This is an optimization exercise on Yosys and OpenROAD, whose aim is small area and a short achievable clock period, not a production implementation. At most, simulation tests tie the RTL to the original design; equivalence was not proved. The series may have gaps, and a smaller design here may also do less where the tests do not look. The RTL of runs 3 to 7 was laid out without a check of its function. No activity file was given, so power comes from the tool's default toggle rates.

run_1/top_view.png
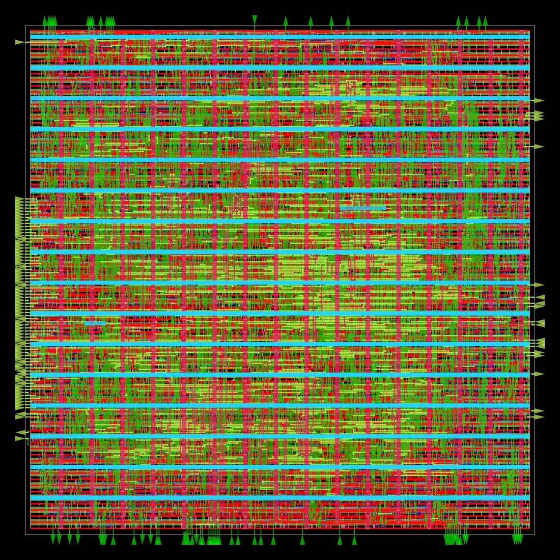
run_1/util_map.png
(1.5 px per um) The die is cut into 23 by 23 equal tiles; dark purple is low, yellow is high, 0 to 100% covered.
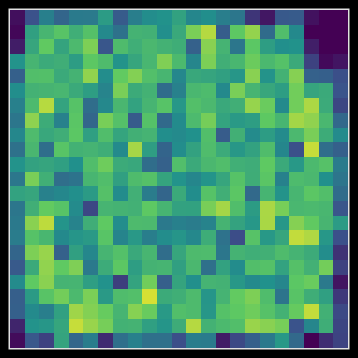
run_1/class_map.png
(2 px per um)
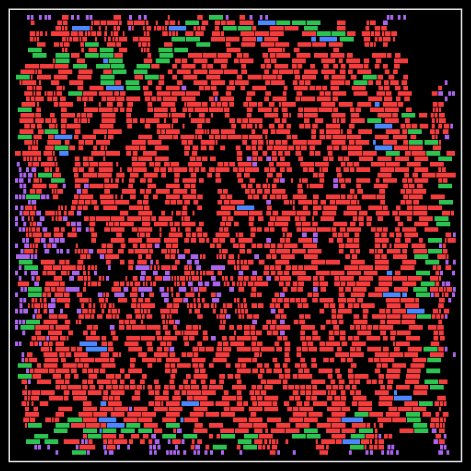
## flow/design.v in outline (module list and top-level ports)
// module MAF: 2904 lines
module MAF(
    input clk,
    input  [31:0] A, B, C,
    input  [1:0]  func,
    output [63:0] Result
    );
  // ...
==> flow/flow/run.sh <==
#!/bin/bash
# Standard ORFS layout with two changes:
#  - synthesis runs `synth -noabc` (the quick generic ABC pass inside synth is
#    skipped), so extract_fa sees the RTL's XOR/majority structure and maps
#    full adders without the inverters it otherwise puts around them;
#  - extra make variables from flow/make_args.txt (e.g. the port buffer cell).
# Each tool's output goes to its own log here and under orfs/logs.
set -euo pipefail
here=$(pwd)
sed '1s/yosys synth -nofsm -noshare/yosys synth -nofsm -noshare -noabc/' synth_recipe.tcl > my_synth.tcl
grep -q -- '-noabc' my_synth.tcl
sed "s#SYNTH_SCRIPT=[^ ]*#SYNTH_SCRIPT=$here/my_synth.tcl#" standard.sh > my_standard.sh
grep -q "SYNTH_SCRIPT=$here/my_synth.tcl" my_standard.sh
extra=()
if [[ -f flow/make_args.txt ]]; then
  while IFS= read -r line; do [[ -n "$line" ]] && extra+=("$line"); done < flow/make_args.txt
fi
bash my_standard.sh "${extra[@]}" synth > synth.log 2>&1
bash my_standard.sh "${extra[@]}" finish > layout.log 2>&1
test -f out/final.def
==> flow/flow/make_args.txt <==
BUFFER_PORTS_ARGS=-buffer_cell sky130_fd_sc_hd__buf_2
==> flow/standard.sh <==
#!/bin/bash
# synth_recipe.tcl (not shown) runs the flow's synth.tcl, then flattens the netlist and writes it again
# the make line also repeats each setting of config.mk as NAME=value (left out here)
make -C /OpenROAD-flow-scripts/flow DESIGN_CONFIG=/design/flow/config.mk WORK_HOME=/design/flow/orfs CLKGATE_MAP_FILE= SYNTH_SCRIPT=/design/flow/synth_recipe.tcl "${@:-finish}"
==> flow/config.mk <==
export PLATFORM = sky130hd
export DESIGN_NAME = MAF
export DESIGN_NICKNAME = MAF
export VERILOG_FILES = /design/flow/design.v
export SDC_FILE = /design/flow/constraint.sdc
export NUM_CORES = 4
export LEC_CHECK = 0
export CAP_MARGIN = 0
export CORE_MARGIN = 2
export CORE_UTILIZATION = 55
export SETUP_SLACK_MARGIN = 4.0
export SLEW_MARGIN = 0
==> flow/constraint.sdc <==
create_clock -name core_clock -period 10.0 [get_ports {clk}]
set_input_delay 2.0000 -clock core_clock [delete_from_list [all_inputs] [get_ports {clk}]]
set_output_delay 2.0000 -clock core_clock [all_outputs]
set_load 0.01 [all_outputs]
==> results.toml, run 1 <==
[synth]
most_numerous_cell_in_the_yosys_netlist = "sky130_fd_sc_hd__xnor2_1"
synth-seq-cells = 117
post_synth_top_area_share = 0.386
synth-edff-count = 0
synthTopCellsByArea = "sky130_fd_sc_hd__fa_1 39%, sky130_fd_sc_hd__xnor2_1 17%, sky130_fd_sc_hd__a22oi_1 13%"
ys_warnings = 1
yosys.area.top_type = "sky130_fd_sc_hd__fa_1"
synth_sequential_area_ratio = 0.0869
synth_common_cells = "533 x sky130_fd_sc_hd__xnor2_1, 520 x sky130_fd_sc_hd__fa_1, 465 x sky130_fd_sc_hd__a22oi_1"
async_reset_ff_frac = 0
synth.avg_cell_area_sq_um = 10.0

[drt]
viasPerCell = 6.68
first_iter_violations = 2507
post-route-drc-count = 0
route.detailed.wl_per_inst_um = 28.1
antenna_violating_nets_post_route = 0
dr.pass1.iters = 6

[setup_path]
worst_setup_path_start_kind = "flop"
cp_top_family = "compound AO/OA/AOI/OAI gates"
worst-path-stages = 12
worst-setup-path-type = "reg -> out"
critPathArrivalTime_ns = 3.97
critPathRequiredTime_ns = 8.00
crit_path_max_fanout = 4
worst_path_bufs_invs = 2
crit_path_end_kind = "primary output"
cpMaxStageDelayCell = "sky130_fd_sc_hd__fa_2"

[place]
place.detailed.hpwl_um = 62500

[run]
maxCapViolations = 0

[power_and_ir_drop]
comb_power_share = 0.823
clock_power_share = 0.069
share_seq_of_total_power = 0.108
internal_power_of_the_cells_mw = 4.57
power.static_leakage_nw = 11.5
power.density_mw_per_mm2 = 306

[min_path]
min_path_cells = 4

[clocking]
cts_max_level = 4
cts_buffers = 17
clock_sink_count = 117
cts-root-to-sink-buffers = 2
clock_tree_from_tritoncts = "built"

[global_routing]
antenna_found_initial = 6
grt_max_degree = 47
vias_in_the_first_global_route = 23000
track_usage = 0.376

[timing]
final.hold.worst_slack_ns = 1.99
fin_crit_sh = 0.597
maximum_clock_frequency_mhz = 168
max-slew-margin-rel = 0.312
final_max_slew_viol_count = 0
final-hold-violation-count = 0
rsz0062_at_grt = "yes"
setup_violators_final = 0

[status]
run_status = "timing/DRC/antenna clean"

[final_layout]
fin_cells = 3300
nets = 3403
area_growth_syn_to_layout_pct = 8.35
nFillCells = 4125

[die]
row_count = 81
fp.dieArea_sq_mm = 0.0508
-- top_view.png (at the start) --
wire length reported by the detailed router: 92700 um
width of the chip: 225 um
final design utilization: 0.600

-- util_map.png (at the start) --
fullest tile	94%
mean over tiles	56%
emptiest ninth of the die	north-east
nearly empty tiles	1.7%
tiles over 75% full	14%
Starting Density: 0.554
core outline area: 0.0486 sq mm

-- class_map.png (at the start) --
class	colour	cells
registers	green	117
clock drivers and dummy loads	blue	31
remaining buffers and delay cells	purple	265
remaining logic cells	red	2260

[run 1: power by group through the flow]
stage | Sequential (mW) | Combinational (mW) | Clock [mW]
after global routing | 0.989 | 8.29 | 0.650
after detailed placement | 0.974 | 7.23 | 0
after global placement | 0.974 | 7.03 | 0
after CTS | 0.967 | 7.36 | 0.638
after floorplan | 0.961 | 4.98 | 0
final | 0.965 | 7.36 | 0.617
[run 1: tightest hold or removal path, cell delays in order]
cell and delay [ns]:
sky130_fd_sc_hd__buf_2 0.08, sky130_fd_sc_hd__and2_1 0.12, sky130_fd_sc_hd__ha_1 0.13, sky130_fd_sc_hd__ha_1 0.12
[run 1: per-stage QoR]
stage	cell area (sq um)	worst slack (ns)
floorplan	27000	3.98
global placement	28100	2.97
detailed placement	28100	2.86
CTS	28900	3.94
global route	29200	3.85
finish	29200	4.03
[run 1: cell usage in the layout (no fill, tap or decap), drive strengths merged, types with 11 or more instances in the layout]
cell type	synthesis	routed
o22a	33	33
fa	520	520
xnor2	533	533
xor2	23	23
clkbuf	267	20
nand2	68	68
a21oi	110	110
nor2	90	90
nor2b	20	20
and2	61	61
a21o	15	15
ha	123	123
nand3	13	13
inv	101	102
o21ai	11	11
buf	42	264
dfxtp	117	117
a22oi	465	465
[run 1: cell type report]
type	instances	area [sq um]	share of cell area
Multi-Input combinational cell	2159	23400	0.802
Sequential cell	117	2340	0.0803
Inverter	101	379	0.0130
Antenna cell	5	12.5	0.000429
Clock buffer	19	443	0.0152
Timing Repair Buffer	265	1700	0.0582
Clock inverter	12	131	0.00450
Tap cell	622	778	0.0267
[run 1: metal layers]
metal,routed length (um),vias up,global-route usage
met4,3280,4,0.146
met1,36600,11200,0.502
met5,25,-,0
li1,-,9037,-
met2,41700,1490,0.572
met3,11000,269,0.119
[run 1: repair_timing]
action | 4_1_cts | 5_1_grt
setup endpoints to repair | 91 | 52
buffers inserted | 14 | 21
resized for setup | 29 | 21
pin swaps | 13 | 15
[run 1: logic make-up (layout without fill, tap and decap cells)]
kind of cell             count (synthesis)  count (layout)  synth area share
AO/OA/AOI/OAI                          682             682             0.182
adder cells (fa/ha/maj)                643             643             0.443
XOR/XNOR                               556             556             0.181
buffers and inverters                  410             397            0.0571
AND/OR/NAND/NOR                        278             278            0.0495
flip-flops                             117             117            0.0869
other                                    0               5                 0
==> run 2: changes to the inputs <==
--- a/flow/config.mk
+++ b/flow/config.mk
@@ -6,7 +6,7 @@
 export NUM_CORES = 4
 export LEC_CHECK = 0
-export CAP_MARGIN = 0
+export CAP_MARGIN = 20
 export CORE_MARGIN = 2
 export CORE_UTILIZATION = 55
 export SETUP_SLACK_MARGIN = 4.0
-export SLEW_MARGIN = 0
+export SLEW_MARGIN = 20
run_2/m1.png
(1.5 px per um)
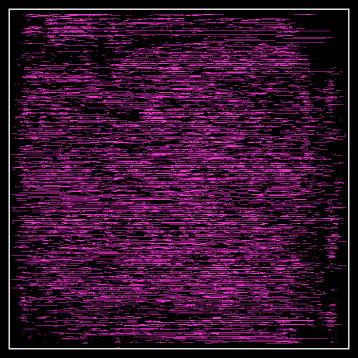
share of all routed wire	40%
longest straight run	99.4 um
wire length on this layer	36.6 mm
main direction	horizontal
nets with wire on the layer	3007

run_2/cts.png
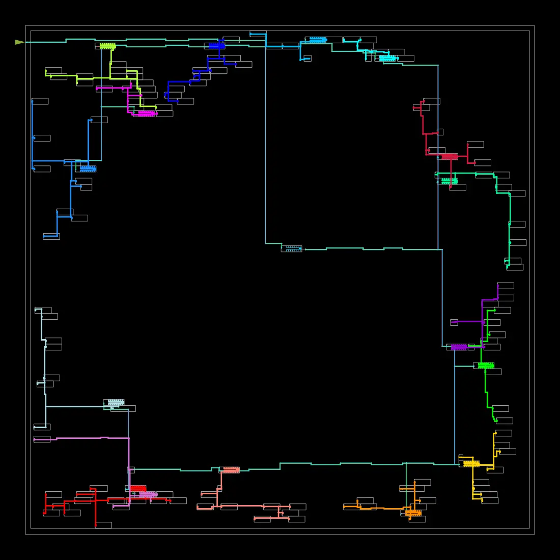
Num CTS Buffers: 17
number of clock sinks: 117
clock root cell: sky130_fd_sc_hd__clkbuf_16
FF+latch count: 117

run_2/gates.png
(1.5 px per um)
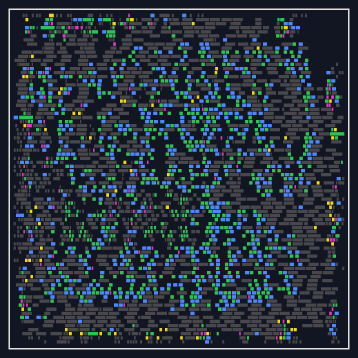
family	colour	cells	where
xor and xnor cells	blue	556	all over the die
and/or cells	yellow	72	all over the die
nand cells	magenta	88	all over the die
aoi and oai cells	green	620	all over the die

==> results.toml, run 2 <==
[synth]
synth-adder-area-share = 0.443
synth-seq-cells = 117
synthTopCellsByArea = "sky130_fd_sc_hd__fa_1 39%, sky130_fd_sc_hd__xnor2_1 17%, sky130_fd_sc_hd__a22oi_1 13%"
post_synth_top_area_share = 0.386
async_reset_ff_frac = 0
synth_common_cells = "533 x sky130_fd_sc_hd__xnor2_1, 520 x sky130_fd_sc_hd__fa_1, 465 x sky130_fd_sc_hd__a22oi_1"
xor_xnor_share_of_the_synthesized_area = 0.181
synth_simple_gate_area_share = 0.0495
largest_family_of_logic_cells_by_synthesized_area = "adder cells"
synth_sequential_area_ratio = 0.0869
synth-compound-area-share = 0.182

[global_routing]
vias_in_the_first_global_route = 23000
gr-usage-met1 = 0.502
grt_max_degree = 47
track_usage = 0.376
grt.busiest_layer = "met2"

[setup_path]
critPathArrivalTime_ns = 3.97
worst_setup_path_start_kind = "flop"
crit_path_max_fanout = 4
worst-setup-path-type = "reg -> out"
critPathRequiredTime_ns = 8.00

[power_and_ir_drop]
power.static_leakage_nw = 11.5
power.density_mw_per_mm2 = 306

[timing]
final_max_slew_viol_count = 0
final-hold-violation-count = 0
fin_crit_sh = 0.597
max-slew-margin-rel = 0.312
final_critical_path_setup_slack_ns = 4.03
maximum_clock_frequency_mhz = 168
rsz0062_at_grt = "yes"

[drt]
post-route-drc-count = 0
route.detailed.wl_per_inst_um = 28.1
viasPerCell = 6.68

[die]
die_width_um = 225
start_util = 0.554
fp.dieArea_sq_mm = 0.0508
row_count = 81
floorplan.core_area_sq_mm = 0.0486

[final_layout]
final_core_utilization = 0.600
area_growth_syn_to_layout_pct = 8.35
top_library_cells_by_usage_in_the_layout_fill_and_taps_aside = "532 x sky130_fd_sc_hd__xnor2_1, 518 x sky130_fd_sc_hd__fa_1, 465 x sky130_fd_sc_hd__a22oi_1"

[clocking]
clock_tree_from_tritoncts = "built"

[place]
place.detailed.hpwl_um = 62500

[status]
run_status = "timing/DRC/antenna clean"
-- run 2: cell counts after synthesis --
No cell type changed its count.
-- run 2: cell families (layout without fill, tap and decap cells) --
kind of cell / after synthesis / in the layout
compound gates: 682 / 682
fa+ha+maj: 643 / 643
xor+xnor: 556 / 556
buf+inv: 410 / 397
simple gates: 278 / 278
flops: 117 / 117
other cells: 0 / 5
-- run 2: repair_timing --
item | in CTS | in global routing
setup buffers | 14 | 21
pin swaps | 13 | 15
gates resized for setup | 29 | 21
hold endpoints to repair | 0 | 0
endpoints found under the setup margin | 91 | 52
-- run 2: layout make-up --
type	instances	area, sq um	area share
clock buffers	19	443	0.0152
multi-input cells	2159	23400	0.802
flip-flops and latches	117	2340	0.0803
clock inverters	12	131	0.00450
diodes	5	12.5	0.000429
inverters	101	379	0.0130
repair buffers	265	1700	0.0582
well taps	622	778	0.0267
-- run 2: power breakdown --
part           internal [mW]  leakage, nW  total, mW  switching (mW)
logic                   3.32         10.2       7.36            4.04
registers              0.873        0.986      0.965          0.0915
clock network          0.369        0.271      0.617           0.248
total                   4.57         11.5       8.95            4.38
-- run 2: critical path: stages, from the launching register on --
cell and delay [ns]:
sky130_fd_sc_hd__dfxtp_2 0.33, sky130_fd_sc_hd__fa_2 0.39, sky130_fd_sc_hd__fa_2 0.39, sky130_fd_sc_hd__a211oi_4 0.29, sky130_fd_sc_hd__o211ai_1 0.26, sky130_fd_sc_hd__a31oi_1 0.27
sky130_fd_sc_hd__buf_4 0.20, sky130_fd_sc_hd__o32ai_4 0.16, sky130_fd_sc_hd__and2b_2 0.31, sky130_fd_sc_hd__o2111ai_4 0.29, sky130_fd_sc_hd__nand3_2 0.16, sky130_fd_sc_hd__o311ai_4 0.25
sky130_fd_sc_hd__buf_2 0.18
-- run 2: layer usage --
metal	vias to the layer above	wire (um)
met5	-	25
met4	4	3280
met3	269	11000
met2	1490	41700
met1	11200	36600
li1	9037	-
-- run 2: stage by stage --
stage / std cells / instance area (sq um) / hold WS [ns]
2_1_floorplan: 2686 / 27000 / 2.30
3_3_place_gp: 3229 / 28100 / 2.40
3_5_place_dp: 3229 / 28100 / 2.39
4_1_cts: 3274 / 28900 / 1.95
5_1_grt: 3295 / 29200 / 2.00
6_report: 3300 / 29200 / 1.99
==> run 3: changes to the inputs <==
--- a/flow/design.v
+++ b/flow/design.v
@@ -1418,69 +1418,68 @@
     wire f0 = func[0];
     wire addc = func[0] ^ func[1];
-    wire [31:0] be = {B[31:1] & {31{~f0}}, B[0] | f0};
     wire [31:0] ce = C & {32{addc}};
-    wire [34:0] bx = {2'b00, be, 1'b0};
-    wire one0 = bx[1] ^ bx[0];
-    wire two0 = (bx[2] & ~bx[1] & ~bx[0]) | (~bx[2] & bx[1] & bx[0]);
-    wire neg0 = bx[2];
+    wire [34:0] bx = {2'b00, B, 1'b0};
+    wire one0 = bx[1] | f0;
+    wire two0 = bx[2] & ~bx[1] & ~f0;
+    wire neg0 = bx[2] & ~f0;
     wire [32:0] pp0 = (({1'b0, A} & {33{one0}}) | ({A, 1'b0} & {33{two0}})) ^ {33{neg0}};
-    wire one1 = bx[3] ^ bx[2];
-    wire two1 = (bx[4] & ~bx[3] & ~bx[2]) | (~bx[4] & bx[3] & bx[2]);
+    wire one1 = (bx[3] ^ bx[2]) & ~f0;
+    wire two1 = ((bx[4] & ~bx[3] & ~bx[2]) | (~bx[4] & bx[3] & bx[2])) & ~f0;
     wire neg1 = bx[4];
     wire [32:0] pp1 = (({1'b0, A} & {33{one1}}) | ({A, 1'b0} & {33{two1}})) ^ {33{neg1}};
-    wire one2 = bx[5] ^ bx[4];
-    wire two2 = (bx[6] & ~bx[5] & ~bx[4]) | (~bx[6] & bx[5] & bx[4]);
+    wire one2 = (bx[5] ^ bx[4]) & ~f0;
+    wire two2 = ((bx[6] & ~bx[5] & ~bx[4]) | (~bx[6] & bx[5] & bx[4])) & ~f0;
     wire neg2 = bx[6];
     wire [32:0] pp2 = (({1'b0, A} & {33{one2}}) | ({A, 1'b0} & {33{two2}})) ^ {33{neg2}};
-    wire one3 = bx[7] ^ bx[6];
-    wire two3 = (bx[8] & ~bx[7] & ~bx[6]) | (~bx[8] & bx[7] & bx[6]);
+    wire one3 = (bx[7] ^ bx[6]) & ~f0;
+    wire two3 = ((bx[8] & ~bx[7] & ~bx[6]) | (~bx[8] & bx[7] & bx[6])) & ~f0;
     wire neg3 = bx[8];
     wire [32:0] pp3 = (({1'b0, A} & {33{one3}}) | ({A, 1'b0} & {33{two3}})) ^ {33{neg3}};
-    wire one4 = bx[9] ^ bx[8];
-    wire two4 = (bx[10] & ~bx[9] & ~bx[8]) | (~bx[10] & bx[9] & bx[8]);
+    wire one4 = (bx[9] ^ bx[8]) & ~f0;
+    wire two4 = ((bx[10] & ~bx[9] & ~bx[8]) | (~bx[10] & bx[9] & bx[8])) & ~f0;
     wire neg4 = bx[10];
     wire [32:0] pp4 = (({1'b0, A} & {33{one4}}) | ({A, 1'b0} & {33{two4}})) ^ {33{neg4}};
-    wire one5 = bx[11] ^ bx[10];
-    wire two5 = (bx[12] & ~bx[11] & ~bx[10]) | (~bx[12] & bx[11] & bx[10]);
+    wire one5 = (bx[11] ^ bx[10]) & ~f0;
+    wire two5 = ((bx[12] & ~bx[11] & ~bx[10]) | (~bx[12] & bx[11] & bx[10])) & ~f0;
     wire neg5 = bx[12];
     wire [32:0] pp5 = (({1'b0, A} & {33{one5}}) | ({A, 1'b0} & {33{two5}})) ^ {33{neg5}};
-    wire one6 = bx[13] ^ bx[12];
-    wire two6 = (bx[14] & ~bx[13] & ~bx[12]) | (~bx[14] & bx[13] & bx[12]);
+    wire one6 = (bx[13] ^ bx[12]) & ~f0;
+    wire two6 = ((bx[14] & ~bx[13] & ~bx[12]) | (~bx[14] & bx[13] & bx[12])) & ~f0;
     wire neg6 = bx[14];
     wire [32:0] pp6 = (({1'b0, A} & {33{one6}}) | ({A, 1'b0} & {33{two6}})) ^ {33{neg6}};
-    wire one7 = bx[15] ^ bx[14];
-    wire two7 = (bx[16] & ~bx[15] & ~bx[14]) | (~bx[16] & bx[15] & bx[14]);
+    wire one7 = (bx[15] ^ bx[14]) & ~f0;
+    wire two7 = ((bx[16] & ~bx[15] & ~bx[14]) | (~bx[16] & bx[15] & bx[14])) & ~f0;
     wire neg7 = bx[16];
     wire [32:0] pp7 = (({1'b0, A} & {33{one7}}) | ({A, 1'b0} & {33{two7}})) ^ {33{neg7}};
-    wire one8 = bx[17] ^ bx[16];
-    wire two8 = (bx[18] & ~bx[17] & ~bx[16]) | (~bx[18] & bx[17] & bx[16]);
+    wire one8 = (bx[17] ^ bx[16]) & ~f0;
+    wire two8 = ((bx[18] & ~bx[17] & ~bx[16]) | (~bx[18] & bx[17] & bx[16])) & ~f0;
     wire neg8 = bx[18];
     wire [32:0] pp8 = (({1'b0, A} & {33{one8}}) | ({A, 1'b0} & {33{two8}})) ^ {33{neg8}};
-    wire one9 = bx[19] ^ bx[18];
-    wire two9 = (bx[20] & ~bx[19] & ~bx[18]) | (~bx[20] & bx[19] & bx[18]);
+    wire one9 = (bx[19] ^ bx[18]) & ~f0;
+    wire two9 = ((bx[20] & ~bx[19] & ~bx[18]) | (~bx[20] & bx[19] & bx[18])) & ~f0;
     wire neg9 = bx[20];
     wire [32:0] pp9 = (({1'b0, A} & {33{one9}}) | ({A, 1'b0} & {33{two9}})) ^ {33{neg9}};
-    wire one10 = bx[21] ^ bx[20];
-    wire two10 = (bx[22] & ~bx[21] & ~bx[20]) | (~bx[22] & bx[21] & bx[20]);
+    wire one10 = (bx[21] ^ bx[20]) & ~f0;
+    wire two10 = ((bx[22] & ~bx[21] & ~bx[20]) | (~bx[22] & bx[21] & bx[20])) & ~f0;
     wire neg10 = bx[22];
     wire [32:0] pp10 = (({1'b0, A} & {33{one10}}) | ({A, 1'b0} & {33{two10}})) ^ {33{neg10}};
-    wire one11 = bx[23] ^ bx[22];
-    wire two11 = (bx[24] & ~bx[23] & ~bx[22]) | (~bx[24] & bx[23] & bx[22]);
+    wire one11 = (bx[23] ^ bx[22]) & ~f0;
+    wire two11 = ((bx[24] & ~bx[23] & ~bx[22]) | (~bx[24] & bx[23] & bx[22])) & ~f0;
     wire neg11 = bx[24];
     wire [32:0] pp11 = (({1'b0, A} & {33{one11}}) | ({A, 1'b0} & {33{two11}})) ^ {33{neg11}};
-    wire one12 = bx[25] ^ bx[24];
-    wire two12 = (bx[26] & ~bx[25] & ~bx[24]) | (~bx[26] & bx[25] & bx[24]);
+    wire one12 = (bx[25] ^ bx[24]) & ~f0;
+    wire two12 = ((bx[26] & ~bx[25] & ~bx[24]) | (~bx[26] & bx[25] & bx[24])) & ~f0;
     wire neg12 = bx[26];
     wire [32:0] pp12 = (({1'b0, A} & {33{one12}}) | ({A, 1'b0} & {33{two12}})) ^ {33{neg12}};
-    wire one13 = bx[27] ^ bx[26];
-    wire two13 = (bx[28] & ~bx[27] & ~bx[26]) | (~bx[28] & bx[27] & bx[26]);
+    wire one13 = (bx[27] ^ bx[26]) & ~f0;
+    wire two13 = ((bx[28] & ~bx[27] & ~bx[26]) | (~bx[28] & bx[27] & bx[26])) & ~f0;
     wire neg13 = bx[28];
     wire [32:0] pp13 = (({1'b0, A} & {33{one13}}) | ({A, 1'b0} & {33{two13}})) ^ {33{neg13}};
-    wire one14 = bx[29] ^ bx[28];
-    wire two14 = (bx[30] & ~bx[29] & ~bx[28]) | (~bx[30] & bx[29] & bx[28]);
+    wire one14 = (bx[29] ^ bx[28]) & ~f0;
+    wire two14 = ((bx[30] & ~bx[29] & ~bx[28]) | (~bx[30] & bx[29] & bx[28])) & ~f0;
     wire neg14 = bx[30];
     wire [32:0] pp14 = (({1'b0, A} & {33{one14}}) | ({A, 1'b0} & {33{two14}})) ^ {33{neg14}};
-    wire one15 = bx[31] ^ bx[30];
-    wire two15 = (bx[32] & ~bx[31] & ~bx[30]) | (~bx[32] & bx[31] & bx[30]);
+    wire one15 = (bx[31] ^ bx[30]) & ~f0;
+    wire two15 = ((bx[32] & ~bx[31] & ~bx[30]) | (~bx[32] & bx[31] & bx[30])) & ~f0;
     wire neg15 = bx[32];
     wire [32:0] pp15 = (({1'b0, A} & {33{one15}}) | ({A, 1'b0} & {33{two15}})) ^ {33{neg15}};
@@ -1545,6 +1544,6 @@
     assign s59 = pp11[9] ^ pp12[7];
     assign c60 = pp11[9] & pp12[7];
-    assign s61 = (A[0] & bx[32]) ^ pp0[32] ^ pp1[30];
-    assign c62 = ((A[0] & bx[32]) & pp0[32]) | ((A[0] & bx[32]) & pp1[30]) | (pp0[32] & pp1[30]);
+    assign s61 = (A[0] & (bx[32] & ~f0)) ^ pp0[32] ^ pp1[30];
+    assign c62 = ((A[0] & (bx[32] & ~f0)) & pp0[32]) | ((A[0] & (bx[32] & ~f0)) & pp1[30]) | (pp0[32] & pp1[30]);
     assign s63 = pp2[28] ^ pp3[26] ^ pp4[24];
     assign c64 = (pp2[28] & pp3[26]) | (pp2[28] & pp4[24]) | (pp3[26] & pp4[24]);
@@ -1555,6 +1554,6 @@
     assign s69 = pp11[10] ^ pp12[8];
     assign c70 = pp11[10] & pp12[8];
-    assign s71 = ~((A[1] & bx[32])) ^ ~neg0 ^ pp1[31];
-    assign c72 = (~((A[1] & bx[32])) & ~neg0) | (~((A[1] & bx[32])) & pp1[31]) | (~neg0 & pp1[31]);
+    assign s71 = ~((A[1] & (bx[32] & ~f0))) ^ ~neg0 ^ pp1[31];
+    assign c72 = (~((A[1] & (bx[32] & ~f0))) & ~neg0) | (~((A[1] & (bx[32] & ~f0))) & pp1[31]) | (~neg0 & pp1[31]);
     assign s73 = pp2[29] ^ pp3[27] ^ pp4[25];
     assign c74 = (pp2[29] & pp3[27]) | (pp2[29] & pp4[25]) | (pp3[27] & pp4[25]);
@@ -1565,6 +1564,6 @@
     assign s79 = pp11[11] ^ pp12[9];
     assign c80 = pp11[11] & pp12[9];
-    assign s81 = (A[1] & bx[32]) ^ ~((A[2] & bx[32])) ^ pp1[32];
-    assign c82 = ((A[1] & bx[32]) & ~((A[2] & bx[32]))) | ((A[1] & bx[32]) & pp1[32]) | (~((A[2] & bx[32])) & pp1[32]);
+    assign s81 = (A[1] & (bx[32] & ~f0)) ^ ~((A[2] & (bx[32] & ~f0))) ^ pp1[32];
+    assign c82 = ((A[1] & (bx[32] & ~f0)) & ~((A[2] & (bx[32] & ~f0)))) | ((A[1] & (bx[32] & ~f0)) & pp1[32]) | (~((A[2] & (bx[32] & ~f0))) & pp1[32]);
     assign s83 = pp2[30] ^ pp3[28] ^ pp4[26];
     assign c84 = (pp2[30] & pp3[28]) | (pp2[30] & pp4[26]) | (pp3[28] & pp4[26]);
@@ -1575,6 +1574,6 @@
     assign s89 = pp11[12] ^ pp12[10];
     assign c90 = pp11[12] & pp12[10];
-    assign s91 = (A[3] & bx[32]) ^ (A[2] & bx[32]) ^ ~neg1;
-    assign c92 = ((A[3] & bx[32]) & (A[2] & bx[32])) | ((A[3] & bx[32]) & ~neg1) | ((A[2] & bx[32]) & ~neg1);
+    assign s91 = (A[3] & (bx[32] & ~f0)) ^ (A[2] & (bx[32] & ~f0)) ^ ~neg1;
+    assign c92 = ((A[3] & (bx[32] & ~f0)) & (A[2] & (bx[32] & ~f0))) | ((A[3] & (bx[32] & ~f0)) & ~neg1) | ((A[2] & (bx[32] & ~f0)) & ~neg1);
     assign s93 = pp2[31] ^ pp3[29] ^ pp4[27];
     assign c94 = (pp2[31] & pp3[29]) | (pp2[31] & pp4[27]) | (pp3[29] & pp4[27]);
@@ -1585,6 +1584,6 @@
     assign s99 = pp11[13] ^ pp12[11];
     assign c100 = pp11[13] & pp12[11];
-    assign s101 = ~((A[4] & bx[32])) ^ pp2[32] ^ pp3[30];
-    assign c102 = (~((A[4] & bx[32])) & pp2[32]) | (~((A[4] & bx[32])) & pp3[30]) | (pp2[32] & pp3[30]);
+    assign s101 = ~((A[4] & (bx[32] & ~f0))) ^ pp2[32] ^ pp3[30];
+    assign c102 = (~((A[4] & (bx[32] & ~f0))) & pp2[32]) | (~((A[4] & (bx[32] & ~f0))) & pp3[30]) | (pp2[32] & pp3[30]);
     assign s103 = pp4[28] ^ pp5[26] ^ pp6[24];
     assign c104 = (pp4[28] & pp5[26]) | (pp4[28] & pp6[24]) | (pp5[26] & pp6[24]);
@@ -1593,6 +1592,6 @@
     assign s107 = pp10[16] ^ pp11[14];
     assign c108 = pp10[16] & pp11[14];
-    assign s109 = (A[5] & bx[32]) ^ (A[4] & bx[32]) ^ ~neg2;
-    assign c110 = ((A[5] & bx[32]) & (A[4] & bx[32])) | ((A[5] & bx[32]) & ~neg2) | ((A[4] & bx[32]) & ~neg2);
+    assign s109 = (A[5] & (bx[32] & ~f0)) ^ (A[4] & (bx[32] & ~f0)) ^ ~neg2;
+    assign c110 = ((A[5] & (bx[32] & ~f0)) & (A[4] & (bx[32] & ~f0))) | ((A[5] & (bx[32] & ~f0)) & ~neg2) | ((A[4] & (bx[32] & ~f0)) & ~neg2);
     assign s111 = pp3[31] ^ pp4[29] ^ pp5[27];
     assign c112 = (pp3[31] & pp4[29]) | (pp3[31] & pp5[27]) | (pp4[29] & pp5[27]);
@@ -1601,28 +1600,28 @@
     assign s115 = pp9[19] ^ pp10[17];
     assign c116 = pp9[19] & pp10[17];
-    assign s117 = ~((A[6] & bx[32])) ^ pp3[32] ^ pp4[30];
-    assign c118 = (~((A[6] & bx[32])) & pp3[32]) | (~((A[6] & bx[32])) & pp4[30]) | (pp3[32] & pp4[30]);
+    assign s117 = ~((A[6] & (bx[32] & ~f0))) ^ pp3[32] ^ pp4[30];
+    assign c118 = (~((A[6] & (bx[32] & ~f0))) & pp3[32]) | (~((A[6] & (bx[32] & ~f0))) & pp4[30]) | (pp3[32] & pp4[30]);
     assign s119 = pp5[28] ^ pp6[26] ^ pp7[24];
     assign c120 = (pp5[28] & pp6[26]) | (pp5[28] & pp7[24]) | (pp6[26] & pp7[24]);
     assign s121 = pp8[22] ^ pp9[20];
     assign c122 = pp8[22] & pp9[20];
-    assign s123 = (A[7] & bx[32]) ^ (A[6] & bx[32]) ^ ~neg3;
-    assign c124 = ((A[7] & bx[32]) & (A[6] & bx[32])) | ((A[7] & bx[32]) & ~neg3) | ((A[6] & bx[32]) & ~neg3);
+    assign s123 = (A[7] & (bx[32] & ~f0)) ^ (A[6] & (bx[32] & ~f0)) ^ ~neg3;
+    assign c124 = ((A[7] & (bx[32] & ~f0)) & (A[6] & (bx[32] & ~f0))) | ((A[7] & (bx[32] & ~f0)) & ~neg3) | ((A[6] & (bx[32] & ~f0)) & ~neg3);
     assign s125 = pp4[31] ^ pp5[29] ^ pp6[27];
     assign c126 = (pp4[31] & pp5[29]) | (pp4[31] & pp6[27]) | (pp5[29] & pp6[27]);
     assign s127 = pp7[25] ^ pp8[23];
     assign c128 = pp7[25] & pp8[23];
-    assign s129 = ~((A[8] & bx[32])) ^ pp4[32] ^ pp5[30];
-    assign c130 = (~((A[8] & bx[32])) & pp4[32]) | (~((A[8] & bx[32])) & pp5[30]) | (pp4[32] & pp5[30]);
+    assign s129 = ~((A[8] & (bx[32] & ~f0))) ^ pp4[32] ^ pp5[30];
+    assign c130 = (~((A[8] & (bx[32] & ~f0))) & pp4[32]) | (~((A[8] & (bx[32] & ~f0))) & pp5[30]) | (pp4[32] & pp5[30]);
     assign s131 = pp6[28] ^ pp7[26];
     assign c132 = pp6[28] & pp7[26];
-    assign s133 = (A[9] & bx[32]) ^ (A[8] & bx[32]) ^ ~neg4;
-    assign c134 = ((A[9] & bx[32]) & (A[8] & bx[32])) | ((A[9] & bx[32]) & ~neg4) | ((A[8] & bx[32]) & ~neg4);
+    assign s133 = (A[9] & (bx[32] & ~f0)) ^ (A[8] & (bx[32] & ~f0)) ^ ~neg4;
+    assign c134 = ((A[9] & (bx[32] & ~f0)) & (A[8] & (bx[32] & ~f0))) | ((A[9] & (bx[32] & ~f0)) & ~neg4) | ((A[8] & (bx[32] & ~f0)) & ~neg4);
     assign s135 = pp5[31] ^ pp6[29];
     assign c136 = pp5[31] & pp6[29];
-    assign s137 = ~((A[10] & bx[32])) ^ pp5[32];
-    assign c138 = ~((A[10] & bx[32])) & pp5[32];
-    assign s139 = (A[11] & bx[32]) ^ (A[10] & bx[32]);
-    assign c140 = (A[11] & bx[32]) & (A[10] & bx[32]);
+    assign s137 = ~((A[10] & (bx[32] & ~f0))) ^ pp5[32];
+    assign c138 = ~((A[10] & (bx[32] & ~f0))) & pp5[32];
+    assign s139 = (A[11] & (bx[32] & ~f0)) ^ (A[10] & (bx[32] & ~f0));
+    assign c140 = (A[11] & (bx[32] & ~f0)) & (A[10] & (bx[32] & ~f0));
     assign s141 = neg7 ^ ce[14];
     assign c142 = neg7 & ce[14];
@@ -1841,6 +1840,6 @@
     assign s355 = pp13[17] ^ pp14[15] ^ pp15[13];
     assign c356 = (pp13[17] & pp14[15]) | (pp13[17] & pp15[13]) | (pp14[15] & pp15[13]);
-    assign s357 = ~((A[12] & bx[32])) ^ c140 ^ pp6[32];
-    assign c358 = (~((A[12] & bx[32])) & c140) | (~((A[12] & bx[32])) & pp6[32]) | (c140 & pp6[32]);
+    assign s357 = ~((A[12] & (bx[32] & ~f0))) ^ c140 ^ pp6[32];
+    assign c358 = (~((A[12] & (bx[32] & ~f0))) & c140) | (~((A[12] & (bx[32] & ~f0))) & pp6[32]) | (c140 & pp6[32]);
     assign s359 = pp7[30] ^ pp8[28] ^ pp9[26];
     assign c360 = (pp7[30] & pp8[28]) | (pp7[30] & pp9[26]) | (pp8[28] & pp9[26]);
@@ -1849,6 +1848,6 @@
     assign s363 = pp13[18] ^ pp14[16];
     assign c364 = pp13[18] & pp14[16];
-    assign s365 = (A[13] & bx[32]) ^ (A[12] & bx[32]) ^ ~neg6;
-    assign c366 = ((A[13] & bx[32]) & (A[12] & bx[32])) | ((A[13] & bx[32]) & ~neg6) | ((A[12] & bx[32]) & ~neg6);
+    assign s365 = (A[13] & (bx[32] & ~f0)) ^ (A[12] & (bx[32] & ~f0)) ^ ~neg6;
+    assign c366 = ((A[13] & (bx[32] & ~f0)) & (A[12] & (bx[32] & ~f0))) | ((A[13] & (bx[32] & ~f0)) & ~neg6) | ((A[12] & (bx[32] & ~f0)) & ~neg6);
     assign s367 = pp7[31] ^ pp8[29] ^ pp9[27];
     assign c368 = (pp7[31] & pp8[29]) | (pp7[31] & pp9[27]) | (pp8[29] & pp9[27]);
@@ -1857,28 +1856,28 @@
     assign s371 = pp13[19] ^ pp14[17];
     assign c372 = pp13[19] & pp14[17];
-    assign s373 = ~((A[14] & bx[32])) ^ pp7[32] ^ pp8[30];
-    assign c374 = (~((A[14] & bx[32])) & pp7[32]) | (~((A[14] & bx[32])) & pp8[30]) | (pp7[32] & pp8[30]);
+    assign s373 = ~((A[14] & (bx[32] & ~f0))) ^ pp7[32] ^ pp8[30];
+    assign c374 = (~((A[14] & (bx[32] & ~f0))) & pp7[32]) | (~((A[14] & (bx[32] & ~f0))) & pp8[30]) | (pp7[32] & pp8[30]);
     assign s375 = pp9[28] ^ pp10[26] ^ pp11[24];
     assign c376 = (pp9[28] & pp10[26]) | (pp9[28] & pp11[24]) | (pp10[26] & pp11[24]);
     assign s377 = pp12[22] ^ pp13[20];
     assign c378 = pp12[22] & pp13[20];
-    assign s379 = (A[15] & bx[32]) ^ (A[14] & bx[32]) ^ ~neg7;
-    assign c380 = ((A[15] & bx[32]) & (A[14] & bx[32])) | ((A[15] & bx[32]) & ~neg7) | ((A[14] & bx[32]) & ~neg7);
+    assign s379 = (A[15] & (bx[32] & ~f0)) ^ (A[14] & (bx[32] & ~f0)) ^ ~neg7;
+    assign c380 = ((A[15] & (bx[32] & ~f0)) & (A[14] & (bx[32] & ~f0))) | ((A[15] & (bx[32] & ~f0)) & ~neg7) | ((A[14] & (bx[32] & ~f0)) & ~neg7);
     assign s381 = pp8[31] ^ pp9[29] ^ pp10[27];
     assign c382 = (pp8[31] & pp9[29]) | (pp8[31] & pp10[27]) | (pp9[29] & pp10[27]);
     assign s383 = pp11[25] ^ pp12[23];
     assign c384 = pp11[25] & pp12[23];
-    assign s385 = ~((A[16] & bx[32])) ^ pp8[32] ^ pp9[30];
-    assign c386 = (~((A[16] & bx[32])) & pp8[32]) | (~((A[16] & bx[32])) & pp9[30]) | (pp8[32] & pp9[30]);
+    assign s385 = ~((A[16] & (bx[32] & ~f0))) ^ pp8[32] ^ pp9[30];
+    assign c386 = (~((A[16] & (bx[32] & ~f0))) & pp8[32]) | (~((A[16] & (bx[32] & ~f0))) & pp9[30]) | (pp8[32] & pp9[30]);
     assign s387 = pp10[28] ^ pp11[26];
     assign c388 = pp10[28] & pp11[26];
-    assign s389 = (A[17] & bx[32]) ^ (A[16] & bx[32]) ^ ~neg8;
-    assign c390 = ((A[17] & bx[32]) & (A[16] & bx[32])) | ((A[17] & bx[32]) & ~neg8) | ((A[16] & bx[32]) & ~neg8);
+    assign s389 = (A[17] & (bx[32] & ~f0)) ^ (A[16] & (bx[32] & ~f0)) ^ ~neg8;
+    assign c390 = ((A[17] & (bx[32] & ~f0)) & (A[16] & (bx[32] & ~f0))) | ((A[17] & (bx[32] & ~f0)) & ~neg8) | ((A[16] & (bx[32] & ~f0)) & ~neg8);
     assign s391 = pp9[31] ^ pp10[29];
     assign c392 = pp9[31] & pp10[29];
-    assign s393 = ~((A[18] & bx[32])) ^ pp9[32];
-    assign c394 = ~((A[18] & bx[32])) & pp9[32];
-    assign s395 = (A[19] & bx[32]) ^ (A[18] & bx[32]);
-    assign c396 = (A[19] & bx[32]) & (A[18] & bx[32]);
+    assign s393 = ~((A[18] & (bx[32] & ~f0))) ^ pp9[32];
+    assign c394 = ~((A[18] & (bx[32] & ~f0))) & pp9[32];
+    assign s395 = (A[19] & (bx[32] & ~f0)) ^ (A[18] & (bx[32] & ~f0));
+    assign c396 = (A[19] & (bx[32] & ~f0)) & (A[18] & (bx[32] & ~f0));
     assign s397 = neg4 ^ ce[8];
     assign c398 = neg4 & ce[8];
@@ -2133,28 +2132,28 @@
     assign s647 = pp14[23] ^ pp15[21] ^ c394;
     assign c648 = (pp14[23] & pp15[21]) | (pp14[23] & c394) | (pp15[21] & c394);
-    assign s649 = ~((A[20] & bx[32])) ^ c396 ^ pp10[32];
-    assign c650 = (~((A[20] & bx[32])) & c396) | (~((A[20] & bx[32])) & pp10[32]) | (c396 & pp10[32]);
+    assign s649 = ~((A[20] & (bx[32] & ~f0))) ^ c396 ^ pp10[32];
+    assign c650 = (~((A[20] & (bx[32] & ~f0))) & c396) | (~((A[20] & (bx[32] & ~f0))) & pp10[32]) | (c396 & pp10[32]);
     assign s651 = pp11[30] ^ pp12[28] ^ pp13[26];
     assign c652 = (pp11[30] & pp12[28]) | (pp11[30] & pp13[26]) | (pp12[28] & pp13[26]);
     assign s653 = pp14[24] ^ pp15[22];
     assign c654 = pp14[24] & pp15[22];
-    assign s655 = (A[21] & bx[32]) ^ (A[20] & bx[32]) ^ ~neg10;
-    assign c656 = ((A[21] & bx[32]) & (A[20] & bx[32])) | ((A[21] & bx[32]) & ~neg10) | ((A[20] & bx[32]) & ~neg10);
+    assign s655 = (A[21] & (bx[32] & ~f0)) ^ (A[20] & (bx[32] & ~f0)) ^ ~neg10;
+    assign c656 = ((A[21] & (bx[32] & ~f0)) & (A[20] & (bx[32] & ~f0))) | ((A[21] & (bx[32] & ~f0)) & ~neg10) | ((A[20] & (bx[32] & ~f0)) & ~neg10);
     assign s657 = pp11[31] ^ pp12[29] ^ pp13[27];
     assign c658 = (pp11[31] & pp12[29]) | (pp11[31] & pp13[27]) | (pp12[29] & pp13[27]);
     assign s659 = pp14[25] ^ pp15[23];
     assign c660 = pp14[25] & pp15[23];
-    assign s661 = ~((A[22] & bx[32])) ^ pp11[32] ^ pp12[30];
-    assign c662 = (~((A[22] & bx[32])) & pp11[32]) | (~((A[22] & bx[32])) & pp12[30]) | (pp11[32] & pp12[30]);
+    assign s661 = ~((A[22] & (bx[32] & ~f0))) ^ pp11[32] ^ pp12[30];
+    assign c662 = (~((A[22] & (bx[32] & ~f0))) & pp11[32]) | (~((A[22] & (bx[32] & ~f0))) & pp12[30]) | (pp11[32] & pp12[30]);
     assign s663 = pp13[28] ^ pp14[26];
     assign c664 = pp13[28] & pp14[26];
-    assign s665 = (A[23] & bx[32]) ^ (A[22] & bx[32]) ^ ~neg11;
-    assign c666 = ((A[23] & bx[32]) & (A[22] & bx[32])) | ((A[23] & bx[32]) & ~neg11) | ((A[22] & bx[32]) & ~neg11);
+    assign s665 = (A[23] & (bx[32] & ~f0)) ^ (A[22] & (bx[32] & ~f0)) ^ ~neg11;
+    assign c666 = ((A[23] & (bx[32] & ~f0)) & (A[22] & (bx[32] & ~f0))) | ((A[23] & (bx[32] & ~f0)) & ~neg11) | ((A[22] & (bx[32] & ~f0)) & ~neg11);
     assign s667 = pp12[31] ^ pp13[29];
     assign c668 = pp12[31] & pp13[29];
-    assign s669 = ~((A[24] & bx[32])) ^ pp12[32];
-    assign c670 = ~((A[24] & bx[32])) & pp12[32];
-    assign s671 = (A[25] & bx[32]) ^ (A[24] & bx[32]);
-    assign c672 = (A[25] & bx[32]) & (A[24] & bx[32]);
+    assign s669 = ~((A[24] & (bx[32] & ~f0))) ^ pp12[32];
+    assign c670 = ~((A[24] & (bx[32] & ~f0))) & pp12[32];
+    assign s671 = (A[25] & (bx[32] & ~f0)) ^ (A[24] & (bx[32] & ~f0));
+    assign c672 = (A[25] & (bx[32] & ~f0)) & (A[24] & (bx[32] & ~f0));
     assign s673 = neg2 ^ ce[4];
     assign c674 = neg2 & ce[4];
@@ -2369,16 +2368,16 @@
     assign s883 = pp14[29] ^ pp15[27] ^ c670;
     assign c884 = (pp14[29] & pp15[27]) | (pp14[29] & c670) | (pp15[27] & c670);
-    assign s885 = ~((A[26] & bx[32])) ^ c672 ^ pp13[32];
-    assign c886 = (~((A[26] & bx[32])) & c672) | (~((A[26] & bx[32])) & pp13[32]) | (c672 & pp13[32]);
+    assign s885 = ~((A[26] & (bx[32] & ~f0))) ^ c672 ^ pp13[32];
+    assign c886 = (~((A[26] & (bx[32] & ~f0))) & c672) | (~((A[26] & (bx[32] & ~f0))) & pp13[32]) | (c672 & pp13[32]);
     assign s887 = pp14[30] ^ pp15[28];
     assign c888 = pp14[30] & pp15[28];
-    assign s889 = (A[27] & bx[32]) ^ (A[26] & bx[32]) ^ ~neg13;
-    assign c890 = ((A[27] & bx[32]) & (A[26] & bx[32])) | ((A[27] & bx[32]) & ~neg13) | ((A[26] & bx[32]) & ~neg13);
+    assign s889 = (A[27] & (bx[32] & ~f0)) ^ (A[26] & (bx[32] & ~f0)) ^ ~neg13;
+    assign c890 = ((A[27] & (bx[32] & ~f0)) & (A[26] & (bx[32] & ~f0))) | ((A[27] & (bx[32] & ~f0)) & ~neg13) | ((A[26] & (bx[32] & ~f0)) & ~neg13);
     assign s891 = pp14[31] ^ pp15[29];
     assign c892 = pp14[31] & pp15[29];
-    assign s893 = ~((A[28] & bx[32])) ^ pp14[32];
-    assign c894 = ~((A[28] & bx[32])) & pp14[32];
-    assign s895 = (A[29] & bx[32]) ^ (A[28] & bx[32]);
-    assign c896 = (A[29] & bx[32]) & (A[28] & bx[32]);
+    assign s893 = ~((A[28] & (bx[32] & ~f0))) ^ pp14[32];
+    assign c894 = ~((A[28] & (bx[32] & ~f0))) & pp14[32];
+    assign s895 = (A[29] & (bx[32] & ~f0)) ^ (A[28] & (bx[32] & ~f0));
+    assign c896 = (A[29] & (bx[32] & ~f0)) & (A[28] & (bx[32] & ~f0));
     assign s897 = neg1 ^ ce[2];
     assign c898 = neg1 & ce[2];
@@ -2501,8 +2500,8 @@
     assign s1015 = ~neg14 ^ s895 ^ pp15[31];
     assign c1016 = (~neg14 & s895) | (~neg14 & pp15[31]) | (s895 & pp15[31]);
-    assign s1017 = ~((A[30] & bx[32])) ^ c896;
-    assign c1018 = ~((A[30] & bx[32])) & c896;
-    assign s1019 = (A[31] & bx[32]) ^ (A[30] & bx[32]);
-    assign c1020 = (A[31] & bx[32]) & (A[30] & bx[32]);
+    assign s1017 = ~((A[30] & (bx[32] & ~f0))) ^ c896;
+    assign c1018 = ~((A[30] & (bx[32] & ~f0))) & c896;
+    assign s1019 = (A[31] & (bx[32] & ~f0)) ^ (A[30] & (bx[32] & ~f0));
+    assign c1020 = (A[31] & (bx[32] & ~f0)) & (A[30] & (bx[32] & ~f0));
     assign s1021 = neg0 ^ ce[0];
     assign c1022 = neg0 & ce[0];
run_3/top_view.png
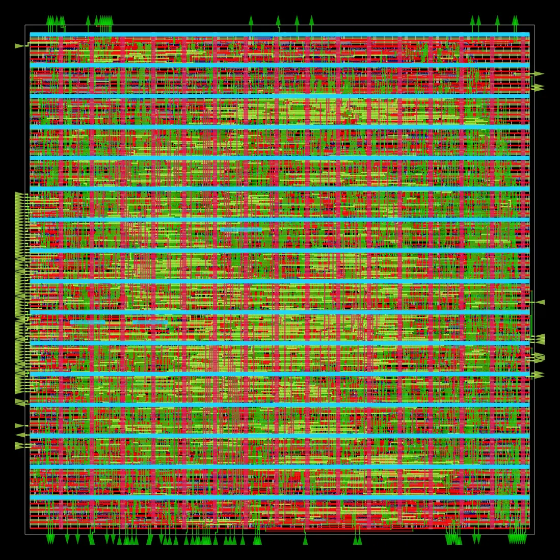
width of the chip: 224 um
final design area excluding fillers: 0.0297 sq mm
wire length reported by the detailed router: 98500 um
final design utilization: 0.620
Rows: 80

run_3/m1.png
(1.5 px per um)
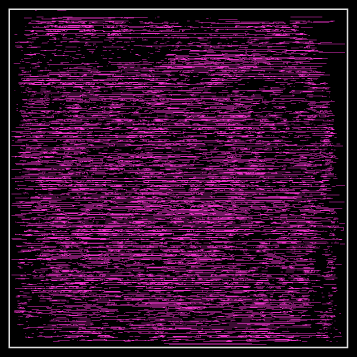
nets with wire on the layer	3001
wire length on this layer	37.5 mm
longest straight run	127 um
share of all routed wire	38%
main direction	horizontal

run_3/gates.png
(1.5 px per um)
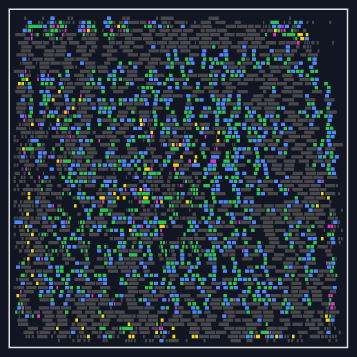
family	colour	cells	where
and/or cells	yellow	78	all over the die
xor and xnor cells	blue	559	all over the die
aoi and oai cells	green	612	all over the die
nand cells	magenta	81	all over the die
most common cell after layout, fill and taps aside: sky130_fd_sc_hd__xnor2_1
multi-input logic portion of the cell area: 0.788
non-filler cells, final: 3263

run_3/cts.png
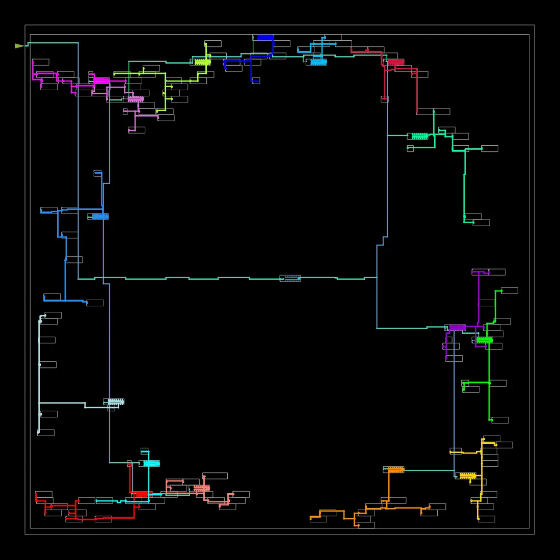
Clock H-tree levels: 4

==> results.toml, run 3 <==
[global_routing]
antenna_found_initial = 7
gr-usage-met1 = 0.516
grt_use_met3 = 0.133
track_usage = 0.394

[setup_path]
worst-setup-path-type = "reg -> out"
crit_path_max_fanout = 6
timing.critical_path.cells = "fa_2 -> fa_2 -> a211oi_2 -> o211ai_4 -> a21oi_4 -> nor4_4 -> o21ai_1 -> o21ai_2 -> a21boi_1 -> o21ai_0 -> xnor2_1 -> buf_2"
critPathArrivalTime_ns = 3.95
cpMaxStageDelayCell = "sky130_fd_sc_hd__o21ai_1"

[drt]
first_iter_violations = 2875
viasPerCell = 6.80
dr.pass1.iters = 9

[synth]
synth.avg_cell_area_sq_um = 10.2
post_synth_top_area_share = 0.389
synth_sequential_area_ratio = 0.0876
synth_common_cells = "535 x sky130_fd_sc_hd__xnor2_1, 520 x sky130_fd_sc_hd__fa_1, 465 x sky130_fd_sc_hd__a22oi_1"

[clocking]
cts-root-to-sink-buffers = 2

[power_and_ir_drop]
share_seq_of_total_power = 0.103
clock_power_share = 0.065

[timing]
final.hold.worst_slack_ns = 1.97
final_max_slew_viol_count = 0
maximum_clock_frequency_mhz = 168

[final_layout]
nFillCells = 4077
area_growth_syn_to_layout_pct = 10.9

[place]
place.detailed.hpwl_um = 65500

[status]
run_status = "timing/DRC/antenna clean"
==> run 3: cell types whose count changed in the layout (fill, tap and decap cells not counted), sizes merged, moves of 4 or more <==
cell / previous run / this run
nor2: 90 / 56
buf: 264 / 283
nand2: 68 / 55
nor2b: 20 / 7
or3: 2 / 11
a21oi: 110 / 106
clkbuf: 20 / 24
nand3: 13 / 17
o21ai: 11 / 15
==> run 3: logic make-up after synthesis <==
group / share of synthesized area
adder cells (fa/ha/maj): 0.447
XOR/XNOR: 0.183
AND/OR/NAND/NOR: 0.0437
AO/OA/AOI/OAI: 0.181
flip-flops: 0.0876
buffers and inverters: 0.0575
==> run 3: final cells by class <==
type                       count  share of cell area
sequential                   117              0.0790
inverter                      99              0.0132
tap                          615              0.0259
timing repair buffer         289              0.0742
clock inverter                14             0.00511
multi-input combinational   2109               0.788
clock buffer                  18              0.0148
antenna                        2            0.000169
==> run 3: metal layers <==
| layer | share of wire | routed length, um | vias to the layer above |
|---|---|---|---|
| met2 | 0.44 | 43700 | 1644 |
| met5 | 0.00045 | 44 | - |
| met1 | 0.38 | 37500 | 11300 |
| li1 | - | - | 8926 |
| met3 | 0.13 | 12500 | 344 |
| met4 | 0.049 | 4820 | 6 |
==> run 3: timing repair <==
item,in CTS,in global routing
pin swaps,22,28
gates cloned,2,7
setup buffers,23,23
resized for setup,77,38
endpoints found under the setup margin,96,57
==> run 3: power by group through the flow <==
stage	Combinational (mW)	Clock, mW	Sequential, mW
after detailed placement	7.81	0	1.01
after global placement	7.56	0	1.01
after CTS	7.96	0.646	1.00
after floorplan	5.34	0	0.984
after global routing	8.95	0.663	1.02
final	8.02	0.629	0.998
==> run 3: stage by stage <==
| stage | area (sq um) | setup WS, ns |
|---|---|---|
| after CTS | 29200 | 3.87 |
| after global routing | 29600 | 3.92 |
| after global placement | 28000 | 2.70 |
| final | 29700 | 4.05 |
| after floorplan | 27300 | 3.92 |
| after detailed placement | 28000 | 2.61 |
run_3/class_map.png
(2 px per um)
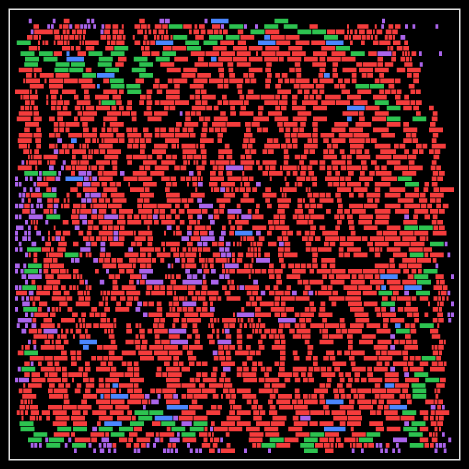

==> run 4: changes to the inputs <==
--- a/flow/config.mk
+++ b/flow/config.mk
@@ -9,4 +9,4 @@
 export CORE_MARGIN = 2
 export CORE_UTILIZATION = 55
-export SETUP_SLACK_MARGIN = 4.0
+export SETUP_SLACK_MARGIN = 4.2
 export SLEW_MARGIN = 20
run_4/class_map.png
(2 px per um)
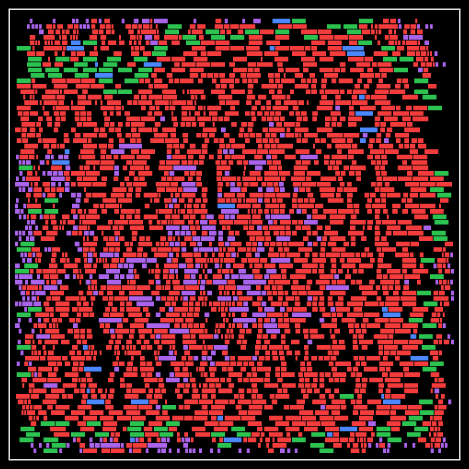
class	colour	cells
remaining buffers and delay cells	purple	383
clock drivers and dummy loads	blue	32
registers	green	117
remaining logic cells	red	2211

run_4/m1.png
(1.5 px per um)
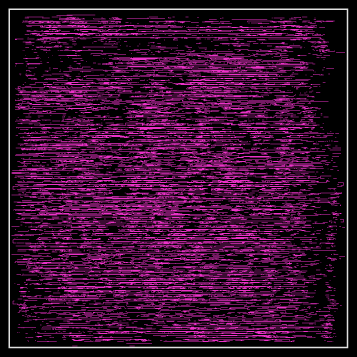
main direction	horizontal
nets with wire on the layer	3105

==> results.toml, run 4 <==
[status]
run_status = "timing/DRC/antenna clean"

[clocking]
cts-root-to-sink-buffers = 2
root_buffer = "sky130_fd_sc_hd__clkbuf_16"
clock_tree_from_tritoncts = "built"

[synth]
async_reset_ff_frac = 0
synth_sequential_area_ratio = 0.0876
synth-seq-cells = 117
synth.avg_cell_area_sq_um = 10.2
post_synth_top_area_share = 0.389

[setup_path]
worst-setup-path-type = "reg -> out"
worst-path-stages = 14
critPathRequiredTime_ns = 8.00
critPathArrivalTime_ns = 3.94
slowest_stage_delay_on_critical_path_ns = 0.39
worst_path_bufs_invs = 3
cp_top_family = "compound AO/OA/AOI/OAI gates"

[drt]
dr.pass1.iters = 6
route.detailed.wl_per_inst_um = 30.0
viasPerCell = 6.81
post-route-drc-count = 0

[global_routing]
vias_in_the_first_global_route = 23700
grt_max_degree = 36
antenna_found_initial = 5

[run]
maxCapViolations = 0

[timing]
fin_crit_sh = 0.594

[die]
floorplan.core_area_sq_mm = 0.0478
start_util = 0.559

[power_and_ir_drop]
power.density_mw_per_mm2 = 317

[place]
detailed_place.area_sq_mm = 0.0281
run_4/top_view.png
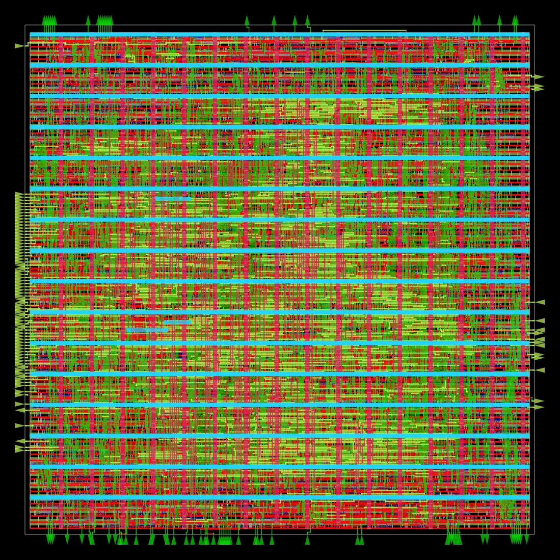
die footprint: 0.0504 sq mm
vertical extent of the die: 224 um
final design area excluding fillers: 0.0315 sq mm
final design utilization: 0.658

run_4/util_map.png
(1.5 px per um) The die is cut into 22 by 22 equal tiles; dark purple is low, yellow is high, 0 to 100% covered.
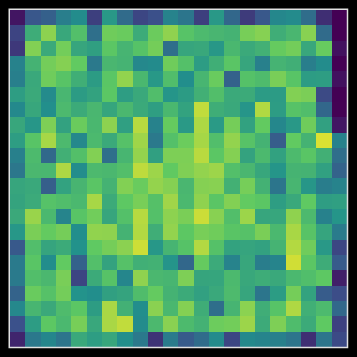
densest ninth of the die	centre
fullest tile	95%
tiles over 75% full	25%
nearly empty tiles	1.0%
mean over tiles	61%

[run 4: cell types whose count changed in the layout (fill, tap and decap cells not counted), moves of 16 or more]
| cell | change |
|---|---|
| sky130_fd_sc_hd__a22oi_1 | -16 |
| sky130_fd_sc_hd__a22oi_2 | +16 |
| sky130_fd_sc_hd__buf_12 | +19 |
| sky130_fd_sc_hd__buf_4 | +55 |
| sky130_fd_sc_hd__fa_1 | -58 |
| sky130_fd_sc_hd__fa_2 | +58 |
[run 4: cell type report]
class / count / area (sq um)
inverter: 99 / 424
clock buffer: 18 / 439
tap: 615 / 769
timing repair buffer: 383 / 3530
clock inverter: 14 / 128
fill: 3777 / 16400
antenna: 2 / 5.00
sequential: 117 / 2340
multi-input combinational: 2112 / 23800
[run 4: stage by stage]
| stage | power, mW | hold WS, ns | util | std cells |
|---|---|---|---|---|
| after floorplan | 6.38 | 2.30 | - | 2631 |
| after global placement | 8.63 | 2.40 | 0.587 | 3175 |
| after detailed placement | 8.83 | 2.39 | 0.587 | 3175 |
| after CTS | 9.86 | 1.96 | 0.632 | 3276 |
| after global routing | 11.0 | 1.92 | 0.658 | 3358 |
| final | 9.97 | 1.93 | 0.658 | 3360 |
[run 4: worst min-delay path, stage by stage]
cell                      delay (ns)
sky130_fd_sc_hd__buf_6          0.17
sky130_fd_sc_hd__o21ai_0        0.13
sky130_fd_sc_hd__xor2_1         0.07
[run 4: logic make-up after synthesis]
| logic type | count (synthesis) | share of synthesized area |
|---|---|---|
| XOR/XNOR | 559 | 0.183 |
| adder cells (fa/ha/maj) | 643 | 0.447 |
| AO/OA/AOI/OAI | 672 | 0.181 |
| AND/OR/NAND/NOR | 233 | 0.0437 |
| buffers and inverters | 407 | 0.0575 |
| flip-flops | 117 | 0.0876 |
[run 4: layer usage]
metal / GRT usage / routed length [um]
met1: 0.523 / 37700
met2: 0.605 / 44700
met3: 0.134 / 13000
met4: 0.195 / 5330
met5: 0 / 40
[run 4: where the power goes]
group | internal (mW) | switching (mW)
registers | 0.895 | 0.0987
clock network | 0.348 | 0.269
logic | 3.89 | 4.47
[run 4: what timing repair did]
action,4_1_cts,5_1_grt
setup endpoints to repair,114,70
gates resized for setup,154,123
hold buffers,0,0
cloned,15,7
setup buffers,54,75
pin swaps,68,139
run_4/cts.png
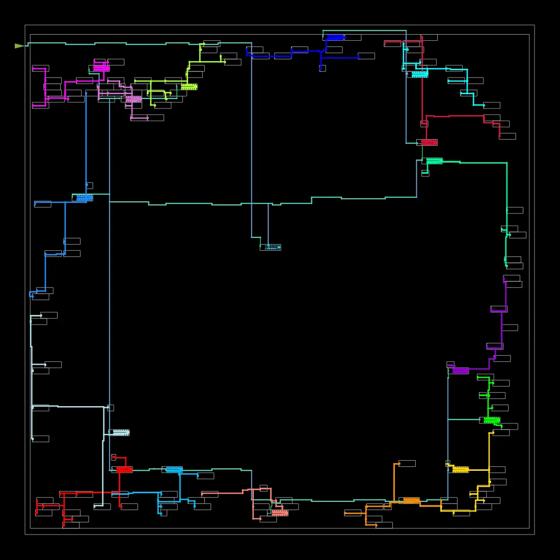

## Run 5: large edit since run 4, in outline
flow/design.v: 2904 -> 3169 lines; modules unchanged: 0
  MAF: edited, 2903 -> 3168 lines
--- a/flow/config.mk
+++ b/flow/config.mk
@@ -9,4 +9,4 @@
 export CORE_MARGIN = 2
 export CORE_UTILIZATION = 55
-export SETUP_SLACK_MARGIN = 4.2
+export SETUP_SLACK_MARGIN = 4.3
 export SLEW_MARGIN = 20
run_5/cts.png
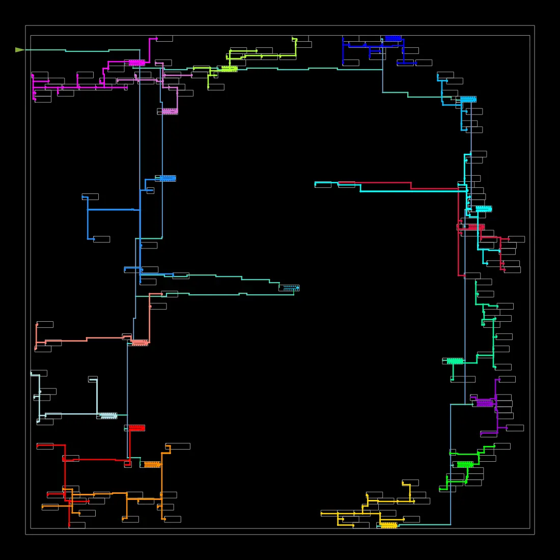
number of clock sinks: 144
FF+latch count: 144

run_5/m1.png
(1.5 px per um)
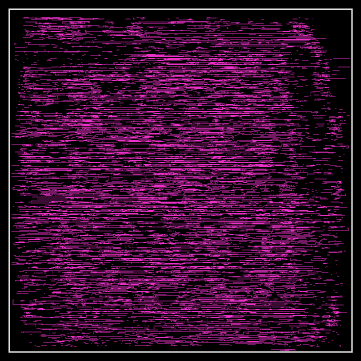
longest straight run	147 um
share of all routed wire	39%

run_5/class_map.png
(2 px per um)
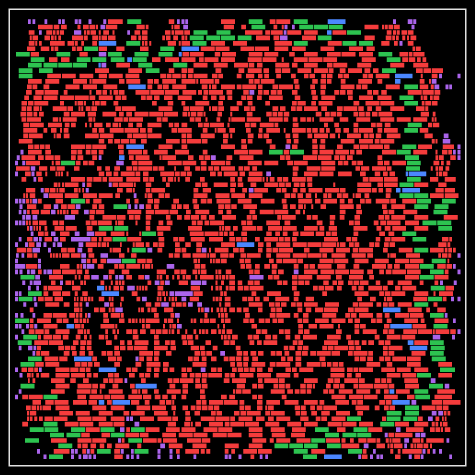
class	colour	cells
clock drivers and dummy loads	blue	32
remaining logic cells	red	2243
remaining buffers and delay cells	purple	253
registers	green	144
final design area excluding fillers: 0.0300 sq mm
Seq area share: 0.0962
final design utilization: 0.610

run_5/util_map.png
(1.5 px per um) The die is cut into 23 by 23 equal tiles; dark purple is low, yellow is high, 0 to 100% covered.
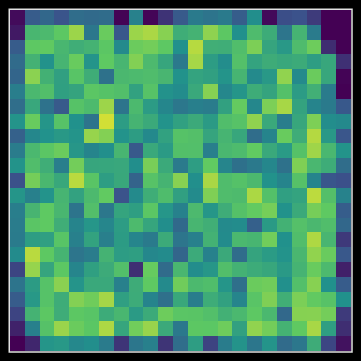
tiles over 75% full	16%
nearly empty tiles	1.9%
emptiest ninth of the die	north-east
mean over tiles	56%
fullest tile	93%

==> results.toml, run 5 <==
[drt]
viasPerCell = 6.65
first_iter_violations = 2590
antenna_violating_nets_post_route = 0

[timing]
max-slew-margin-rel = 0.0753
setup_violators_final = 0
final_max_slew_viol_count = 0

[power_and_ir_drop]
power.static_leakage_nw = 11.7
comb_power_share = 0.826
switching_share = 0.497
share_seq_of_total_power = 0.109

[status]
run_status = "timing/DRC/antenna clean"

[die]
row_count = 81
die_width_um = 227
floorplan.core_area_sq_mm = 0.0492

[synth]
post_synth_top_area_share = 0.379
async_reset_ff_frac = 0
most_numerous_cell_in_the_yosys_netlist = "sky130_fd_sc_hd__xnor2_1"
synth_common_cells = "529 x sky130_fd_sc_hd__xnor2_1, 520 x sky130_fd_sc_hd__fa_1, 465 x sky130_fd_sc_hd__a22oi_1"
synth-seq-cells = 144
synth_sequential_area_ratio = 0.105
ys_warnings = 1

[setup_path]
slowest_stage_delay_on_critical_path_ns = 0.53
crit_path_end_kind = "primary output"
crit_path_max_fanout = 4

[final_layout]
layout.cells.most_common = "sky130_fd_sc_hd__xnor2_1"
nFillCells = 4156

[global_routing]
vias_in_the_first_global_route = 23600

[clocking]
cts_max_level = 4
clock_tree_from_tritoncts = "built"
[run 5: cell types whose count changed after synthesis, sizes merged, moves of 10 or more]
cell and delta:
or3 -11, nor2b +10, a21oi +10, dfxtp +27, buf -20, nor2 +13
nand2 +12, clkbuf +24
[run 5: timing repair]
item	4_1_cts	5_1_grt
gates resized for setup	51	55
buffers inserted	23	8
pin swaps	28	13
gates cloned	1	2
hold buffers	0	0
endpoints found under the setup margin	100	57
[run 5: area by class of cell]
cell class / instances / area share
diodes: 1 / 0.0000834
flip-flops and latches: 144 / 0.0962
inverters: 97 / 0.0121
well taps: 664 / 0.0277
clock buffers: 19 / 0.0144
multi-input cells: 2146 / 0.789
clock inverters: 13 / 0.00509
repair buffers: 253 / 0.0549
[run 5: power by group through the flow]
stage	logic [mW]	clock network (mW)	registers [mW]
floorplan	5.14	0	1.12
global placement	7.56	0	1.14
detailed placement	7.69	0	1.14
CTS	8.22	0.680	1.13
global route	9.45	0.700	1.16
finish	8.50	0.666	1.13
[run 5: logic make-up (layout without fill, tap and decap cells)]
kind of cell / Yosys count / in the layout / synth area share
adders and majority gates: 643 / 643 / 0.435
and+or+nand+nor: 262 / 264 / 0.0476
DFF: 144 / 144 / 0.105
other: 0 / 1 / 0
xor gates and xnor gates: 557 / 557 / 0.178
buffers and inverters: 409 / 382 / 0.0559
AOI/OAI and AO/OA: 682 / 682 / 0.179
[run 5: stage by stage]
stage	area (sq um)	power [mW]	cells	setup slack [ns]
detailed placement	28600	8.84	3270	3.26
global route	30000	11.3	3337	3.94
global placement	28600	8.70	3270	3.28
CTS	29700	10.0	3326	3.98
floorplan	27500	6.26	2697	4.27
finish	30000	10.3	3337	4.11
[run 5: worst min-delay path: stages]
cell	delay, ns
sky130_fd_sc_hd__buf_2	0.07
sky130_fd_sc_hd__and2_1	0.13
sky130_fd_sc_hd__ha_1	0.15
sky130_fd_sc_hd__ha_1	0.16
[run 5: metal layers]
metal	routed length (um)	GRT usage	share of wire	vias to the layer above
met4	3930	0.165	0.041	14
met2	41100	0.552	0.43	1536
met1	37100	0.502	0.39	11300
li1	-	-	-	9055
met3	12700	0.136	0.13	291
met5	82	0	0.00086	-
run_5/gates.png
(1.5 px per um)
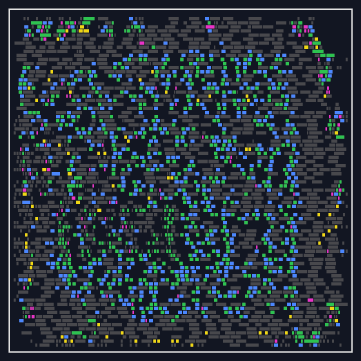

==> run 6: changes to the inputs <==
--- a/flow/config.mk
+++ b/flow/config.mk
@@ -9,4 +9,5 @@
 export CORE_MARGIN = 2
 export CORE_UTILIZATION = 55
+export PLACE_DENSITY = 0.8
 export SETUP_SLACK_MARGIN = 4.3
 export SLEW_MARGIN = 20
run_6/gates.png
(1.5 px per um)
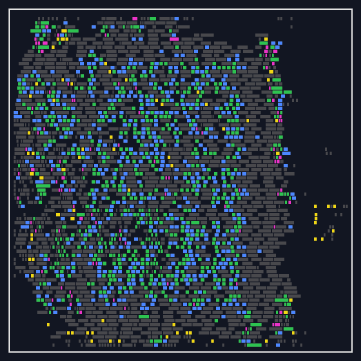
family	colour	cells
xor and xnor cells	blue	557
and/or cells	yellow	74
aoi and oai cells	green	627
nand cells	magenta	92

run_6/cts.png
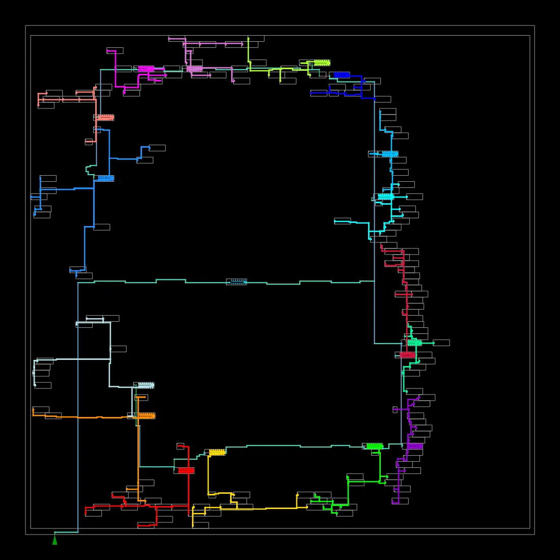

run_6/top_view.png
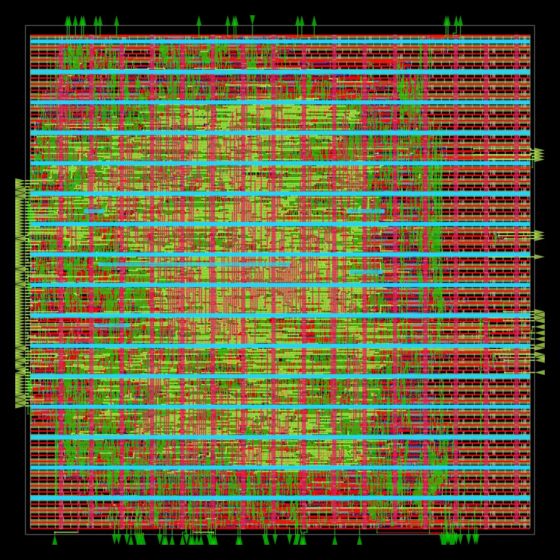
final design area excluding fillers: 0.0301 sq mm
Rows: 81
die footprint: 0.0517 sq mm
vertical extent of the die: 227 um
final design utilization: 0.612

run_6/util_map.png
(1.5 px per um) The die is cut into 23 by 23 equal tiles; dark purple is low, yellow is high, 0 to 100% covered.
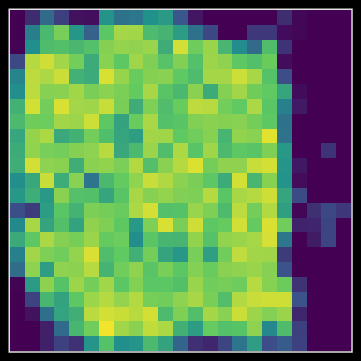
tiles over 75% full	44%
emptiest ninth of the die	north-east
nearly empty tiles	17%
core outline area: 0.0492 sq mm
Starting Density: 0.559

==> results.toml, run 6 <==
[place]
place.detailed.hpwl_um = 61300
place_ws_ns = 3.19

[status]
run_status = "timing/DRC/antenna clean"

[synth]
synth-adder-area-share = 0.435
largest_family_of_logic_cells_by_synthesized_area = "adder cells"
synth_sequential_area_ratio = 0.105
synth-edff-count = 0
synth-compound-area-share = 0.179
most_numerous_cell_in_the_yosys_netlist = "sky130_fd_sc_hd__xnor2_1"
synth_simple_gate_area_share = 0.0476
post_synth_top_area_share = 0.379

[final_layout]
nFillCells = 3803
multi_input_comb_area_sq_mm = 0.0238
top_library_cells_by_usage_in_the_layout_fill_and_taps_aside = "528 x sky130_fd_sc_hd__xnor2_1, 516 x sky130_fd_sc_hd__fa_1, 465 x sky130_fd_sc_hd__a22oi_1"
nets = 3397
layout.cells.most_common = "sky130_fd_sc_hd__xnor2_1"

[global_routing]
grt_max_degree = 51

[setup_path]
timing.critical_path.cells = "fa_1 -> ha_4 -> nand2_4 -> a2111oi_4 -> o31ai_2 -> buf_4 -> a2111o_2 -> and2_4 -> o21ai_4 -> buf_6 -> o211ai_1 -> o311ai_2 -> buf_2"
critPathArrivalTime_ns = 3.91
cp_top_family = "compound AO/OA/AOI/OAI gates"

[timing]
final_max_slew_viol_count = 0
fin_crit_sh = 0.591
rsz0062_at_grt = "yes"

[drt]
antenna_violating_nets_post_route = 0
route.final.wire_length_um = 94600
==> run 6: cells by family (layout without fill, tap and decap cells) <==
family	Yosys count	in the layout
AOI/OAI and AO/OA	682	683
xor gates and xnor gates	557	557
adders and majority gates	643	643
buffers and inverters	409	373
DFF	144	144
other	0	5
and+or+nand+nor	262	268
==> run 6: repair_timing <==
item	CTS	global route
cloned	3	4
buffers inserted	11	19
resized for setup	44	75
pin swaps	27	27
endpoints found under the setup margin	110	65
==> run 6: tightest hold or removal path, stage by stage <==
cell and delay [ns]:
sky130_fd_sc_hd__buf_2 0.08, sky130_fd_sc_hd__and2_1 0.13, sky130_fd_sc_hd__ha_1 0.14, sky130_fd_sc_hd__ha_1 0.14
==> run 6: per-layer routing <==
layer / track usage / vias up / share of wire
met1: 0.451 / 11400 / 0.34
met3: 0.157 / 713 / 0.16
met4: 0.214 / 10 / 0.071
li1: - / 9062 / -
met2: 0.542 / 2343 / 0.42
met5: 0 / - / 0.0014
==> run 6: where the power goes <==
part | internal (mW) | leakage, nW | switching [mW] | total [mW]
Sequential | 0.985 | 1.21 | 0.145 | 1.13
Combinational | 3.82 | 10.1 | 4.86 | 8.68
Clock | 0.328 | 0.282 | 0.305 | 0.634
==> run 6: stage by stage <==
stage,hold slack [ns],util,total power [mW],area [sq um],cells
2_1_floorplan,2.30,-,6.26,27500,2697
5_1_grt,2.06,0.612,11.3,30100,3333
3_3_place_gp,2.40,0.582,8.59,28600,3261
4_1_cts,2.00,0.601,9.93,29500,3307
3_5_place_dp,2.40,0.582,8.91,28600,3261
6_report,2.03,0.612,10.4,30100,3337
==> run 6: layout make-up <==
cell class	instances	share of cell area
multi-input combinational	2151	0.792
sequential	144	0.0959
timing repair buffer	244	0.0529
tap	664	0.0276
clock buffer	17	0.0141
inverter	97	0.0121
clock inverter	15	0.00474
antenna	5	0.000416
run_6/m1.png
(1.5 px per um)
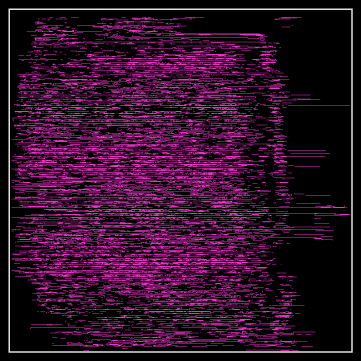

## Run 7: large edit since run 6, in outline
flow/design.v: 3169 -> 3657 lines; modules unchanged: 0
  MAF: edited, 3168 -> 3656 lines
--- a/flow/config.mk
+++ b/flow/config.mk
@@ -9,5 +9,4 @@
 export CORE_MARGIN = 2
 export CORE_UTILIZATION = 55
-export PLACE_DENSITY = 0.8
 export SETUP_SLACK_MARGIN = 4.3
 export SLEW_MARGIN = 20
run_7/m1.png
(1.5 px per um)
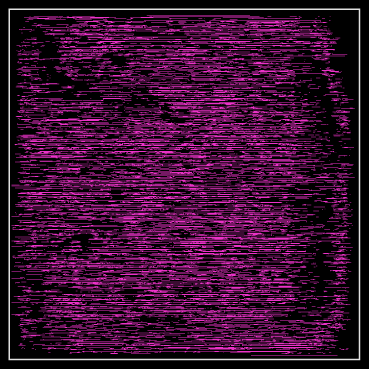
wire length on this layer	41.6 mm
main direction	horizontal
share of all routed wire	40%

run_7/gates.png
(1.5 px per um)
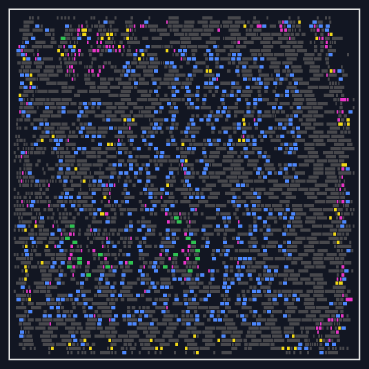
family	colour	cells
mux cells	green	20
and/or cells	yellow	84
xor and xnor cells	blue	567
nand cells	magenta	167
non-filler cells, final: 3533
multi-input logic portion of the cell area: 0.801

==> results.toml, run 7 <==
[status]
run_status = "timing/DRC/antenna clean"

[power_and_ir_drop]
power.static_leakage_nw = 12.1
report.power.total_mw = 11.9

[synth]
most_numerous_cell_in_the_yosys_netlist = "sky130_fd_sc_hd__xnor2_1"
synth.avg_cell_area_sq_um = 9.93
synth_common_cells = "542 x sky130_fd_sc_hd__xnor2_1, 512 x sky130_fd_sc_hd__fa_1, 467 x sky130_fd_sc_hd__a22oi_1"
yosys.area.top_type = "sky130_fd_sc_hd__fa_1"
synth-edff-count = 0
synth_sequential_area_ratio = 0.100
synth-seq-cells = 144

[final_layout]
final_design_area_excluding_fillers_sq_mm = 0.0313
nets = 3572
multi_input_comb_area_sq_mm = 0.0251
final_core_utilization = 0.610
area_growth_syn_to_layout_pct = 9.19

[clocking]
root_buffer = "sky130_fd_sc_hd__clkbuf_16"
cts_buffers = 17
cts-root-to-sink-buffers = 2
cts_max_level = 4
clock_sink_count = 144

[drt]
dr.pass1.iters = 7
met1Wirelength_um = 41600
post-route-drc-count = 0
antenna_violating_nets_post_route = 0
route.final.wire_length_um = 105000
first_iter_violations = 2836
top_signal_layer_used = "met5"
viasPerCell = 6.80
dr_wl_met3_um = 14100

[die]
die_width_um = 232
start_util = 0.558
row_count = 83

[place]
place_ws_ns = 3.09
detailed_place.area_sq_mm = 0.0297
place.detailed.hpwl_um = 68800

[setup_path]
crit_path_max_fanout = 5
critPathRequiredTime_ns = 8.00
crit_path_end_kind = "primary output"

[timing]
max-slew-margin-rel = 0.211
final_max_slew_viol_count = 0
final.hold.worst_slack_ns = 1.98
rsz0062_at_grt = "yes"
final_critical_path_setup_slack_ns = 4.32

[global_routing]
antenna_found_initial = 9

[run]
maxCapViolations = 0
run_7/util_map.png
(1.5 px per um) The die is cut into 23 by 23 equal tiles; dark purple is low, yellow is high, 0 to 100% covered.
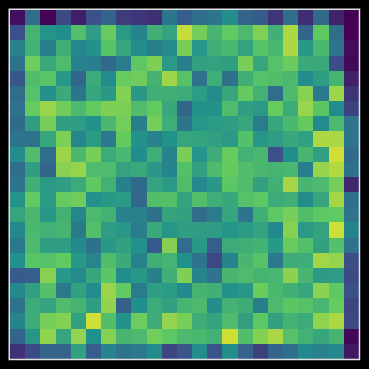
fullest tile	93%
mean over tiles	56%
nearly empty tiles	0.80%
tiles over 75% full	16%

run_7/cts.png
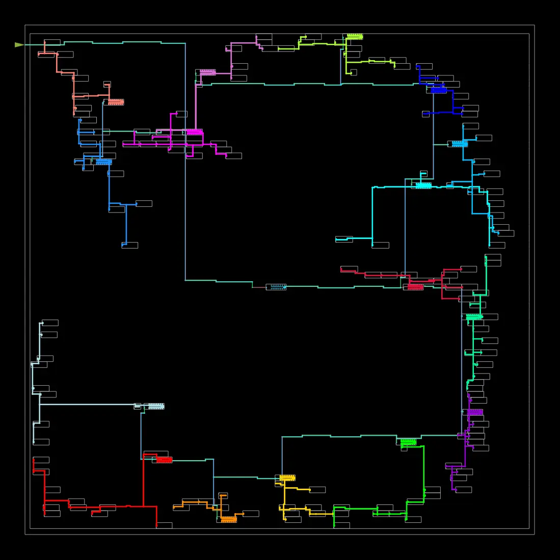

## run 7: cell count changes in the layout (fill, tap and decap cells not counted), sizes merged, moves of 20 or more
cell    before  now
o22a        32    1
inv        106   75
nand2b       4   24
a21oi      116   91
a32o         1   31
mux2i        0   20
nand2       67  112
## run 7: power by group
| group | switching, mW | total (mW) | internal (mW) | leakage [nW] |
|---|---|---|---|---|
| combinational | 5.71 | 10.1 | 4.35 | 10.6 |
| clock | 0.294 | 0.685 | 0.391 | 0.296 |
| sequential | 0.153 | 1.14 | 0.985 | 1.21 |
| total | 6.15 | 11.9 | 5.73 | 12.1 |
## run 7: layer usage
layer,global-route usage,up-vias
li1,-,9793
met1,0.531,12200
met2,0.572,1664
met3,0.145,314
met4,0.154,8
met5,0.00460,-
## run 7: layout make-up
| cell class | count | area share |
|---|---|---|
| clock buffer | 20 | 0.0149 |
| sequential | 144 | 0.0921 |
| tap | 680 | 0.0272 |
| antenna | 4 | 0.000319 |
| clock inverter | 12 | 0.00471 |
| timing repair buffer | 254 | 0.0516 |
| inverter | 71 | 0.00862 |
| multi-input combinational | 2348 | 0.801 |
## run 7: critical path, stage by stage, from the launching register on
cell and delay [ns]:
sky130_fd_sc_hd__dfxtp_1 0.32, sky130_fd_sc_hd__fa_1 0.58, sky130_fd_sc_hd__ha_4 0.23, sky130_fd_sc_hd__o21a_4 0.24, sky130_fd_sc_hd__a221o_1 0.33, sky130_fd_sc_hd__a31oi_4 0.23, sky130_fd_sc_hd__nor3_4 0.10, sky130_fd_sc_hd__o211ai_4 0.29
sky130_fd_sc_hd__a31oi_4 0.20, sky130_fd_sc_hd__o211a_1 0.27, sky130_fd_sc_hd__a2111oi_2 0.20, sky130_fd_sc_hd__buf_2 0.20
## run 7: logic make-up after synthesis
kind of cell | synth area share
AOI/OAI and AO/OA | 0.186
xor gates and xnor gates | 0.173
adders and majority gates | 0.412
buffers and inverters | 0.0540
DFF | 0.100
muxes | 0.00698
and+or+nand+nor | 0.0683
## run 7: repair_timing
action | 4_1_cts | 5_1_grt
resized for setup | 80 | 61
pin swaps | 30 | 31
buffers inserted | 21 | 12
gates cloned | 0 | 1
setup endpoints to repair | 122 | 60

afterwards: timing with drivers on the ports:
The results above use ideal ports. As a check the final layouts listed here were re-extracted and re-timed, cells and wires unchanged. Step 1 (the two cells are an assumption about what drives the block):
set clk [get_ports {clk}]
set_driving_cell -lib_cell sky130_fd_sc_hd__clkbuf_16 $clk
set_driving_cell -lib_cell sky130_fd_sc_hd__buf_2 [delete_from_list [all_inputs] $clk]
Step 2, shift: input delay + t, output delay - t, t = (earliest + latest rising clock arrival at the registers) / 2. This alone moves slack from input paths to output paths. Three values: no drivers, after step 1, after step 2; two values: the first two.
| run | t (ns) | slack for setup (ns) | worst setup path after step 2 |
|---|---|---|---|
| run 1 | 0.546 | 4.031 / 3.971 / 3.529 | input to register |
| run 2 | 0.546 | 4.031 / 3.971 / 3.529 | input to register |
| run 3 | 0.552 | 4.048 / 3.983 / 3.508 | input to register |
| run 4 | 0.559 | 4.063 / 4.004 / 3.482 | input to register |
| run 5 | 0.558 | 4.109 / 4.046 / 3.884 | input to register |
| run 6 | 0.544 | 4.090 / 4.030 / 3.797 | input to register |
| run 7 | 0.558 | 4.317 / 4.253 / 3.837 | input to register |
After both steps every run listed still meets setup and hold. The setup slack of run 4, which loses most, moves by -0.059 ns with the drivers and by -0.581 ns with both steps.
